Source: an optimization exercise on an open RTL-to-GDS flow (aim: a short achievable clock period and few clock cycles). Production flows keep margins and buffers that such runs may drop.
Where RTL was checked, it was by simulation tests only, not by an equivalence proof against the original.
Some runs may be left out. An edit can pass the tests and still lose a function that they never use.
Function not checked in runs 2 to 4: the RTL went through the layout flow alone.
Power figures rest on the tool's default switching activity, not on a simulated workload.

### design/flow/config.mk
export PLATFORM = sky130hd
export DESIGN_NAME = mips
export DESIGN_NICKNAME = mips
export VERILOG_FILES = /design/flow/design.v
export SDC_FILE = /design/flow/constraint.sdc
export NUM_CORES = 4
export LEC_CHECK = 0
export CAP_MARGIN = 20
export CORE_MARGIN = 2
export CORE_UTILIZATION = 40
export SLEW_MARGIN = 20
### design/flow/constraint.sdc
create_clock -name core_clock -period 18.0 [get_ports {clk}]
set_input_delay 3.6000 -clock core_clock [delete_from_list [all_inputs] [get_ports {clk}]]
set_output_delay 3.6000 -clock core_clock [all_outputs]
set_load 0.01 [all_outputs]
### design/flow/design.v
module adder(
        input logic a, b, cin,
        output logic s, cout);
    logic p, g;
    assign p = a ^ b;
    assign g = a & b;
    assign s = p ^ cin;
    assign cout = g | (p & cin);
endmodule
module mux2_1(
    input logic s,
    input logic d0, d1,
    output logic y);
    assign y = s ? d1 : d0;
endmodule
module mux4_1(
    input logic [1:0] s,
    input logic d0, d1, d2, d3,
    output logic y);
    logic y0, y1;
    mux2_1 m0(s[0], d0, d1, y0);
    mux2_1 m1(s[0], d2, d3, y1);
    mux2_1 m2(s[1], y0, y1, y);
endmodule
module mux8_1(
    input logic [2:0] s,
    input logic d0, d1, d2, d3, d4, d5, d6, d7,
    output logic y);
    logic y0, y1;
    mux4_1 m0(s[1:0], d0, d1, d2, d3, y0);
    mux4_1 m1(s[1:0], d4, d5, d6, d7, y1);
    mux2_1 m2(s[2], y0, y1, y);
endmodule
module ula(
        input logic [2:0] ULAcontrole,
        input logic a, b,
        input logic cin, addsub, less,
        output logic set, cout,
        output logic ULAsaida
        );
    logic saidaAND, saidaOR, saidaNOR, saidaXOR, saidaADD, saidaSUB, saidaDEF, bAux;
    logic cout0, cout1;
    assign saidaDEF = 1'b0;  
    and ULAand(saidaAND,a,b);                  
    or ULAor(saidaOR,a,b);                     
    nor ULAnor(saidaNOR,a,b);                  
    xor ULAxor(saidaXOR,a,b);                  
	 xor ULAaddsub(bAux, b, addsub);
	 adder ULAadd(.a(a), .b(bAux), .cin(cin), .s(saidaADD), .cout(cout));
    assign set = saidaADD;
	 mux8_1 ULAmux(.s(ULAcontrole), .d0(saidaAND), .d1(saidaOR), .d2(saidaADD), .d3(saidaNOR), .d4(saidaDEF)
		, .d5(saidaXOR), .d6(saidaADD), .d7(less), .y(ULAsaida));
endmodule
module ula32(
    input logic [2:0] ULAcontrole,
    input logic [31:0] SrcA, SrcB,
    output logic [31:0] ULAsaida,
    output logic overflow, zero
    );
    logic [31:0] cout, set;
	 logic addSub;
	 assign addSub = (ULAcontrole == 3'b110 || ULAcontrole == 3'b111) ? 1'b1 : 1'b0;
    ula ula0(.ULAcontrole(ULAcontrole), .a(SrcA[0]), .b(SrcB[0]), .cin(addSub), .addsub(addSub)
		, .less(set[31]), .set(set[0]), .cout(cout[0]), .ULAsaida(ULAsaida[0]));
    genvar j;
    generate
        for (j = 1; j < 32; j++) begin: ula
            ula ula(.ULAcontrole(ULAcontrole), .a(SrcA[j]), .b(SrcB[j]), .cin(cout[j-1]), .addsub(addSub)
					, .less(1'b0), .set(set[j]), .cout(cout[j]), .ULAsaida(ULAsaida[j]));
        end
    endgenerate
    xor of(overflow, cout[31], cout[30]);
    nor z(zero, ULAsaida[31], ULAsaida[30], ULAsaida[29], ULAsaida[28], ULAsaida[27], ULAsaida[26],
        ULAsaida[25], ULAsaida[24], ULAsaida[23], ULAsaida[22], ULAsaida[21], ULAsaida[20], ULAsaida[19],
        ULAsaida[18], ULAsaida[17], ULAsaida[16], ULAsaida[15], ULAsaida[14], ULAsaida[13], ULAsaida[12],
        ULAsaida[11], ULAsaida[10], ULAsaida[9], ULAsaida[8], ULAsaida[7], ULAsaida[6], ULAsaida[5], 
		  ULAsaida[4], ULAsaida[3], ULAsaida[2], ULAsaida[1], ULAsaida[0]);
endmodule
module mux2_5(
    input logic s,
    input logic [4:0] d0, d1,
    output logic [4:0] y);
    assign y = s ? d1 : d0;
endmodule
module mux2_32(
    input logic s,
    input logic [31:0] d0, d1,
    output logic [31:0] y);
    assign y = s ? d1 : d0;
endmodule
module mux4_32(
    input logic [1:0] s,
    input logic [31:0] d0, d1, d2, d3,
    output logic [31:0] y);
    logic [31:0] y0, y1;
    mux2_32 m0(s[0], d0, d1, y0);
    mux2_32 m1(s[0], d2, d3, y1);
    mux2_32 m2(s[1], y0, y1, y);
endmodule
module signext(
    input logic [15:0] a,
    output logic [31:0] y);
    assign y = {{16{a[15]}}, a[15:0]};
endmodule
module sl2(
    input logic [31:0] a,
    output logic [31:0] y);
    assign y = {a[29:0], 2'b00};
endmodule
module flopenr(
    input logic clk_in,
    input logic en,
    input logic rst_in,
    input logic d,
    output logic q);
    always_ff @(posedge clk_in, posedge rst_in)
        if (rst_in) q <= 1'b0;
        else if (en) q <= d;
endmodule
module flopenr32(
    input logic clk_in, en, rst_in,
    input logic [31:0]d,
    output logic [31:0]q
	 );
    genvar j;
    generate for (j = 0; j < 32; j++) begin: registers
        flopenr registers(
                .clk_in(clk_in),
                .en(en),
                .rst_in(rst_in),
                .d(d[j]),
                .q(q[j])
				);
		end
	endgenerate
endmodule
module flopr(
    input logic clk_in, rst_in,
    input logic d,
    output logic q
    );
    always_ff @(posedge clk_in, posedge rst_in)
        if (rst_in) q <= 1'b0;
        else q <= d;
endmodule
module flopr32(
    input logic clk_in, rst_in,
    input logic [31:0] d,
    output logic [31:0] q
    );
    genvar j;
    generate for (j = 0; j < 32; j++) begin: registers
        flopr registers(
            .clk_in(clk_in),
            .rst_in(rst_in),
            .d(d[j]),
            .q(q[j])
				);
		end
	endgenerate
endmodule
module decoder(
    input logic [4:0] a,
    output logic [31:0] y);
    assign y = 32'd1 << a;
endmodule
module flopenr32_regbank(
    input logic clk_in, en, rst_in, regWrite,
    input logic [31:0] d,
    output logic [31:0] q
	 );
    logic write_s;
    assign write_s = regWrite & en;
    flopenr32 register(.clk_in(clk_in), .en(write_s), .rst_in(rst_in), .d(d), .q(q));
endmodule
module mux32_1(
    input logic [31:0][31:0] a,
    input logic [4:0] sel,
    output logic [31:0] y);
always_comb begin
    y = a[sel];
    end
endmodule
module regbank(
	input logic [4:0] a1, a2, a3,
	input logic [31:0] wd3,
	input logic clk, rst, we3,
	output logic [31:0] rd1, rd2
	);
	logic [31:0] decoder_s;
	logic [31:0][31:0] registers_s;
	decoder decoder(a3, decoder_s);
	assign registers_s[0] = 32'd0;  
	genvar j;
	generate for(j = 1; j < 32; j++) begin: registers
			flopenr32_regbank reg32(.clk_in(clk), .en(decoder_s[j]), .rst_in(rst), .regWrite(we3), .d(wd3), .q(registers_s[j]));
		end
	endgenerate
	mux32_1 mux1(.sel(a1), .a(registers_s), .y(rd1));
	mux32_1 mux2(.sel(a2), .a(registers_s), .y(rd2));
endmodule
module datapath(
    input logic clk, reset,
    input logic IorD, RegDst, MemtoReg, IRWrite, WE3, ALUSrcA, Branch, PCWrite,
    input logic [1:0] ALUSrcB, PCSrc,
    input logic [2:0] ALUControl,
    input logic [31:0] RD,
    output logic [31:0] Adr, WD,
    output logic Overflow,
	 output [5:0] Op, Funct
    );
    logic Zero, outputAND_PC, PCEn;
    logic [31:0] inputPC, outputPC, outRegInstr, outRegData, outRegA, outRegB, WD3, RD1, RD2;
    logic [31:0] SrcA, SrcB, SignImm, outShift2, ALUOut, ALUResult;
    logic [31:0] inShift2, outShiftJump, jumpADDR;
    logic [4:0] A3;
    and andPC(outputAND_PC, Zero, Branch);
    or orPC(PCEn, outputAND_PC, PCWrite);
    flopenr32 reg_pc(.clk_in(clk), .en(PCEn), .rst_in(reset), .d(inputPC), .q(outputPC));
	 mux2_32 mux__1(.s(IorD), .d0(outputPC), .d1(ALUOut), .y(Adr));
    flopenr32 reg_instructions(.clk_in(clk), .en(IRWrite), .rst_in(reset), .d(RD), .q(outRegInstr));
    flopr32 reg_data(.clk_in(clk), .rst_in(reset), .d(RD), .q(outRegData));
    mux2_5 mux__2(.s(RegDst), .d0(outRegInstr[20:16]), .d1(outRegInstr[15:11]), .y(A3));
    mux2_32 mux__3(.s(MemtoReg), .d0(ALUOut), .d1(outRegData), .y(WD3));
    regbank register_bank(.a1(outRegInstr[25:21]), .a2(outRegInstr[20:16]), .a3(A3), .wd3(WD3), .clk(clk)
		, .rst(reset), .we3(WE3), .rd1(RD1), .rd2(RD2));
	 flopr32 reg_A(.clk_in(clk), .rst_in(reset), .d(RD1), .q(outRegA));
    flopr32 reg_B(.clk_in(clk), .rst_in(reset), .d(RD2), .q(outRegB));
    mux2_32 mux__4(.s(ALUSrcA), .d0(outputPC), .d1(outRegA), .y(SrcA));
    signext sign_extend(.a(outRegInstr[15:0]), .y(SignImm));
    sl2 shift_2(.a(SignImm), .y(outShift2));
    mux4_32 mux__5(.s(ALUSrcB), .d0(outRegB), .d1(32'd4), .d2(SignImm), .d3(outShift2), .y(SrcB));
    ula32 ula32(.ULAcontrole(ALUControl), .SrcA(SrcA), .SrcB(SrcB), .ULAsaida(ALUResult), .overflow(Overflow), .zero(Zero));
    flopr32 reg_ALUResult(.clk_in(clk), .rst_in(reset), .d(ALUResult), .q(ALUOut));
    assign inShift2[25:0] = outRegInstr[25:0];
    assign inShift2[31:26] = 6'b000000;
    sl2 shift_2_2(.a(inShift2), .y(outShiftJump));
    assign jumpADDR = {outputPC[31:28], outShiftJump[27:0]};
    mux4_32 mux__6(.s(PCSrc), .d0(ALUResult), .d1(ALUOut), .d2(jumpADDR), .d3(32'd0), .y(inputPC));
	 assign WD = outRegB;
	 assign Op = outRegInstr[31:26];
	 assign Funct = outRegInstr[5:0];
endmodule
module ula_decoder(
    input logic [5:0] Funct,
    input logic [1:0] ULAOp,
    output logic [2:0] ULAControle);
    always_comb begin
		case (ULAOp)
			2'b00: begin
				ULAControle = 3'b010;  
			end
			2'b01: begin
				ULAControle = 3'b110;  
			end
			2'b10: begin
				case (Funct)
					6'b100000: begin
						ULAControle = 3'b010;  
					end
					6'b100010: begin
						ULAControle = 3'b110;  
					end
					6'b100100: begin
						ULAControle = 3'b000;  
					end
					6'b100101: begin
						ULAControle = 3'b001;  
					end
					6'b101010: begin
						ULAControle = 3'b111;  
					end
					6'b100111: begin
                        ULAControle = 3'b011;  
                    end
                    6'b100110: begin
                        ULAControle = 3'b101;  
                    end
					default: ULAControle = 3'b010;  
				endcase
			end
			2'b11: begin
				case (Funct)
					6'b100000: begin
						ULAControle = 3'b010;  
					end
					6'b100010: begin
						ULAControle = 3'b110;  
					end
					6'b100100: begin
						ULAControle = 3'b000;  
					end
					6'b100101: begin
						ULAControle = 3'b001;  
					end
					6'b101010: begin
						ULAControle = 3'b111;  
					end
					6'b100111: begin
                        ULAControle = 3'b011;  
                    end
                    6'b100110: begin
                        ULAControle = 3'b101;  
                    end
					default: ULAControle = 3'b010;  
				endcase
			end
			default: ULAControle = 3'b010;  
		endcase
    end
endmodule
module fsm(
    input logic [5:0] Opcode,
    input logic clk, reset,
    output logic MemtoReg, RegDst, IorD, ALUSrcA, IRWrite, MemWrite, PCWrite, Branch, RegWrite,
    output logic [1:0] ULAOp, ALUSrcB, PCSrc);
    typedef enum logic [3:0]{S0,S1,S2,S3,S4,S5,S6,S7,S8,S9,S10,S11} State;
    State current_state, next_state;
    always_ff @(posedge clk, posedge reset) begin
        if(reset)begin
            current_state <= S0;
            end
        else
            current_state <= next_state;
    end
    always_comb begin
        case(current_state)
            S0: begin   
                IorD = 1'b0;
                ALUSrcA = 1'b0;
                ALUSrcB = 2'b01;
                ULAOp = 2'b00;
                PCSrc = 2'b00;
                IRWrite = 1'b1;
                PCWrite = 1'b1;
                MemtoReg = 1'b0;
                RegDst = 1'b0;
                MemWrite = 1'b0;
                Branch = 1'b0;
                RegWrite = 1'b0;
                next_state = S1;
            end
            S1: begin  
                ALUSrcA = 1'b0;
                ALUSrcB = 2'b11;
                ULAOp = 2'b00;
                MemtoReg = 1'b0;
                RegDst = 1'b0;
                MemWrite = 1'b0;
                Branch = 1'b0;
                RegWrite = 1'b0;
                IorD = 1'b0;
                PCSrc = 2'b00;
                IRWrite = 1'b0;
                PCWrite = 1'b0;
                case(Opcode)
                    6'd0: begin
                        next_state = S6;  
                    end
                    6'd35: begin
                        next_state = S2;  
                    end
                    6'd43: begin
                        next_state = S2;  
                    end
                    6'd4: begin
                        next_state = S8;  
                    end
                    6'd8: begin
                        next_state = S9;  
                    end
                    6'd2: begin
                        next_state = S11;  
                    end
                    default: next_state = S0;
                endcase
            end
            S2: begin  
                ALUSrcA = 1'b1;
                ALUSrcB = 2'b10;
                ULAOp = 2'b00;
                MemtoReg = 1'b0;
                RegDst = 1'b0;
                MemWrite = 1'b0;
                Branch = 1'b0;
                RegWrite = 1'b0;
                IorD = 1'b0;
                PCSrc = 2'b00;
                IRWrite = 1'b0;
                PCWrite = 1'b0;
                case(Opcode)
                    6'd35: begin
                        next_state = S3;  
                    end
                    6'd43: begin
                        next_state = S5;  
                    end
                    default: next_state= S0;
                endcase
            end
            S3: begin  
                IorD = 1'b1;
                MemtoReg = 1'b0;
                RegDst = 1'b0;
                MemWrite = 1'b0;
                Branch = 1'b0;
                RegWrite = 1'b0;
                ALUSrcA = 1'b0;
                ALUSrcB = 2'b00;
                ULAOp = 2'b00;
                PCSrc = 2'b00;
                IRWrite = 1'b0;
                PCWrite = 1'b0;
                next_state = S4;
            end
            S4: begin  
                RegDst = 1'b0;
                MemtoReg = 1'b1;
                RegWrite = 1'b1;
                MemWrite = 1'b0;
                Branch = 1'b0;
                IorD = 1'b0;
                ALUSrcA = 1'b0;
                ALUSrcB = 2'b00;
                ULAOp = 2'b00;
                PCSrc = 2'b00;
                IRWrite = 1'b0;
                PCWrite = 1'b0;
                next_state = S0;
            end
            S5: begin  
                IorD = 1'b1;
                MemWrite = 1'b1;
                MemtoReg = 1'b0;
                RegDst = 1'b0;
                Branch = 1'b0;
                RegWrite = 1'b0;
                ALUSrcA = 1'b0;
                ALUSrcB = 2'b00;
                ULAOp = 2'b00;
                PCSrc = 2'b00;
                IRWrite = 1'b0;
                PCWrite = 1'b0;
                next_state = S0;
            end
            S7: begin  
                RegDst   = 1'b1;
                MemtoReg = 1'b0;
                RegWrite = 1'b1;
                MemWrite = 1'b0;
                Branch = 1'b0;
                IorD = 1'b0;
                ALUSrcA = 1'b0;
                ALUSrcB = 2'b00;
                ULAOp = 2'b00;
                PCSrc = 2'b00;
                IRWrite = 1'b0;
                PCWrite = 1'b0;
                next_state = S0;
            end
            S8: begin  
                ALUSrcA = 1'b1;
                ALUSrcB = 2'b00;
                PCSrc = 2'b01;
                ULAOp = 2'b01;
                Branch = 1'b1;
                MemtoReg = 1'b0;
                RegDst = 1'b0;
                MemWrite = 1'b0;
                RegWrite = 1'b0;
                IorD = 1'b0;
                IRWrite = 1'b0;
                PCWrite = 1'b0;
                next_state = S0;
            end
            S10: begin  
                RegDst = 1'b0;
                MemtoReg = 1'b0;
                RegWrite = 1'b1;
                MemWrite = 1'b0;
                Branch = 1'b0;
                IorD = 1'b0;
                ALUSrcA = 1'b0;
                ALUSrcB = 2'b00;
                ULAOp = 2'b00;
                PCSrc = 2'b00;
                IRWrite = 1'b0;
                PCWrite = 1'b0;
                next_state = S0;
            end
            S11: begin  
                PCSrc = 2'b10;
                PCWrite = 1'b1;
                MemtoReg = 1'b0;
                RegDst = 1'b0;
                MemWrite = 1'b0;
                Branch = 1'b0;
                RegWrite = 1'b0;
                IorD = 1'b0;
                ALUSrcA = 1'b0;
                ALUSrcB = 2'b00;
                ULAOp = 2'b00;
                IRWrite = 1'b0;
                next_state = S0;
            end
            S9: begin  
                ALUSrcA = 1'b1;
                ALUSrcB = 2'b10;
                ULAOp = 2'b00;
                MemtoReg = 1'b0;
                RegDst = 1'b0;
                MemWrite = 1'b0;
                Branch = 1'b0;
                RegWrite = 1'b0;
                IorD = 1'b0;
                PCSrc = 2'b00;
                IRWrite = 1'b0;
                PCWrite = 1'b0;
                next_state = S10;
            end
            S6: begin  
                ALUSrcA = 1'b1;
                ALUSrcB = 2'b00;
                MemtoReg = 1'b0;
                RegDst = 1'b0;
                MemWrite = 1'b0;
                Branch = 1'b0;
                RegWrite = 1'b0;
                IorD = 1'b0;
                PCSrc = 2'b00;
                IRWrite = 1'b0;
                PCWrite = 1'b0;
                ULAOp = 2'b10;  
                next_state = S7;
            end
            default: begin
                MemtoReg = 1'b0;
                RegDst = 1'b0;
                MemWrite = 1'b0;
                Branch = 1'b0;
                RegWrite = 1'b0;
                IorD = 1'b0;
                ALUSrcA = 1'b0;
                ALUSrcB = 2'b00;
                ULAOp = 2'b00;
                PCSrc = 2'b00;
                IRWrite = 1'b0;
                PCWrite = 1'b0;
                next_state = S0;
            end
        endcase
    end
endmodule
module controller(
    input logic [5:0] Opcode, Funct,
    input logic clk, reset,
    output logic MemtoReg, RegDst, IorD, ALUSrcA, IRWrite, MemWrite, PCWrite, Branch, RegWrite,
    output logic [1:0] ALUSrcB, PCSrc,
    output logic [2:0] ULAControle
    );
    logic [1:0]ULAOp;
    fsm fsm(.Opcode(Opcode), .clk(clk), .reset(reset), .MemtoReg(MemtoReg), .RegDst(RegDst), .IorD(IorD)
		, .ALUSrcA(ALUSrcA), .IRWrite(IRWrite), .MemWrite(MemWrite), .PCWrite(PCWrite), .Branch(Branch)
		,.RegWrite(RegWrite), .ULAOp(ULAOp), .ALUSrcB(ALUSrcB), .PCSrc(PCSrc));
    ula_decoder ula_decoder(.ULAOp(ULAOp), .Funct(Funct), .ULAControle(ULAControle));
endmodule
module mips(input logic clk,reset,input logic [31:0]rd,output logic [31:0] wd, adr,output logic MemWrite);
logic IorD,MemtoReg,IRWrite,RegWrite,PCWrite,Branch,ALUSrcA,RegDst;
logic [1:0] ALUSrcB,PCSrc;
logic [2:0] ALUControl;
logic [5:0]Opcode,Funct;
datapath datapath(.clk(clk), .reset(reset), .IorD(IorD), .MemtoReg(MemtoReg), .IRWrite(IRWrite)
	, .Branch(Branch), .ALUSrcA(ALUSrcA), .RegDst(RegDst), .ALUSrcB(ALUSrcB), .PCSrc(PCSrc)
	, .ALUControl(ALUControl), .Op(Opcode), .Funct(Funct), .Adr(adr), .WD(wd), .RD(rd), .PCWrite(PCWrite)
	, .WE3(RegWrite));
controller controller(.clk(clk), .reset(reset), .IorD(IorD), .MemtoReg(MemtoReg), .IRWrite(IRWrite)
	, .Branch(Branch), .ALUSrcA(ALUSrcA), .RegDst(RegDst), .ALUSrcB(ALUSrcB), .PCSrc(PCSrc)
	, .ULAControle(ALUControl), .Opcode(Opcode), .Funct(Funct), .MemWrite(MemWrite), .PCWrite(PCWrite)
	, .RegWrite(RegWrite));
endmodule
### design/flow/run.sh
#!/bin/bash
# synth_recipe.tcl (not shown) runs the flow's synth.tcl, then flattens the netlist and writes it again
# the make line also repeats each setting of config.mk as NAME=value (left out here)
make -C /OpenROAD-flow-scripts/flow DESIGN_CONFIG=/design/flow/config.mk WORK_HOME=/design/flow/orfs CLKGATE_MAP_FILE= SYNTH_SCRIPT=/design/flow/synth_recipe.tcl finish
==> run_1/cell_classes.png <==
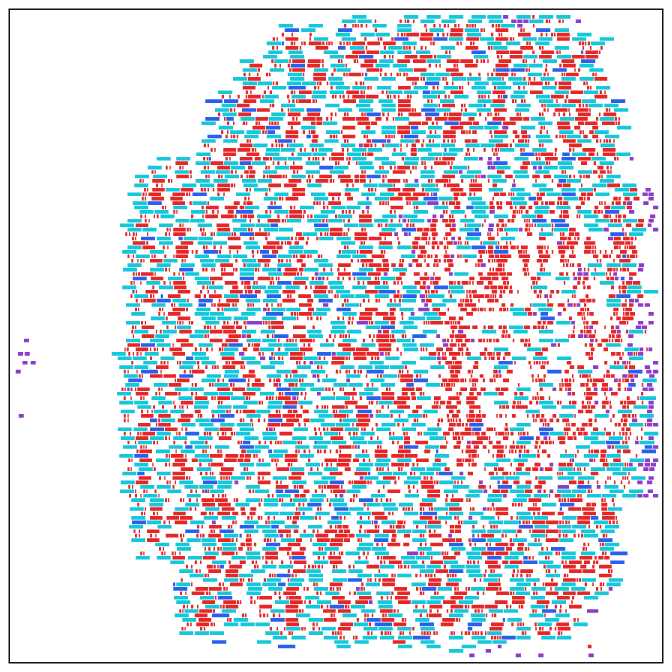
[cyan] flip-flops | cells: 1,188 | share of their area: 44%
[blue] clock drivers and dummy loads | cells: 230 | share of their area: 6.7%
[purple] other buffers and delay cells | cells: 212 | share of their area: 2.9%
[red] all other logic | cells: 3,777 | share of their area: 46%

==> run_1/port_nets.png <==
The bar under the picture is 100 um long.
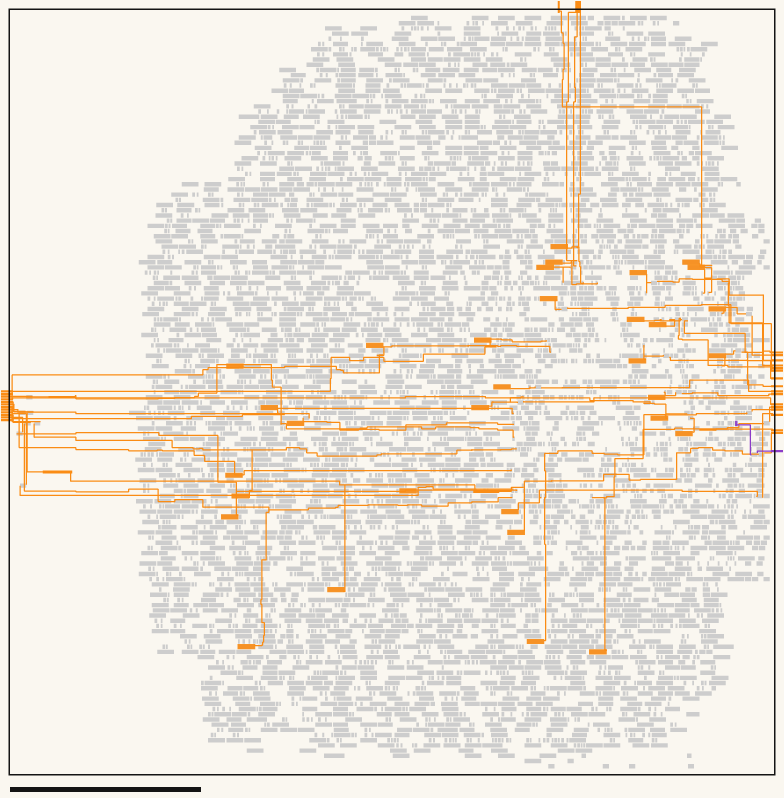
[purple] `MemWrite` | bits: 1 | direction: output | edge: east | end cells: 1 | wire: 32.8 um
[orange] `wd` | bits: 32 | direction: output | edge: 16 east, 12 west, 4 north | end cells: 32 | wire: 6,670 um
I/O pin count: 99
I/O Buffers: 98

==> run_1/metal_stack.png <==
Two of the layers only.
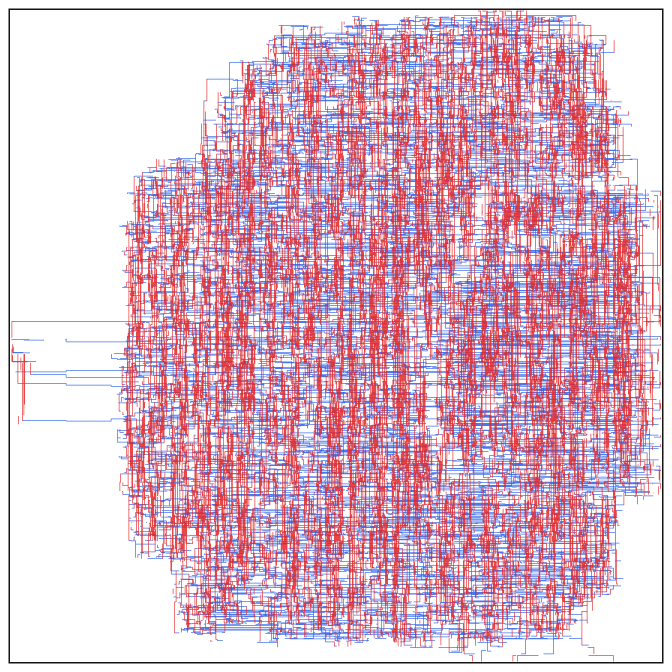
[red] met2 | wire length: 92.7 mm
[blue] met1 | wire length: 87.3 mm
wire length per cell: 27.6 um
routed vias: 44.8k

==> impl_metrics.toml, run 1 <==
[run_status]
status = "no timing/DRC/antenna violations"

[placement]
place_inst = 7234
dp.final_hpwl_um = 121000
place_congestion = 0.960
place_ws_ps = 816

[route]
route.detailed.drc = 0
route.met3.wl_um = 18700
ant_nets = 0
drt_iter0_markers = 4530

[layout]
inverters = 90
diodes = 1
final_cell_count_no_fill = 7466
buffer_area_frac = 0.0277
largest_class = "multi-input combinational cells"
layout_common_cells = "dfrtp_1 (1,179), nand2_1 (674), nor2_1 (577)"
final_common_cell = "dfrtp_1"

[power_and_ir_drop]
p_leak_uw = 0.0304
switching_share = 0.426
seqPwrFrac = 0.310
p_clk_uw = 2860
total_power_uw = 14400
p_clk_frac = 0.199
p_switching_uw = 6110

[worst_setup_path]
critPathBufInv = 2
crit_family = "adder cells"
startpoint_type = "flop"
crit_slowest_cell = "dfrtp_1"
worstSetupEndpoint = "datapath.reg_pc.registers[14].registers.q"
reg2reg_setup_slack_ps = 660
worstSetupPathType = "flop to flop"
crit_cells = 46

[global_route]
grt_pass1_wl_um = 306000
use_met2 = 0.393
met1_usage = 0.374

[synth]
synth_edf_count = 0
yosys_register_bits = 1188
async_reset_ff_frac = 1.00
synth_compound_area_frac = 0.112
yosysWarnings = 5
synth_area_um2 = 62700

[clock_network]
ctsHtreeMaxLevel = 4
cts.clk_slew.worst_paths_ps = 60
cts_setup_buffers = 0
cts.path.max_buffers = 3
clk-insertion-delay-late_ps = 780

[timing]
period_share = 0.963
rsz0062_at_grt = "false"
slew_viol_final = 0

[floorplan]
num_tap_cells = 2058
initial_core_util = 0.402
Testbench counts for the RTL of run 1, summed over its fixed seeds: cycles 265,263.
==> run 2: a larger rewrite; changed files in full <==
removed: design/flow/run.sh
==> design/flow/design.v <==
module mips(input logic clk, reset, input logic [31:0] rd,
            output logic [31:0] wd, adr, output logic MemWrite);
  localparam int NL = 64;            
  localparam int IB = $clog2(NL);    
  localparam int TB = 10 - IB;
  localparam int W = 32;             
  function automatic logic [31:0] add32(input logic [31:0] a, b, input logic ci);
    logic [31:0] p, g, p0, g0;
    p0 = a ^ b;
    g0 = a & b;
    g0[0] = g0[0] | (p0[0] & ci);
    p = p0;
    g = g0;
    for (int d = 1; d < 32; d = d * 2) begin
      for (int i = 31; i >= d; i--) begin
        g[i] = g[i] | (p[i] & g[i - d]);
        p[i] = p[i] & p[i - d];
      end
    end
    add32 = p0 ^ {g[30:0], ci};
  endfunction
  function automatic logic [4:0] f_dst(input logic [31:0] x);
    case (x[31:26])
      6'd0: f_dst = x[15:11];
      6'd8, 6'd35: f_dst = x[20:16];
      default: f_dst = 5'd0;
    endcase
  endfunction
  function automatic logic f_usrs(input logic [31:0] x);
    f_usrs = x[31:26] == 6'd0 || x[31:26] == 6'd8 || x[31:26] == 6'd35 ||
             x[31:26] == 6'd43 || x[31:26] == 6'd4;
  endfunction
  function automatic logic f_usrt(input logic [31:0] x);
    f_usrt = x[31:26] == 6'd0 || x[31:26] == 6'd43 || x[31:26] == 6'd4;
  endfunction
  function automatic logic f_mem(input logic [31:0] x);
    f_mem = x[31:26] == 6'd35 || x[31:26] == 6'd43;
  endfunction
  logic [31:0] adr_q, wd_q;
  logic        mw_q;                 
  logic        pf_q;                 
  logic        ld_q;                 
  logic [4:0]  ldrt_q;
  logic [13:2] pp;                   
  logic [13:2] fpc;                  
  logic [31:0] ir0, ir1;             
  logic        ir0_v, ir1_v;
  logic [13:2] ir_pc;                
  logic        ir_pt;                
  logic        fb_v;                 
  logic [31:0] fb_d;
  logic [13:2] fb_a;
  logic [31:0] rf [1:31];
  logic [31:1] rf_v;                 
  logic [31:0] c_d   [0:NL-1];
  logic [TB-1:0] c_tag [0:NL-1];
  logic [NL-1:0] c_v;
  logic [NL-1:0] c_bp;               
  logic [13:2] c_tgt [0:NL-1];       
  logic [4:0]  c_dst [0:NL-1];
  logic [NL-1:0] c_usrs, c_usrt, c_mem, c_j, c_b;
  assign adr = adr_q;
  assign wd = wd_q;
  assign MemWrite = mw_q;
  logic [5:0]  op0, op1, fn0, fn1;
  logic [4:0]  rs0, rt0, rd0, rs1, rt1, rd1;
  logic [31:0] a0, b0, a1, b1, se0, se1;
  assign op0 = ir0[31:26]; assign rs0 = ir0[25:21]; assign rt0 = ir0[20:16];
  assign rd0 = ir0[15:11]; assign fn0 = ir0[5:0];
  assign op1 = ir1[31:26]; assign rs1 = ir1[25:21]; assign rt1 = ir1[20:16];
  assign rd1 = ir1[15:11]; assign fn1 = ir1[5:0];
  assign se0 = {{16{ir0[15]}}, ir0[15:0]};
  assign se1 = {{16{ir1[15]}}, ir1[15:0]};
  function automatic logic [31:0] rread(input logic [4:0] r);
    rread = (r != 5'd0 && rf_v[r]) ? rf[r] : 32'd0;
  endfunction
  assign a0 = rread(rs0);
  assign b0 = rread(rt0);
  assign a1 = rread(rs1);
  assign b1 = rread(rt1);
  function automatic logic [31:0] alu(input logic [5:0] fn, input logic [31:0] a, b);
    logic sub;
    logic [31:0] sum;
    sub = (fn == 6'h22) || (fn == 6'h2a);
    sum = add32(a, b ^ {32{sub}}, sub);
    case (fn)
      6'h24: alu = a & b;
      6'h25: alu = a | b;
      6'h26: alu = a ^ b;
      6'h27: alu = ~(a | b);
      6'h2a: alu = {31'd0, sum[31]};
      default: alu = sum;
    endcase
  endfunction
  logic stall, ex, ex1;
  assign stall = ld_q && (ldrt_q != 5'd0) &&
                 ((f_usrs(ir0) && rs0 == ldrt_q) || (f_usrt(ir0) && rt0 == ldrt_q) ||
                  (ir1_v && ((f_usrs(ir1) && rs1 == ldrt_q) || (f_usrt(ir1) && rt1 == ldrt_q))));
  assign ex = ir0_v && !stall;
  assign ex1 = ex && ir1_v;
  logic [31:0] ag0, ag1, res0, res1;
  assign ag0 = add32(a0, se0, 1'b0);
  assign ag1 = add32(a1, se1, 1'b0);
  assign res0 = (op0 == 6'd0) ? alu(fn0, a0, b0) : ag0;
  assign res1 = (op1 == 6'd0) ? alu(fn1, a1, b1) : ag1;
  logic [4:0] wa0, wa1;
  logic we0, we1;
  assign wa0 = (op0 == 6'd0) ? rd0 : rt0;
  assign wa1 = (op1 == 6'd0) ? rd1 : rt1;
  assign we0 = ex && (op0 == 6'd0 || op0 == 6'd8) && wa0 != 5'd0;
  assign we1 = ex1 && (op1 == 6'd0 || op1 == 6'd8) && wa1 != 5'd0;
  logic        bsl, isb, tk, e_redir;
  logic [31:0] ba, bb;
  logic [15:0] bimm;
  logic [13:2] bpc, e_tgt;
  assign bsl = ir1_v && op1 == 6'd4;
  assign isb = bsl || op0 == 6'd4;
  assign ba = bsl ? a1 : a0;
  assign bb = bsl ? b1 : b0;
  assign bimm = bsl ? ir1[15:0] : ir0[15:0];
  assign bpc = bsl ? ir_pc + 12'd1 : ir_pc;
  assign tk = ba == bb;
  always_comb begin
    e_redir = 1'b0;
    e_tgt = bpc + 12'd1 + bimm[11:0];
    if (ex && isb && tk != ir_pt) begin
      e_redir = 1'b1;
      if (!tk) e_tgt = bpc + 12'd1;
    end else if (ex && op0 == 6'd2 && !ir_pt) begin
      e_redir = 1'b1;
      e_tgt = ir0[11:0];
    end
  end
  logic msl, e_mem;
  assign msl = ir1_v && f_mem(ir1);
  assign e_mem = ex && (f_mem(ir0) || msl);
  logic [IB-1:0] i0;
  logic [TB-1:0] ft, ft1;
  logic        wrap, hit0, hit1, fbh0, rdh0, f_avail, slot_free, f_take;
  logic [31:0] c_d1 [0:NL-1];
  logic [TB-1:0] c_tag1 [0:NL-1];
  logic [NL-1:0] c_v1, c_bp1, c_usrs1, c_usrt1, c_mem1, c_j1, c_b1;
  logic [13:2] c_tgt1 [0:NL-1];
  logic [4:0]  c_dst1 [0:NL-1];
  always_comb
    for (int k = 0; k < NL; k++) begin
      c_d1[k] = c_d[(k + 1) % NL];
      c_tag1[k] = c_tag[(k + 1) % NL];
      c_tgt1[k] = c_tgt[(k + 1) % NL];
      c_dst1[k] = c_dst[(k + 1) % NL];
      c_v1[k] = c_v[(k + 1) % NL];
      c_bp1[k] = c_bp[(k + 1) % NL];
      c_usrs1[k] = c_usrs[(k + 1) % NL];
      c_usrt1[k] = c_usrt[(k + 1) % NL];
      c_mem1[k] = c_mem[(k + 1) % NL];
      c_j1[k] = c_j[(k + 1) % NL];
      c_b1[k] = c_b[(k + 1) % NL];
    end
  assign i0 = fpc[IB+1:2];
  assign ft = fpc[11:IB+2];
  assign ft1 = ft + 1'b1;
  assign wrap = &i0;
  assign hit0 = fpc[13:12] == 2'b00 && c_v[i0] && c_tag[i0] == ft;
  assign hit1 = fpc[13:12] == 2'b00 && c_v1[i0] &&
                (wrap ? (ft != '1 && c_tag1[i0] == ft1) : c_tag1[i0] == ft);
  assign fbh0 = fb_v && fb_a == fpc;
  assign rdh0 = pf_q && pp == fpc;
  assign f_avail = hit0 | fbh0 | rdh0;
  assign slot_free = !ir0_v || ex;
  assign f_take = f_avail && slot_free && !e_redir;
  logic [31:0] x0, x1;
  assign x0 = hit0 ? c_d[i0] : fbh0 ? fb_d : rd;
  assign x1 = c_d1[i0];
  logic pt0, pt1, raw, pair;
  assign pt0 = c_j[i0] | (c_b[i0] & c_bp[i0]);
  assign pt1 = c_j1[i0] | (c_b1[i0] & c_bp1[i0]);
  assign raw = c_dst[i0] != 5'd0 &&
               ((c_usrs1[i0] && x1[25:21] == c_dst[i0]) || (c_usrt1[i0] && x1[20:16] == c_dst[i0]) ||
                (c_mem[i0] && c_dst1[i0] == c_dst[i0]));    
  assign pair = hit0 && hit1 && !pt0 &&
                (c_b[i0] ? c_j1[i0] : (!(c_mem[i0] && c_mem1[i0]) && !raw));
  logic        f_pt;
  logic [13:2] fpc_n;
  always_comb begin
    f_pt = 1'b0;
    if (e_redir) fpc_n = e_tgt;
    else if (!f_take) fpc_n = fpc;
    else if (pair) begin
      f_pt = c_b1[i0] & c_bp1[i0];
      fpc_n = pt1 ? c_tgt1[i0] : fpc + 12'd2;
    end else if (hit0) begin
      f_pt = pt0;
      fpc_n = pt0 ? c_tgt[i0] : fpc + 12'd1;
    end else fpc_n = fpc + 12'd1;
  end
  logic [11:0] dpp;
  logic behind, far;
  logic [13:2] pp_n;
  assign dpp = pp - fpc;
  assign behind = dpp[11];
  assign far = !behind && dpp >= 12'(W - 1);
  always_comb begin
    if (e_redir) pp_n = e_tgt;
    else if (!f_avail || behind) pp_n = fpc;
    else if (pf_q && !far) pp_n = pp + 12'd1;
    else pp_n = pp;
  end
  always_ff @(posedge clk, posedge reset) begin
    if (reset) begin
      adr_q <= 32'd0;
      mw_q <= 1'b0;
      pf_q <= 1'b1;
      ld_q <= 1'b0;
      pp <= 12'd0;
      fpc <= 12'd0;
      ir0_v <= 1'b0;
      ir1_v <= 1'b0;
      ir_pt <= 1'b0;
      fb_v <= 1'b0;
    end else begin
      fpc <= fpc_n;
      pp <= pp_n;
      if (e_mem) begin
        adr_q <= msl ? ag1 : ag0;
        mw_q <= msl ? op1 == 6'd43 : op0 == 6'd43;
        ld_q <= msl ? op1 == 6'd35 : op0 == 6'd35;
        pf_q <= 1'b0;
      end else begin
        adr_q <= {18'd0, pp_n, 2'b00};
        mw_q <= 1'b0;
        ld_q <= 1'b0;
        pf_q <= 1'b1;
      end
      if (f_take) begin
        ir0_v <= 1'b1;
        ir1_v <= pair;
        ir_pt <= f_pt;
      end else if (ex || e_redir) begin
        ir0_v <= 1'b0;
        ir1_v <= 1'b0;
      end
      fb_v <= pf_q && pp[13:12] == 2'b00;
    end
  end
  always_ff @(posedge clk) begin
    if (e_mem) begin
      ldrt_q <= msl ? rt1 : rt0;
      wd_q <= msl ? b1 : b0;
    end
    if (f_take) begin
      ir0 <= x0;
      ir1 <= x1;
      ir_pc <= fpc;
    end
    fb_d <= rd;
    fb_a <= pp;
  end
  always_ff @(posedge clk, posedge reset) begin
    if (reset) rf_v <= '0;
    else begin
      for (int i = 1; i < 32; i++)
        if ((we1 && wa1 == 5'(i)) || (we0 && wa0 == 5'(i)) || (ld_q && ldrt_q == 5'(i)))
          rf_v[i] <= 1'b1;
    end
  end
  always_ff @(posedge clk) begin
    for (int i = 1; i < 32; i++) begin
      if (we1 && wa1 == 5'(i)) rf[i] <= res1;
      else if (we0 && wa0 == 5'(i)) rf[i] <= res0;
      else if (ld_q && ldrt_q == 5'(i)) rf[i] <= rd;
    end
  end
  logic inval, fill;
  logic [IB-1:0] fi;
  assign fi = fb_a[IB+1:2];
  assign inval = mw_q && adr_q[13:12] == 2'b00;
  assign fill = fb_v && !(c_v[fi] && c_tag[fi] == fb_a[11:IB+2]);
  always_ff @(posedge clk, posedge reset) begin
    if (reset) c_v <= '0;
    else if (inval) c_v <= '0;
    else if (fill) c_v[fi] <= 1'b1;
  end
  always_ff @(posedge clk) begin
    if (fill) begin
      c_d[fi] <= fb_d;
      c_tag[fi] <= fb_a[11:IB+2];
      c_tgt[fi] <= (fb_d[31:26] == 6'd2) ? fb_d[11:0] : fb_a + 12'd1 + fb_d[11:0];
      c_dst[fi] <= f_dst(fb_d);
      c_usrs[fi] <= f_usrs(fb_d);
      c_usrt[fi] <= f_usrt(fb_d);
      c_mem[fi] <= f_mem(fb_d);
      c_j[fi] <= fb_d[31:26] == 6'd2;
      c_b[fi] <= fb_d[31:26] == 6'd4;
    end
    for (int i = 0; i < NL; i++) begin
      if (ex && isb && bpc[IB+1:2] == IB'(i)) c_bp[i] <= tk;
      else if (fill && fi == IB'(i)) c_bp[i] <= fb_d[25:21] == fb_d[20:16];
    end
  end
endmodule
==> design/flow/flow/run.sh <==
#!/bin/bash
set -euo pipefail
bash standard.sh SETUP_SLACK_MARGIN=13 finish > flow_standard.log 2>&1
==> design/flow/standard.sh <==
#!/bin/bash
# synth_recipe.tcl (not shown) runs the flow's synth.tcl, then flattens the netlist and writes it again
# the make line also repeats each setting of config.mk as NAME=value (left out here)
make -C /OpenROAD-flow-scripts/flow DESIGN_CONFIG=/design/flow/config.mk WORK_HOME=/design/flow/orfs CLKGATE_MAP_FILE= SYNTH_SCRIPT=/design/flow/synth_recipe.tcl "${@:-finish}"
==> design/flow/config.mk <==
export PLATFORM = sky130hd
export DESIGN_NAME = mips
export DESIGN_NICKNAME = mips
export VERILOG_FILES = /design/flow/design.v
export SDC_FILE = /design/flow/constraint.sdc
export NUM_CORES = 4
export LEC_CHECK = 0
export ABC_CLOCK_PERIOD_IN_PS = 3000
export CAP_MARGIN = 20
export CORE_MARGIN = 2
export CORE_UTILIZATION = 50
export SLEW_MARGIN = 20
export TNS_END_PERCENT = 5
==> run 2 against run 1 <==
Net effect:
- the run now fails in global routing
- synthesized area rose to 4.6 times the previous value
- synthesized cell count rose to 4.3 times the previous value
==> impl_metrics.toml, run 2 <==
[run_status]
status = "aborted with a tool error"
haltStage = "global routing"
error = "[ERROR GRT-0116] Global routing finished with congestion. Check the congestion regions in the DRC Viewer."

[synth]
synthTopCellsByArea = "edfxtp_1 (51%), mux4_2 (11%), a22oi_1 (5.9%), mux2i_1 (2.5%), nand2_1 (2.4%)"
synth-xor-area-share = 0.0111
yosysWarnings = 38
yosys_register_bits = 5083
synth_compound_area_frac = 0.172
synth.area.mux_share = 0.141
synth_area_um2 = 288000
synth_top_family_by_area = "compound AO/OA/AOI/OAI gates"
async_reset_ff_frac = 0.0311
synthFlopType = "edfxtp_1"
avgSynthCellArea_um2 = 12.2
synth_common_cells = "edfxtp_1 (4,881), a22oi_1 (2,260), nand2_1 (1,866), clkbuf_1 (1,633), mux4_2 (1,373)"
synth_edf_count = 4881
yosysMostFrequentCell = "edfxtp_1"
yosysTopAreaCell = "edfxtp_1"
synth_fa_ha_area_frac = 0.0144

[placement]
portBuffers = 98
dp.final_hpwl_um = 1520000
place_congestion = 1.38
place_ws_ps = 7850
place_inst = 30400
postPlaceCellArea_um2 = 305000

[clock_network]
numClockSinks = 5083
cts.path.max_buffers = 4
cts_setup_buffers = 419
cts_root_buf = "clkbuf_16"
ctsResizeCount = 1334
ctsHtreeMaxLevel = 6
cts_buffers = 552

[global_route]
use_met2 = 0.952
grt.busiest_layer = "met2"
grt_pass1_vias = 322000
grt_pass1_wl_um = 3500000
grt_overflow = 3113
track_usage = 0.885
grt_use_met3 = 0.835
grt_max_degree = 191
met1_usage = 0.900

[floorplan]
initial_core_util = 0.502
dieHeight_um = 763
die_x_um = 763
pin_count = 99
## Run 3: files that changed since run 2, shown whole
==> design/flow/design.v <==
module mips(input logic clk, reset, input logic [31:0] rd,
            output logic [31:0] wd, adr, output logic MemWrite);
  localparam int NL = 32;            
  localparam int IB = $clog2(NL);    
  localparam int TB = 10 - IB;
  localparam int W = 20;             
  function automatic logic [31:0] add32(input logic [31:0] a, b, input logic ci);
    logic [31:0] p, g, p0, g0;
    p0 = a ^ b;
    g0 = a & b;
    g0[0] = g0[0] | (p0[0] & ci);
    p = p0;
    g = g0;
    for (int d = 1; d < 32; d = d * 2) begin
      for (int i = 31; i >= d; i--) begin
        g[i] = g[i] | (p[i] & g[i - d]);
        p[i] = p[i] & p[i - d];
      end
    end
    add32 = p0 ^ {g[30:0], ci};
  endfunction
  function automatic logic [4:0] f_dst(input logic [31:0] x);
    case (x[31:26])
      6'd0: f_dst = x[15:11];
      6'd8, 6'd35: f_dst = x[20:16];
      default: f_dst = 5'd0;
    endcase
  endfunction
  function automatic logic f_usrs(input logic [31:0] x);
    f_usrs = x[31:26] == 6'd0 || x[31:26] == 6'd8 || x[31:26] == 6'd35 ||
             x[31:26] == 6'd43 || x[31:26] == 6'd4;
  endfunction
  function automatic logic f_usrt(input logic [31:0] x);
    f_usrt = x[31:26] == 6'd0 || x[31:26] == 6'd43 || x[31:26] == 6'd4;
  endfunction
  function automatic logic f_mem(input logic [31:0] x);
    f_mem = x[31:26] == 6'd35 || x[31:26] == 6'd43;
  endfunction
  function automatic logic f_pairable(input logic [31:0] p, q);
    logic [4:0] d;
    d = f_dst(p);
    f_pairable = p[31:26] != 6'd2 &&
                 !(p[31:26] == 6'd4 && q[31:26] == 6'd4) &&
                 !(f_mem(p) && f_mem(q)) &&
                 !(d != 5'd0 && ((f_usrs(q) && q[25:21] == d) || (f_usrt(q) && q[20:16] == d))) &&
                 !(p[31:26] == 6'd35 && d != 5'd0 && f_dst(q) == d);
  endfunction
  logic [31:0] adr_q, wd_q;
  logic        mw_q;                 
  logic        pf_q;                 
  logic        ld_q;                 
  logic [4:0]  ldrt_q;
  logic [13:2] pp;                   
  logic [13:2] fpc;                  
  logic [31:0] ir0, ir1;             
  logic        ir0_v, ir1_v;
  logic [13:2] ir_pc;                
  logic        ir_pt;                
  logic        fb_v;                 
  logic        fb_in;                
  logic [31:0] fb_d;
  logic [13:2] fb_a;
  logic        pv_v;                 
  logic [31:0] pv_d;
  logic [13:2] pv_a;
  logic [31:0] rf [1:31];
  logic [31:1] rf_v;                 
  logic [31:0] c_d   [0:NL-1];
  logic [TB-1:0] c_tag [0:NL-1];
  logic [NL-1:0] c_v;
  logic [NL-1:0] c_bp;               
  logic [13:2] c_tgt [0:NL-1];       
  logic [NL-1:0] c_j, c_b, c_pb;     
  assign adr = adr_q;
  assign wd = wd_q;
  assign MemWrite = mw_q;
  logic [5:0]  op0, op1, fn0, fn1;
  logic [4:0]  rs0, rt0, rd0, rs1, rt1, rd1;
  logic [31:0] a0, b0, a1, b1, se0, se1;
  assign op0 = ir0[31:26]; assign rs0 = ir0[25:21]; assign rt0 = ir0[20:16];
  assign rd0 = ir0[15:11]; assign fn0 = ir0[5:0];
  assign op1 = ir1[31:26]; assign rs1 = ir1[25:21]; assign rt1 = ir1[20:16];
  assign rd1 = ir1[15:11]; assign fn1 = ir1[5:0];
  assign se0 = {{16{ir0[15]}}, ir0[15:0]};
  assign se1 = {{16{ir1[15]}}, ir1[15:0]};
  function automatic logic [31:0] rread(input logic [4:0] r);
    rread = (r != 5'd0 && rf_v[r]) ? rf[r] : 32'd0;
  endfunction
  assign a0 = rread(rs0);
  assign b0 = rread(rt0);
  assign a1 = rread(rs1);
  assign b1 = rread(rt1);
  function automatic logic [31:0] alu(input logic [5:0] fn, input logic [31:0] a, b);
    logic sub;
    logic [31:0] sum;
    sub = (fn == 6'h22) || (fn == 6'h2a);
    sum = add32(a, b ^ {32{sub}}, sub);
    case (fn)
      6'h24: alu = a & b;
      6'h25: alu = a | b;
      6'h26: alu = a ^ b;
      6'h27: alu = ~(a | b);
      6'h2a: alu = {31'd0, sum[31]};
      default: alu = sum;
    endcase
  endfunction
  logic stall, ex, ex1, kill1;
  assign stall = ld_q && (ldrt_q != 5'd0) &&
                 ((f_usrs(ir0) && rs0 == ldrt_q) || (f_usrt(ir0) && rt0 == ldrt_q) ||
                  (ir1_v && ((f_usrs(ir1) && rs1 == ldrt_q) || (f_usrt(ir1) && rt1 == ldrt_q))));
  assign ex = ir0_v && !stall;
  assign kill1 = op0 == 6'd4 && a0 == b0;    
  assign ex1 = ex && ir1_v && !kill1;
  logic [31:0] ag0, ag1, res0, res1;
  assign ag0 = add32(a0, se0, 1'b0);
  assign ag1 = add32(a1, se1, 1'b0);
  assign res0 = (op0 == 6'd0) ? alu(fn0, a0, b0) : ag0;
  assign res1 = (op1 == 6'd0) ? alu(fn1, a1, b1) : ag1;
  logic [4:0] wa0, wa1;
  logic we0, we1;
  assign wa0 = (op0 == 6'd0) ? rd0 : rt0;
  assign wa1 = (op1 == 6'd0) ? rd1 : rt1;
  assign we0 = ex && (op0 == 6'd0 || op0 == 6'd8) && wa0 != 5'd0;
  assign we1 = ex1 && (op1 == 6'd0 || op1 == 6'd8) && wa1 != 5'd0;
  logic        bsl, isb, tk, e_redir;
  logic [31:0] ba, bb;
  logic [15:0] bimm;
  logic [13:2] bpc, e_tgt;
  assign bsl = ir1_v && op1 == 6'd4;
  assign isb = bsl || op0 == 6'd4;
  assign ba = bsl ? a1 : a0;
  assign bb = bsl ? b1 : b0;
  assign bimm = bsl ? ir1[15:0] : ir0[15:0];
  assign bpc = bsl ? ir_pc + 12'd1 : ir_pc;
  assign tk = ba == bb;
  always_comb begin
    e_redir = 1'b0;
    e_tgt = bpc + 12'd1 + bimm[11:0];
    if (ex && isb && tk != ir_pt) begin
      e_redir = 1'b1;
      if (!tk) e_tgt = bpc + 12'd1;
    end else if (ex && op0 == 6'd2 && !ir_pt) begin
      e_redir = 1'b1;
      e_tgt = ir0[11:0];
    end
  end
  logic msl, e_mem;
  assign msl = ir1_v && f_mem(ir1);
  assign e_mem = ex && (f_mem(ir0) || (msl && !kill1));
  logic [IB-1:0] i0;
  logic [TB-1:0] ft, ft1;
  logic          fca, fca1;
  assign i0 = fpc[IB+1:2];
  assign ft = fpc[11:IB+2];
  assign ft1 = ft + 1'b1;
  assign fca = fpc[13:12] == 2'b00;
  assign fca1 = fca && ft != '1;       
  logic [NL-1:0] h0, h1, h2, j1r, j2r, b1r, bp1r, pb1r;
  logic [31:0]   d1r  [0:NL-1];
  logic [13:2]   t1r  [0:NL-1];
  logic [13:2]   t2r  [0:NL-1];
  always_comb
    for (int k = 0; k < NL; k++) begin
      h0[k] = c_v[k] && c_tag[k] == ft;
      h1[k] = c_v[(k + 1) % NL] &&
              ((k + 1 >= NL) ? (fca1 && c_tag[(k + 1) % NL] == ft1) : c_tag[(k + 1) % NL] == ft);
      h2[k] = c_v[(k + 2) % NL] &&
              ((k + 2 >= NL) ? (fca1 && c_tag[(k + 2) % NL] == ft1) : c_tag[(k + 2) % NL] == ft);
      j1r[k] = c_j[(k + 1) % NL];
      j2r[k] = c_j[(k + 2) % NL];
      b1r[k] = c_b[(k + 1) % NL];
      bp1r[k] = c_bp[(k + 1) % NL];
      pb1r[k] = c_pb[(k + 1) % NL];
      d1r[k] = c_d[(k + 1) % NL];
      t1r[k] = c_tgt[(k + 1) % NL];
      t2r[k] = c_tgt[(k + 2) % NL];
    end
  logic hit0, hit1, hit2, fbh0, rdh0, f_avail, slot_free;
  assign hit0 = fca && h0[i0];
  assign hit1 = fca && h1[i0];
  assign hit2 = fca && h2[i0];
  assign fbh0 = fb_v && fb_a == fpc;
  assign rdh0 = pf_q && pp == fpc;
  assign f_avail = hit0 | fbh0 | rdh0;
  assign slot_free = !ir0_v || ex;
  logic pt0, pt1, pair, fold1, fold2;
  assign pt0 = c_j[i0] | (c_b[i0] & c_bp[i0]);
  assign pt1 = j1r[i0] | (b1r[i0] & bp1r[i0]);
  assign pair = hit0 && hit1 && pb1r[i0] && !pt0;
  assign fold1 = hit1 && j1r[i0];      
  assign fold2 = hit2 && j2r[i0];      
  logic        f_pt;
  logic [13:2] fpc_n;
  always_comb begin
    f_pt = 1'b0;
    if (e_redir) fpc_n = e_tgt;
    else if (!(f_avail && slot_free)) fpc_n = fpc;
    else if (pair) begin
      f_pt = b1r[i0] & bp1r[i0];
      fpc_n = pt1 ? t1r[i0] : fold2 ? t2r[i0] : fpc + 12'd2;
    end else if (hit0) begin
      f_pt = pt0;
      fpc_n = pt0 ? c_tgt[i0] : fold1 ? t1r[i0] : fpc + 12'd1;
    end else fpc_n = fold1 ? t1r[i0] : fpc + 12'd1;
  end
  logic [11:0] dpp;
  logic behind, far;
  logic [13:2] pp_n;
  assign dpp = pp - fpc;
  assign behind = dpp[11];
  assign far = !behind && dpp >= 12'(W - 1);
  always_comb begin
    if (e_redir) pp_n = e_tgt;
    else if (!f_avail || behind) pp_n = fpc;
    else if (pf_q && !far) pp_n = pp + 12'd1;
    else pp_n = pp;
  end
  always_ff @(posedge clk, posedge reset) begin
    if (reset) begin
      adr_q <= 32'd0;
      mw_q <= 1'b0;
      pf_q <= 1'b1;
      ld_q <= 1'b0;
      pp <= 12'd0;
      fpc <= 12'd0;
      ir0_v <= 1'b0;
      ir1_v <= 1'b0;
      ir_pt <= 1'b0;
      fb_v <= 1'b0;
      pv_v <= 1'b0;
    end else begin
      fpc <= fpc_n;
      pp <= pp_n;
      if (e_mem) begin
        adr_q <= msl ? ag1 : ag0;
        mw_q <= msl ? op1 == 6'd43 : op0 == 6'd43;
        ld_q <= msl ? op1 == 6'd35 : op0 == 6'd35;
        pf_q <= 1'b0;
      end else begin
        adr_q <= {18'd0, pp_n, 2'b00};
        mw_q <= 1'b0;
        ld_q <= 1'b0;
        pf_q <= 1'b1;
      end
      if (slot_free) begin
        ir0_v <= f_avail && !e_redir;
        ir1_v <= pair && !e_redir;
        ir_pt <= f_pt;
      end else if (e_redir) begin
        ir0_v <= 1'b0;
        ir1_v <= 1'b0;
      end
      fb_v <= pf_q && pp[13:12] == 2'b00;
      if (fb_v) pv_v <= 1'b1;
    end
  end
  always_ff @(posedge clk) begin
    if (e_mem) begin
      ldrt_q <= msl ? rt1 : rt0;
      wd_q <= msl ? b1 : b0;
    end
    if (slot_free) begin
      ir0 <= hit0 ? c_d[i0] : fbh0 ? fb_d : rd;
      ir1 <= d1r[i0];
      ir_pc <= fpc;
    end
    fb_d <= rd;
    fb_a <= pp;
    fb_in <= (c_v[pp[IB+1:2]] && c_tag[pp[IB+1:2]] == pp[11:IB+2]) || (fb_v && fb_a == pp);
    if (fb_v) begin
      pv_d <= fb_d;
      pv_a <= fb_a;
    end
  end
  always_ff @(posedge clk, posedge reset) begin
    if (reset) rf_v <= '0;
    else begin
      for (int i = 1; i < 32; i++)
        if ((we1 && wa1 == 5'(i)) || (we0 && wa0 == 5'(i)) || (ld_q && ldrt_q == 5'(i)))
          rf_v[i] <= 1'b1;
    end
  end
  always_ff @(posedge clk) begin
    for (int i = 1; i < 32; i++) begin
      if (we1 && wa1 == 5'(i)) rf[i] <= res1;
      else if (we0 && wa0 == 5'(i)) rf[i] <= res0;
      else if (ld_q && ldrt_q == 5'(i)) rf[i] <= rd;
    end
  end
  logic inval, fill;
  logic [IB-1:0] fi;
  assign fi = fb_a[IB+1:2];
  assign inval = mw_q && adr_q[13:12] == 2'b00;
  assign fill = fb_v && !fb_in;
  always_ff @(posedge clk, posedge reset) begin
    if (reset) c_v <= '0;
    else if (inval) c_v <= '0;
    else if (fill) c_v[fi] <= 1'b1;
  end
  always_ff @(posedge clk) begin
    if (fill) begin
      c_d[fi] <= fb_d;
      c_tag[fi] <= fb_a[11:IB+2];
      c_tgt[fi] <= (fb_d[31:26] == 6'd2) ? fb_d[11:0] : fb_a + 12'd1 + fb_d[11:0];
      c_j[fi] <= fb_d[31:26] == 6'd2;
      c_b[fi] <= fb_d[31:26] == 6'd4;
      c_pb[fi] <= pv_v && pv_a + 12'd1 == fb_a && f_pairable(pv_d, fb_d);
    end
    for (int i = 0; i < NL; i++) begin
      if (ex && isb && bpc[IB+1:2] == IB'(i)) c_bp[i] <= tk;
      else if (fill && fi == IB'(i)) c_bp[i] <= fb_d[25:21] == fb_d[20:16];
    end
  end
endmodule
==> design/flow/config.mk <==
export PLATFORM = sky130hd
export DESIGN_NAME = mips
export DESIGN_NICKNAME = mips
export VERILOG_FILES = /design/flow/design.v
export SDC_FILE = /design/flow/constraint.sdc
export NUM_CORES = 4
export LEC_CHECK = 0
export ABC_CLOCK_PERIOD_IN_PS = 3000
export CAP_MARGIN = 20
export CORE_MARGIN = 2
export CORE_UTILIZATION = 40
export PLACE_DENSITY = 0.7
export SLEW_MARGIN = 20
export TNS_END_PERCENT = 5
==> run 3 against run 2 <==
Net effect:
- the run again fails in global routing
- synthesized area decreased by 34%
- synthesized cell count is 25% lower
==> impl_metrics.toml, run 3 <==
[synth]
synth_top_area_frac = 0.444
synth_top_family_by_area = "compound AO/OA/AOI/OAI gates"
synth.distinct_cells = 115
async_reset_ff_frac = 0.0423
synth-xor-area-share = 0.0255
synth_common_cells = "edfxtp_1 (2,829), nand2_1 (1,638), a22oi_1 (1,276), clkbuf_1 (1,260), nor2_1 (1,202)"
synth_area_um2 = 191000
synth.area.mux_share = 0.116
synth_compound_area_frac = 0.214
synthTopCellsByArea = "edfxtp_1 (44%), mux4_2 (6.8%), a22oi_1 (5.0%), mux2i_1 (3.5%), nand2_1 (3.2%)"
yosys_register_bits = 3001
synthFlopType = "edfxtp_1"
avgSynthCellArea_um2 = 10.8
yosysWarnings = 37
yosysMostFrequentCell = "edfxtp_1"
synth_fa_ha_area_frac = 0.0221
synth_edf_count = 2829
syn_inst = 17700
yosysTopAreaCell = "edfxtp_1"

[floorplan]
dieHeight_um = 695
rows = 253
pin_count = 99
initial_core_util = 0.402
die_x_um = 695

[clock_network]
cts_hold_buf = 0
cts.path.max_buffers = 4
cts_setup_buffers = 535
cts_buffers = 347
ctsHtreeMaxLevel = 5
cts_root_buf = "clkbuf_16"
ctsResizeCount = 1584
numClockSinks = 3001

[placement]
place_inst = 23600
place_congestion = 1.36
dp.final_hpwl_um = 1120000
postPlaceCellArea_um2 = 205000
place_ws_ps = 7670
portBuffers = 98

[global_route]
grt_max_degree = 121
grt.busiest_layer = "met2"
grt_use_met3 = 0.749
grt_overflow = 3518
grt_pass1_wl_um = 2590000
track_usage = 0.807
grt_pass1_vias = 223000
use_met2 = 0.888
met1_usage = 0.821

[run_status]
status = "aborted with a tool error"
haltStage = "global routing"
error = "[ERROR GRT-0116] Global routing finished with congestion. Check the congestion regions in the DRC Viewer."
==> run 4: changes to the inputs <==
--- a/design/flow/design.v
+++ b/design/flow/design.v
@@ -52,10 +52,12 @@
   logic [4:0]  ldrt_q;
   logic [13:2] pp;                   
   logic [13:2] fpc;                  
+  logic [NL-1:0] fs;                 
   logic [31:0] ir0, ir1;             
   logic        ir0_v, ir1_v;
   logic [13:2] ir_pc;                
   logic        ir_pt;                
+  logic [31:0] rs0o, rt0o, rs1o, rt1o;   
   logic        fb_v;                 
   logic        fb_in;                
   logic [31:0] fb_d;
@@ -83,13 +85,14 @@
   assign rd1 = ir1[15:11]; assign fn1 = ir1[5:0];
   assign se0 = {{16{ir0[15]}}, ir0[15:0]};
   assign se1 = {{16{ir1[15]}}, ir1[15:0]};
-  function automatic logic [31:0] rread(input logic [4:0] r);
-    rread = (r != 5'd0 && rf_v[r]) ? rf[r] : 32'd0;
+  function automatic logic [31:0] rread(input logic [31:0] ro);
+    rread = '0;
+    for (int k = 1; k < 32; k++) rread = rread | ({32{ro[k] & rf_v[k]}} & rf[k]);
   endfunction
-  assign a0 = rread(rs0);
-  assign b0 = rread(rt0);
-  assign a1 = rread(rs1);
-  assign b1 = rread(rt1);
+  assign a0 = rread(rs0o);
+  assign b0 = rread(rt0o);
+  assign a1 = rread(rs1o);
+  assign b1 = rread(rt1o);
   function automatic logic [31:0] alu(input logic [5:0] fn, input logic [31:0] a, b);
     logic sub;
     logic [31:0] sum;
@@ -175,33 +178,78 @@
       t1r[k] = c_tgt[(k + 1) % NL];
       t2r[k] = c_tgt[(k + 2) % NL];
     end
+  logic [31:0] cd0, cd1;
+  logic [13:2] t0s, t1s, t2s;
+  logic        h0s, h1s, h2s, j0s, b0s, bp0s, j1s, b1s, bp1s, pb1s, j2s;
+  always_comb begin
+    cd0 = '0; cd1 = '0; t0s = '0; t1s = '0; t2s = '0;
+    {h0s, h1s, h2s, j0s, b0s, bp0s, j1s, b1s, bp1s, pb1s, j2s} = '0;
+    for (int k = 0; k < NL; k++) begin
+      cd0 = cd0 | ({32{fs[k]}} & c_d[k]);
+      cd1 = cd1 | ({32{fs[k]}} & d1r[k]);
+      t0s = t0s | ({12{fs[k]}} & c_tgt[k]);
+      t1s = t1s | ({12{fs[k]}} & t1r[k]);
+      t2s = t2s | ({12{fs[k]}} & t2r[k]);
+      h0s = h0s | (fs[k] & h0[k]);
+      h1s = h1s | (fs[k] & h1[k]);
+      h2s = h2s | (fs[k] & h2[k]);
+      j0s = j0s | (fs[k] & c_j[k]);
+      b0s = b0s | (fs[k] & c_b[k]);
+      bp0s = bp0s | (fs[k] & c_bp[k]);
+      j1s = j1s | (fs[k] & j1r[k]);
+      b1s = b1s | (fs[k] & b1r[k]);
+      bp1s = bp1s | (fs[k] & bp1r[k]);
+      pb1s = pb1s | (fs[k] & pb1r[k]);
+      j2s = j2s | (fs[k] & j2r[k]);
+    end
+  end
   logic hit0, hit1, hit2, fbh0, rdh0, f_avail, slot_free;
-  assign hit0 = fca && h0[i0];
-  assign hit1 = fca && h1[i0];
-  assign hit2 = fca && h2[i0];
+  assign hit0 = fca && h0s;
+  assign hit1 = fca && h1s;
+  assign hit2 = fca && h2s;
   assign fbh0 = fb_v && fb_a == fpc;
   assign rdh0 = pf_q && pp == fpc;
   assign f_avail = hit0 | fbh0 | rdh0;
   assign slot_free = !ir0_v || ex;
   logic pt0, pt1, pair, fold1, fold2;
-  assign pt0 = c_j[i0] | (c_b[i0] & c_bp[i0]);
-  assign pt1 = j1r[i0] | (b1r[i0] & bp1r[i0]);
-  assign pair = hit0 && hit1 && pb1r[i0] && !pt0;
-  assign fold1 = hit1 && j1r[i0];      
-  assign fold2 = hit2 && j2r[i0];      
+  assign pt0 = j0s | (b0s & bp0s);
+  assign pt1 = j1s | (b1s & bp1s);
+  assign pair = hit0 && hit1 && pb1s && !pt0;
+  assign fold1 = hit1 && j1s;          
+  assign fold2 = hit2 && j2s;          
+  function automatic logic [NL-1:0] dec(input logic [13:2] a);
+    dec = '0;
+    dec[a[IB+1:2]] = 1'b1;
+  endfunction
+  function automatic logic [NL-1:0] rot(input logic [NL-1:0] x, input int n);
+    rot = (x << n) | (x >> (NL - n));
+  endfunction
   logic        f_pt;
   logic [13:2] fpc_n;
+  logic [NL-1:0] fs_n;
   always_comb begin
     f_pt = 1'b0;
-    if (e_redir) fpc_n = e_tgt;
-    else if (!(f_avail && slot_free)) fpc_n = fpc;
-    else if (pair) begin
-      f_pt = b1r[i0] & bp1r[i0];
-      fpc_n = pt1 ? t1r[i0] : fold2 ? t2r[i0] : fpc + 12'd2;
-    end else if (hit0) begin
+    if (e_redir) begin
+      fpc_n = e_tgt; fs_n = dec(e_tgt);
+    end else if (!(f_avail && slot_free)) begin
+      fpc_n = fpc; fs_n = fs;
+    end else if (pair) begin
+      f_pt = b1s & bp1s;
+      if (pt1) begin
+        fpc_n = t1s; fs_n = dec(t1s);
+      end else if (fold2) begin
+        fpc_n = t2s; fs_n = dec(t2s);
+      end else begin
+        fpc_n = fpc + 12'd2; fs_n = rot(fs, 2);
+      end
+    end else if (hit0 && pt0) begin
       f_pt = pt0;
-      fpc_n = pt0 ? c_tgt[i0] : fold1 ? t1r[i0] : fpc + 12'd1;
-    end else fpc_n = fold1 ? t1r[i0] : fpc + 12'd1;
+      fpc_n = t0s; fs_n = dec(t0s);
+    end else if (fold1) begin
+      fpc_n = t1s; fs_n = dec(t1s);
+    end else begin
+      fpc_n = fpc + 12'd1; fs_n = rot(fs, 1);
+    end
   end
   logic [11:0] dpp;
   logic behind, far;
@@ -215,6 +263,8 @@
     else if (pf_q && !far) pp_n = pp + 12'd1;
     else pp_n = pp;
   end
+  logic [31:0] x0;
+  assign x0 = hit0 ? cd0 : fbh0 ? fb_d : rd;
   always_ff @(posedge clk, posedge reset) begin
     if (reset) begin
       adr_q <= 32'd0;
@@ -223,6 +273,7 @@
       ld_q <= 1'b0;
       pp <= 12'd0;
       fpc <= 12'd0;
+      fs <= NL'(1);
       ir0_v <= 1'b0;
       ir1_v <= 1'b0;
       ir_pt <= 1'b0;
@@ -230,6 +281,7 @@
       pv_v <= 1'b0;
     end else begin
       fpc <= fpc_n;
+      fs <= fs_n;
       pp <= pp_n;
       if (e_mem) begin
         adr_q <= msl ? ag1 : ag0;
@@ -260,8 +312,12 @@
       wd_q <= msl ? b1 : b0;
     end
     if (slot_free) begin
-      ir0 <= hit0 ? c_d[i0] : fbh0 ? fb_d : rd;
-      ir1 <= d1r[i0];
+      ir0 <= x0;
+      ir1 <= cd1;
+      rs0o <= 32'(1) << x0[25:21];
+      rt0o <= 32'(1) << x0[20:16];
+      rs1o <= 32'(1) << cd1[25:21];
+      rt1o <= 32'(1) << cd1[20:16];
       ir_pc <= fpc;
     end
     fb_d <= rd;
==> run 4 against run 3 <==
Net effect:
- the flow again stops in global routing
- synthesized cell count rose by 5.8%
- synthesized area fell by 1.2%
==> impl_metrics.toml, run 4 <==
[global_route]
grt_use_met3 = 0.601
use_met2 = 0.869
grt_overflow = 2
met1_usage = 0.768
grt_max_degree = 118
track_usage = 0.741
grt.busiest_layer = "met2"

[synth]
synth_top_area_frac = 0.469
synth_fa_ha_area_frac = 0.0207
yosysMostFrequentCell = "edfxtp_1"
synth_area_um2 = 189000
synth.distinct_cells = 93
syn_inst = 18800
synth-xor-area-share = 0.0255
ys_seq_area_frac = 0.495
synthFlopType = "edfxtp_1"
synth_compound_area_frac = 0.239
synth_common_cells = "edfxtp_1 (2,953), a22oi_1 (2,373), clkbuf_1 (1,536), nand2_1 (1,286), nor2_1 (1,217)"
synth.area.mux_share = 0.0186
synthTopCellsByArea = "edfxtp_1 (47%), a22oi_1 (9.4%), clkbuf_1 (3.1%), a21oi_1 (2.9%), nand2_1 (2.6%)"
yosysTopAreaCell = "edfxtp_1"
yosys.area_share.simple = 0.155
async_reset_ff_frac = 0.0504
yosys_register_bits = 3157
synth_edf_count = 2953
yosysWarnings = 5
syn-num-nets = 19100
avgSynthCellArea_um2 = 10.1
synth_top_family_by_area = "compound AO/OA/AOI/OAI gates"

[clock_network]
cts_root_buf = "clkbuf_16"
cts_buffers = 354
cts_hold_buf = 0
numClockSinks = 3157
cts.path.max_buffers = 4
ctsHtreeMaxLevel = 5
ctsResizeCount = 1262
cts_setup_buffers = 519

[floorplan]
dieHeight_um = 691
die_x_um = 691
rows = 252
initial_core_util = 0.401
pin_count = 99

[placement]
place_ws_ps = 8670
place_congestion = 1.25
portBuffers = 98
postPlaceCellArea_um2 = 201000
place_inst = 24200
dp.final_hpwl_um = 1100000

[run_status]
error = "[ERROR GRT-0232] Routing congestion too high. Check the congestion heatmap in the GUI."
status = "aborted with a tool error"
haltStage = "global routing"
==> run 5: changes to the inputs <==
--- a/design/flow/design.v
+++ b/design/flow/design.v
@@ -1,7 +1,7 @@
 module mips(input logic clk, reset, input logic [31:0] rd,
             output logic [31:0] wd, adr, output logic MemWrite);
   localparam int NL = 32;            
-  localparam int IB = $clog2(NL);    
+  localparam int IB = 5;            
   localparam int TB = 10 - IB;
   localparam int W = 20;             
   function automatic logic [31:0] add32(input logic [31:0] a, b, input logic ci);
==> design/flow/config.mk (replaced) <==
export PLATFORM = sky130hd
export DESIGN_NAME = mips
export DESIGN_NICKNAME = mips
export VERILOG_FILES = /design/flow/design.v
export SDC_FILE = /design/flow/constraint.sdc
export NUM_CORES = 4
export LEC_CHECK = 0
export CAP_MARGIN = 20
export CORE_MARGIN = 2
export CORE_UTILIZATION = 33
export PLACE_DENSITY = 0.62
export SLEW_MARGIN = 20
export TNS_END_PERCENT = 5
==> run 5 against run 4 <==
Net effect:
- the run again fails in global routing
- synthesized cell count unchanged
- synthesized area unchanged
==> impl_metrics.toml, run 5 <==
[clock_network]
numClockSinks = 3157
cts_buffers = 370
cts_hold_buf = 0
ctsHtreeMaxLevel = 5
ctsResizeCount = 1398
cts.path.max_buffers = 4
cts_setup_buffers = 495
cts_root_buf = "clkbuf_16"

[synth]
synth_edf_count = 2953
synth_top_family_by_area = "compound AO/OA/AOI/OAI gates"
synthFlopType = "edfxtp_1"
yosysTopAreaCell = "edfxtp_1"
ys_seq_area_frac = 0.495
synth_common_cells = "edfxtp_1 (2,953), a22oi_1 (2,373), clkbuf_1 (1,536), nand2_1 (1,286), nor2_1 (1,217)"
avgSynthCellArea_um2 = 10.1
synthTopCellsByArea = "edfxtp_1 (47%), a22oi_1 (9.4%), clkbuf_1 (3.1%), a21oi_1 (2.9%), nand2_1 (2.6%)"
synth_compound_area_frac = 0.239
yosys_register_bits = 3157
yosysWarnings = 5
synth_top_area_frac = 0.469
async_reset_ff_frac = 0.0504
yosys.area_share.simple = 0.155
yosysMostFrequentCell = "edfxtp_1"
synth_area_um2 = 189000
synth_fa_ha_area_frac = 0.0207
synth-xor-area-share = 0.0255
syn_inst = 18800
synth.area.mux_share = 0.0186
synth.distinct_cells = 93
syn-num-nets = 19100

[global_route]
grt_max_degree = 159
track_usage = 0.591
grt_use_met3 = 0.463
met1_usage = 0.618
use_met2 = 0.711
grt.busiest_layer = "met2"
grt_overflow = 1

[placement]
portBuffers = 98
postPlaceCellArea_um2 = 202000
dp.final_hpwl_um = 1070000
place_congestion = 1.23
place_ws_ps = 8930
place_inst = 25500

[floorplan]
die_x_um = 761
initial_core_util = 0.332
dieHeight_um = 761
rows = 277
pin_count = 99

[run_status]
status = "aborted with a tool error"
error = "[ERROR GRT-0232] Routing congestion too high. Check the congestion heatmap in the GUI."
haltStage = "global routing"
Testbench counts for the RTL of run 5, summed over its fixed seeds: cycles 55,320.
--- run 6 (changed files replaced; the others as in run 5) ---
==> design/flow/design.v <==
module mips(input logic clk, reset, input logic [31:0] rd,
            output logic [31:0] wd, adr, output logic MemWrite);
  localparam int NL = 32;            
  logic [31:0] adr_q, wd_q;
  logic        mw_q;                 
  logic        pf_q;                 
  logic        ld_q;                 
  logic [4:0]  ldrt_q;
  logic [13:2] fpc;                  
  logic [13:2] fpc1;                 
  logic [31:0] ir;                   
  logic        ir_v;
  logic [13:2] ir_pc;
  logic        ir_pt;                
  logic        fill_q;               
  logic [31:0] rf [1:31];
  logic [31:0] c_d   [0:NL-1];
  logic [4:0]  c_tag [0:NL-1];
  logic        c_v   [0:NL-1];
  logic        c_bp  [0:NL-1];       
  assign adr = adr_q;
  assign wd = wd_q;
  assign MemWrite = mw_q;
  logic [5:0]  op, fn;
  logic [4:0]  rs, rt, rdf;
  logic [31:0] a, b, se;
  assign op  = ir[31:26];
  assign rs  = ir[25:21];
  assign rt  = ir[20:16];
  assign rdf = ir[15:11];
  assign fn  = ir[5:0];
  assign se  = {{16{ir[15]}}, ir[15:0]};
  assign a = (rs == 5'd0) ? 32'd0 : rf[rs];
  assign b = (rt == 5'd0) ? 32'd0 : rf[rt];
  logic is_r, is_addi, is_lw, is_sw, is_beq, is_j;
  assign is_r    = op == 6'd0;
  assign is_addi = op == 6'd8;
  assign is_lw   = op == 6'd35;
  assign is_sw   = op == 6'd43;
  assign is_beq  = op == 6'd4;
  assign is_j    = op == 6'd2;
  logic uses_rs, uses_rt, stall, ex;
  assign uses_rs = is_r | is_addi | is_lw | is_sw | is_beq;
  assign uses_rt = is_r | is_sw | is_beq;
  assign stall = ld_q && (ldrt_q != 5'd0) &&
                 ((uses_rs && rs == ldrt_q) || (uses_rt && rt == ldrt_q));
  assign ex = ir_v && !stall;
  logic        sub;
  logic [31:0] sum, agen, rres;
  assign sub  = (fn == 6'h22) || (fn == 6'h2a);
  assign sum  = a + (b ^ {32{sub}}) + {31'd0, sub};
  assign agen = a + se;
  always_comb begin
    case (fn)
      6'h24: rres = a & b;
      6'h25: rres = a | b;
      6'h26: rres = a ^ b;
      6'h27: rres = ~(a | b);
      6'h2a: rres = {31'd0, sum[31]};
      default: rres = sum;
    endcase
  end
  logic        we_a;
  logic [4:0]  wa;
  logic [31:0] wdat;
  assign we_a = ex && ((is_r && rdf != 5'd0) || (is_addi && rt != 5'd0));
  assign wa   = is_r ? rdf : rt;
  assign wdat = is_r ? rres : agen;
  logic        taken, e_redir;
  logic [13:2] e_tgt, btgt;
  assign taken = is_beq && (a == b);
  assign btgt  = ir_pc + 12'd1 + ir[11:0];
  always_comb begin
    e_redir = 1'b0;
    e_tgt = btgt;
    if (ex && is_beq && (taken != ir_pt)) begin
      e_redir = 1'b1;
      e_tgt = taken ? btgt : ir_pc + 12'd1;
    end else if (ex && is_j && !ir_pt) begin
      e_redir = 1'b1;
      e_tgt = ir[11:0];
    end
  end
  logic e_mem;
  assign e_mem = ex && (is_lw || is_sw);
  logic [4:0]  i0, i1;
  logic        ca0, ca1, hit0, hit1;
  logic [31:0] cd0, cd1;
  assign i0  = fpc[6:2];
  assign i1  = fpc1[6:2];
  assign ca0 = fpc[13:12] == 2'b00;
  assign ca1 = fpc1[13:12] == 2'b00;
  assign cd0 = c_d[i0];
  assign cd1 = c_d[i1];
  assign hit0 = ca0 && c_v[i0] && (c_tag[i0] == fpc[11:7]);
  assign hit1 = ca1 && c_v[i1] && (c_tag[i1] == fpc1[11:7]);
  logic        f_avail, f_take, slot_free, p_j, p_b, f_pred, fold;
  logic [31:0] f_ins;
  logic [13:2] f_tgt, fpc_n;
  assign f_avail = pf_q | hit0;
  assign f_ins = hit0 ? cd0 : rd;
  assign slot_free = !ir_v || ex;
  assign f_take = f_avail && slot_free && !e_redir;
  assign p_j = hit0 && cd0[31:26] == 6'd2;
  assign p_b = hit0 && cd0[31:26] == 6'd4 && c_bp[i0];
  assign f_pred = p_j | p_b;
  assign f_tgt = p_j ? cd0[11:0] : fpc1 + cd0[11:0];
  assign fold = hit1 && cd1[31:26] == 6'd2;
  always_comb begin
    if (e_redir) fpc_n = e_tgt;
    else if (f_take) begin
      if (f_pred) fpc_n = f_tgt;
      else if (fold) fpc_n = cd1[11:0];
      else fpc_n = fpc1;
    end else fpc_n = fpc;
  end
  always_ff @(posedge clk, posedge reset) begin
    if (reset) begin
      adr_q <= 32'd0;
      mw_q <= 1'b0;
      pf_q <= 1'b1;
      ld_q <= 1'b0;
      fpc <= 12'd0;
      fpc1 <= 12'd1;
      ir_v <= 1'b0;
      ir_pt <= 1'b0;
      fill_q <= 1'b0;
    end else begin
      fpc <= fpc_n;
      fpc1 <= fpc_n + 12'd1;
      if (e_mem) begin
        adr_q <= agen;
        mw_q <= is_sw;
        ld_q <= is_lw;
        pf_q <= 1'b0;
      end else begin
        adr_q <= {18'd0, fpc_n, 2'b00};
        mw_q <= 1'b0;
        ld_q <= 1'b0;
        pf_q <= 1'b1;
      end
      if (f_take) begin
        ir_v <= 1'b1;
        ir_pt <= f_pred;
      end else if (ex || e_redir) begin
        ir_v <= 1'b0;
      end
      fill_q <= f_take && !hit0 && ca0;
    end
  end
  always_ff @(posedge clk) begin
    if (e_mem) begin
      ldrt_q <= rt;
      wd_q <= b;
    end
    if (f_take) begin
      ir <= f_ins;
      ir_pc <= fpc;
    end
  end
  always_ff @(posedge clk, posedge reset) begin
    if (reset) begin
      for (int i = 1; i < 32; i++) rf[i] <= 32'd0;
    end else begin
      for (int i = 1; i < 32; i++) begin
        if (we_a && wa == 5'(i)) rf[i] <= wdat;
        else if (ld_q && ldrt_q == 5'(i)) rf[i] <= rd;
      end
    end
  end
  logic inval;
  assign inval = mw_q && adr_q[13:12] == 2'b00;
  always_ff @(posedge clk, posedge reset) begin
    if (reset) begin
      for (int i = 0; i < NL; i++) c_v[i] <= 1'b0;
    end else begin
      for (int i = 0; i < NL; i++) begin
        if (inval) c_v[i] <= 1'b0;
        else if (fill_q && ir_pc[6:2] == 5'(i)) c_v[i] <= 1'b1;
      end
    end
  end
  always_ff @(posedge clk) begin
    for (int i = 0; i < NL; i++) begin
      if (fill_q && ir_pc[6:2] == 5'(i)) begin
        c_d[i] <= ir;
        c_tag[i] <= ir_pc[11:7];
      end
      if (ex && is_beq && ir_pc[6:2] == 5'(i)) c_bp[i] <= taken;
      else if (fill_q && ir_pc[6:2] == 5'(i)) c_bp[i] <= (rs == rt);
    end
  end
endmodule
==> design/flow/config.mk <==
export PLATFORM = sky130hd
export DESIGN_NAME = mips
export DESIGN_NICKNAME = mips
export VERILOG_FILES = /design/flow/design.v
export SDC_FILE = /design/flow/constraint.sdc
export NUM_CORES = 4
export LEC_CHECK = 0
export CAP_MARGIN = 20
export CELL_PAD_IN_SITES_DETAIL_PLACEMENT = 1
export CELL_PAD_IN_SITES_GLOBAL_PLACEMENT = 2
export CORE_MARGIN = 2
export CORE_UTILIZATION = 27
export PLACE_DENSITY = 0.6
export SLEW_MARGIN = 20
export TNS_END_PERCENT = 5
==> run_6/metal_stack.png <==
Two of the layers only.
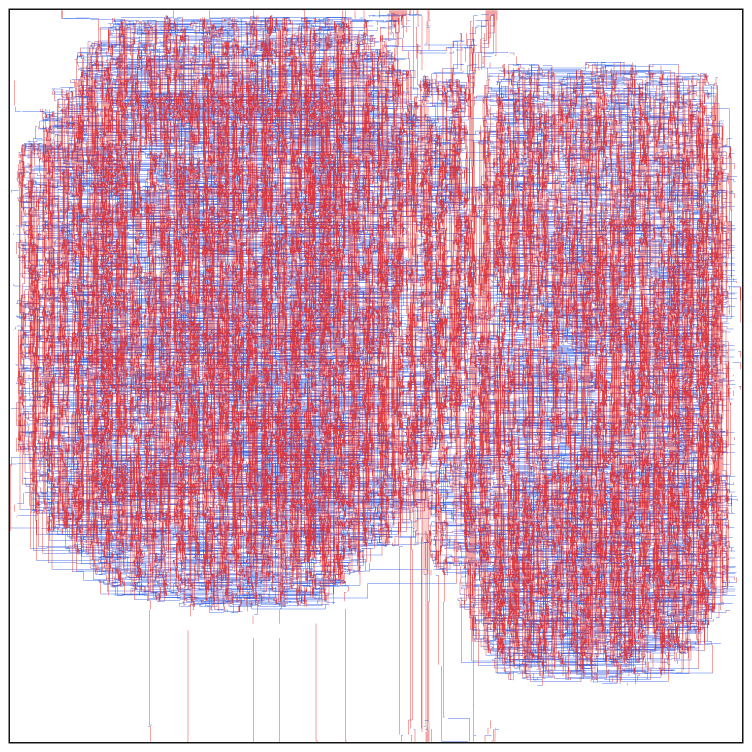
[blue] met1 | wire length: 323 mm
[red] met2 | wire length: 368 mm
wirelength, routed: 861,000 um
routed vias: 123k

==> run_6/port_nets.png <==
The bar under the picture is 200 um long.
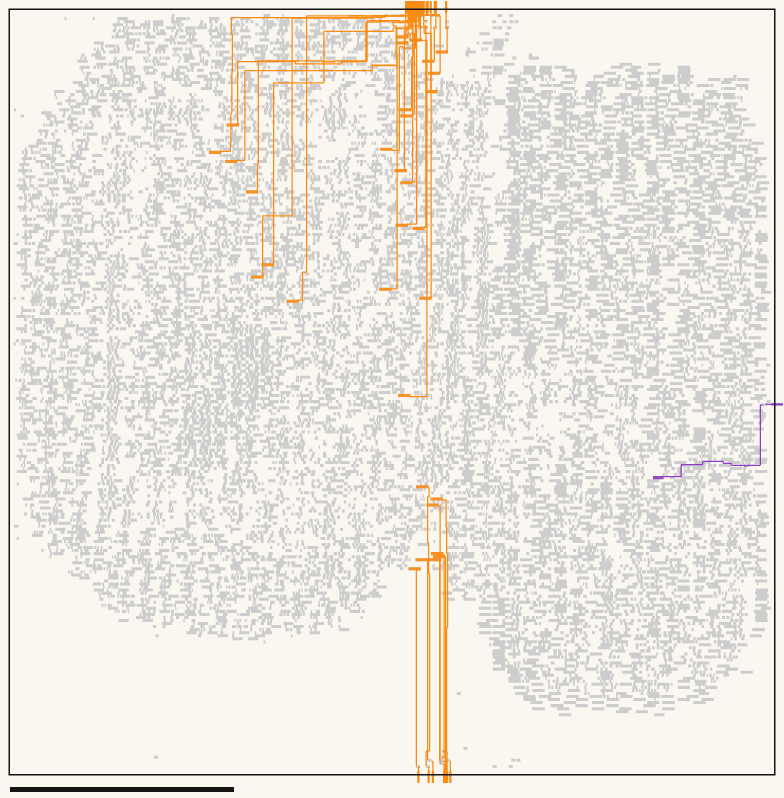
[orange] `wd` | bits: 32 | direction: output | edge: 24 north, 8 south | end cells: 32 | wire: 6,300 um
[purple] `MemWrite` | bits: 1 | direction: output | edge: east | end cells: 1 | wire: 168 um

==> run 6 against run 5 <==
Net effect:
- now fails the layout checks on capacitance limit, slew limit
- synthesized area fell by 34%
- synthesized cell count fell by 37%
==> impl_metrics.toml, run 6 <==
[synth]
async_reset_ff_frac = 0.456
synth_compound_area_frac = 0.219
synth_top_family_by_area = "compound AO/OA/AOI/OAI gates"
synth_edf_count = 1297
syn-num-nets = 12000
synth-xor-area-share = 0.00968
yosys.area_share.simple = 0.131
yosysWarnings = 38
yosysTopAreaCell = "edfxtp_1"
synth_fa_ha_area_frac = 0.0158
yosys_register_bits = 2383
synthTopCellsByArea = "edfxtp_1 (31%), dfrtp_1 (22%), a22oi_1 (7.4%), a21oi_1 (4.2%), a211oi_1 (3.1%)"
synth_area_um2 = 125000

[power_and_ir_drop]
seqPwrFrac = 0.292
p_switching_uw = 12100
p_clk_uw = 6120

[route]
ant_nets = 0
drt_iter0_markers = 20600
route.detailed.drc = 0

[worst_setup_path]
reg2reg_setup_slack_ps = 11510
critPathBufInv = 4

[layout]
inverters = 133
final_cell_count_no_fill = 18600

[clock_network]
numClockSinks = 2383
ctsHtreeMaxLevel = 5
cts_hold_buf = 0
cts_buffers = 296

[global_route]
grt_max_degree = 140
use_met2 = 0.527
track_usage = 0.348
grt_overflow = 0
grt_pass1_wl_um = 1120000

[timing]
period_share = 0.360
slew_viol_final = 11

[placement]
postPlaceCellArea_um2 = 135000
portBuffers = 98
place_ws_ps = 7440

[floorplan]
num_tap_cells = 6149
dieHeight_um = 684
initial_core_util = 0.271
die_x_um = 684

[run_status]
failed_checks = "capacitance limit, slew limit"
status = "failed layout checks"

[flow_run]
drv_cap = 1
Testbench counts for the RTL of run 6, summed over its fixed seeds: cycles 74,699.
==> run_6/final_congestion.png <==
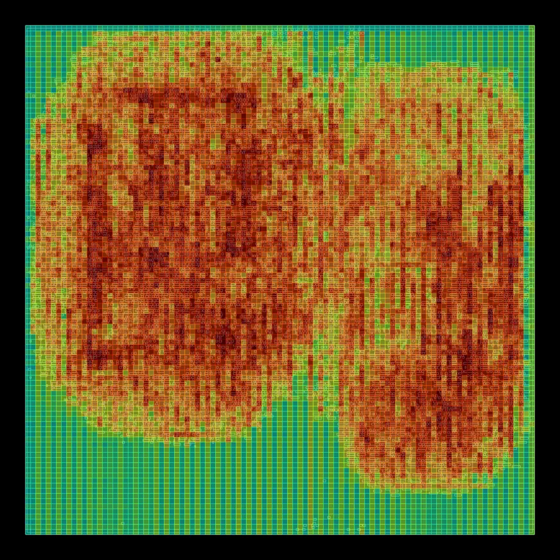
wire length per cell: 46.3 um
busiest grt layer: met2

==> run_6/clock_map.png <==
The bar under the picture is 200 um long.
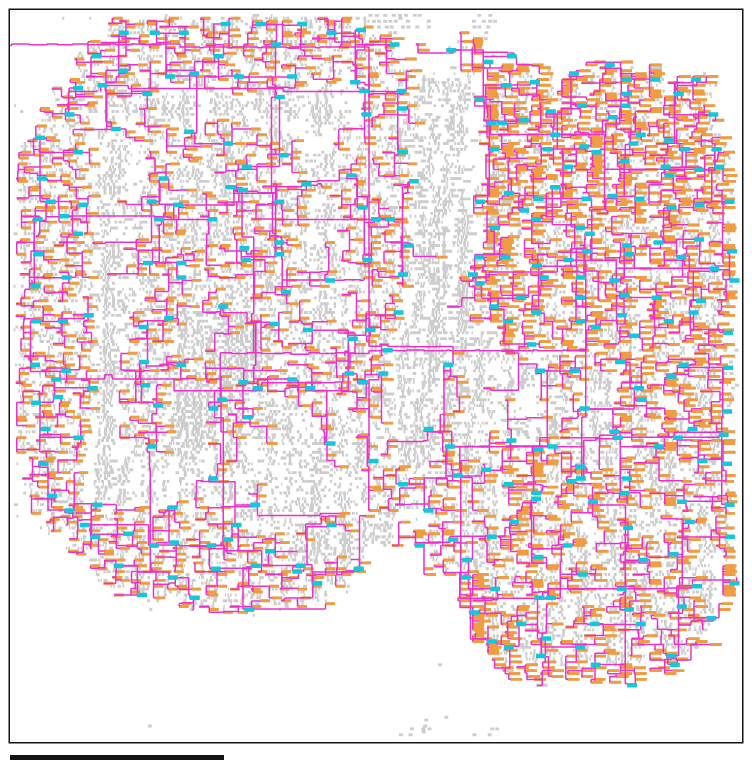

==> run 7: changes to the inputs <==
==> design/flow/flow/run.sh (replaced) <==
#!/bin/bash
set -euo pipefail
bash standard.sh SETUP_SLACK_MARGIN=13 SKIP_GATE_CLONING=1 finish > flow_standard.log 2>&1
==> design/flow/config.mk (replaced) <==
export PLATFORM = sky130hd
export DESIGN_NAME = mips
export DESIGN_NICKNAME = mips
export VERILOG_FILES = /design/flow/design.v
export SDC_FILE = /design/flow/constraint.sdc
export NUM_CORES = 4
export LEC_CHECK = 0
export CAP_MARGIN = 45
export CELL_PAD_IN_SITES_DETAIL_PLACEMENT = 1
export CELL_PAD_IN_SITES_GLOBAL_PLACEMENT = 2
export CORE_MARGIN = 2
export CORE_UTILIZATION = 27
export PLACE_DENSITY = 0.6
export SLEW_MARGIN = 45
export TNS_END_PERCENT = 5
==> run_7/clock_map.png <==
The bar under the picture is 200 um long.
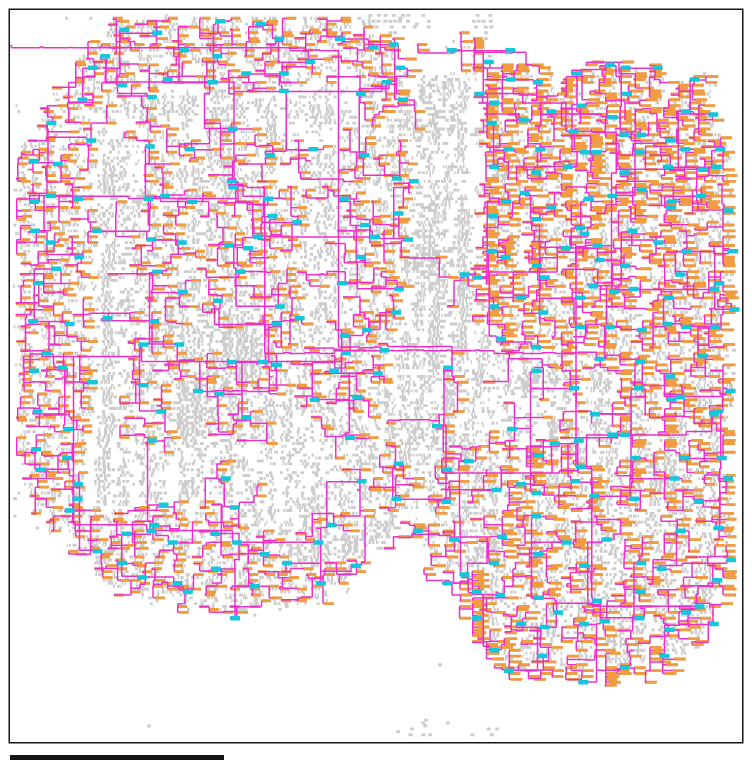
[cyan] cells driving clock nets | count: 299
[orange] flip-flops | count: 2,383
[magenta] clock wires | length: 38.3 mm
flops lie: widely spread
routed clock nets: 300
Final Skew: 41.8 ps
Clk power: 6160 uW
clock latency on the worst-skew pair: 1000 ps

==> run_7/metal_stack.png <==
Two of the layers only.
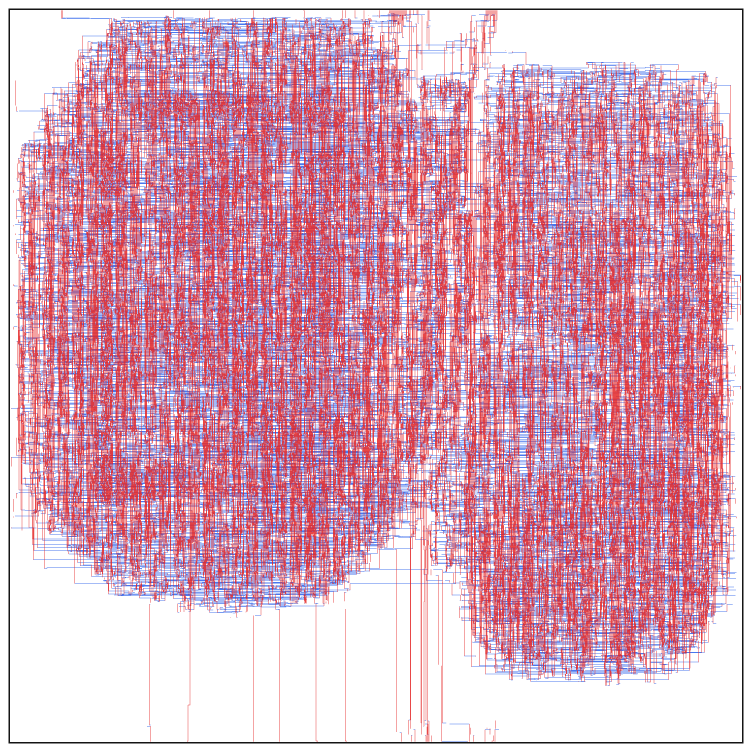
[red] met2 | wire length: 367 mm
[blue] met1 | wire length: 319 mm
wirelength, routed: 853,000 um
routed vias: 122k
Total GRT Usage: 0.347

==> run_7/cell_classes.png <==
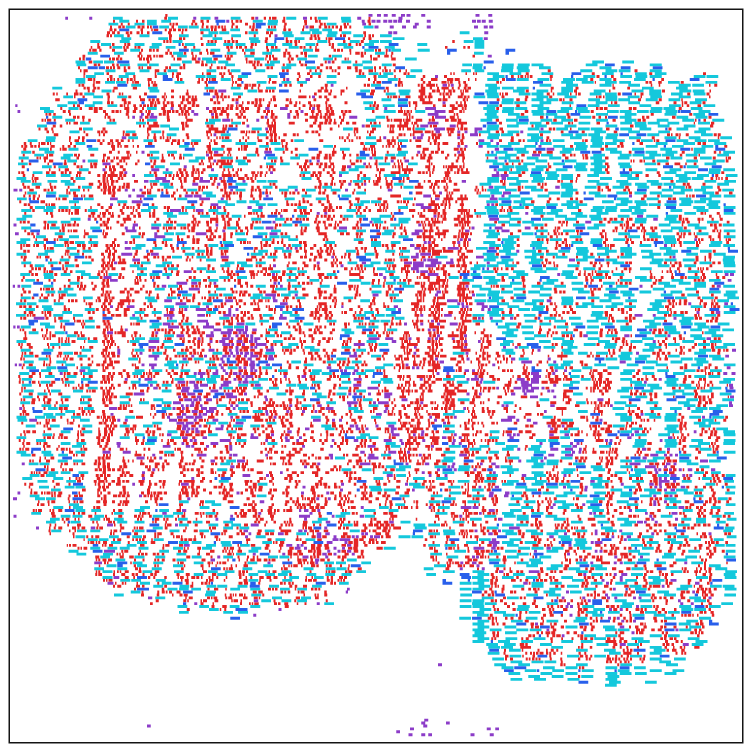
fraction of area in registers: 0.427
# rows: 249
final core utilization: 0.337

==> run 7 against run 6 <==
Net effect:
- now clean on timing, DRC and antenna
- synthesized cell count stayed put
- non-clock buffer count is 40 lower
- critical endpoint is now fpc1[13]
- die area stayed put
- flip-flop and latch count stayed put
- count of clock-buffer cells in the layout is 1 higher
- worst setup slack better by 28 ps
==> impl_metrics.toml, run 7 <==
[synth]
synth_top_family_by_area = "compound AO/OA/AOI/OAI gates"
synth_area_um2 = 125000
yosysTopAreaCell = "edfxtp_1"
yosysWarnings = 38
synth_top_area_frac = 0.312
synth_common_cells = "edfxtp_1 (1,297), a22oi_1 (1,233), dfrtp_1 (1,084), a21oi_1 (1,035), clkbuf_1 (899)"
synth_fa_ha_area_frac = 0.0158
syn_inst = 11800
synth_compound_area_frac = 0.219
synthFlopType = "edfxtp_1"
synth_edf_count = 1297
yosysMostFrequentCell = "edfxtp_1"
yosys.area_share.simple = 0.131
yosys_register_bits = 2383
synth.distinct_cells = 111
async_reset_ff_frac = 0.456
avgSynthCellArea_um2 = 10.5

[floorplan]
num_tap_cells = 6149
initial_core_util = 0.271
pin_count = 99

[clock_network]
cts_setup_buffers = 226
cts_buffers = 299
numClockSinks = 2383
cts_hold_buf = 0
cts.path.max_buffers = 4
ctsResizeCount = 620
cts_root_buf = "clkbuf_16"

[layout]
buffer_area_frac = 0.0804
final_cell_count_no_fill = 18600
layout_common_cells = "edfxtp_1 (1,297), a22oi_1 (1,220), dfrtp_1 (1,079)"
final_common_cell = "edfxtp_1"
diodes = 42
inverters = 133

[route]
drt_iter0_markers = 20500
ant_nets = 0
route.detailed.drc = 0

[placement]
postPlaceCellArea_um2 = 136000
place_ws_ps = 8070
dp.final_hpwl_um = 528000
portBuffers = 98

[worst_setup_path]
worstSetupEndpoint = "fpc1[13]"
reg2reg_setup_slack_ps = 11540
crit_family = "simple AND/OR/NAND/NOR gates"
worstSetupPathType = "flop to flop"
startpoint_type = "flop"
crit_slowest_cell = "nand4_1"
crit_cells = 24

[power_and_ir_drop]
total_power_uw = 26100
switching_share = 0.462
seqPwrFrac = 0.293
p_clk_frac = 0.236
p_switching_uw = 12100

[run_status]
status = "no timing/DRC/antenna violations"

[global_route]
met1_usage = 0.433
grt_pass1_vias = 118000
grt.busiest_layer = "met2"
grt_max_degree = 134

[timing]
period_share = 0.359
slew_viol_final = 0
rsz0062_at_grt = "true"

==> port drivers added, routing unchanged <==
In the flow no input, the clock included, has a driving cell. The finished layouts below were timed again as built, in two steps. Step 1, drivers: a clkbuf_16 drives clk and a buf_2 each remaining input, both assumed. Step 2, shift: input delay + t, output delay - t, t = (earliest + latest rising clock arrival at the registers) / 2. This alone moves slack from input paths to output paths. a / b / c = ideal / step 1 / step 2; a / b = the first two.
run	t (ns)	setup WS [ns]	hold WS [ns]
run 1	0.851	0.660 / 0.660 / 0.660	0.497 / 0.497 / 0.497
run 6	1.119	11.513 / 11.513 / 10.911	0.498 / 0.498 / 0.498
run 7	1.106	11.541 / 11.541 / 11.141	0.492 / 0.492 / 0.492
For run 6, which loses most, drivers alone change the setup slack by 0.000 ns; drivers and shift together by -0.602 ns. Setup slack includes reset recovery checks.
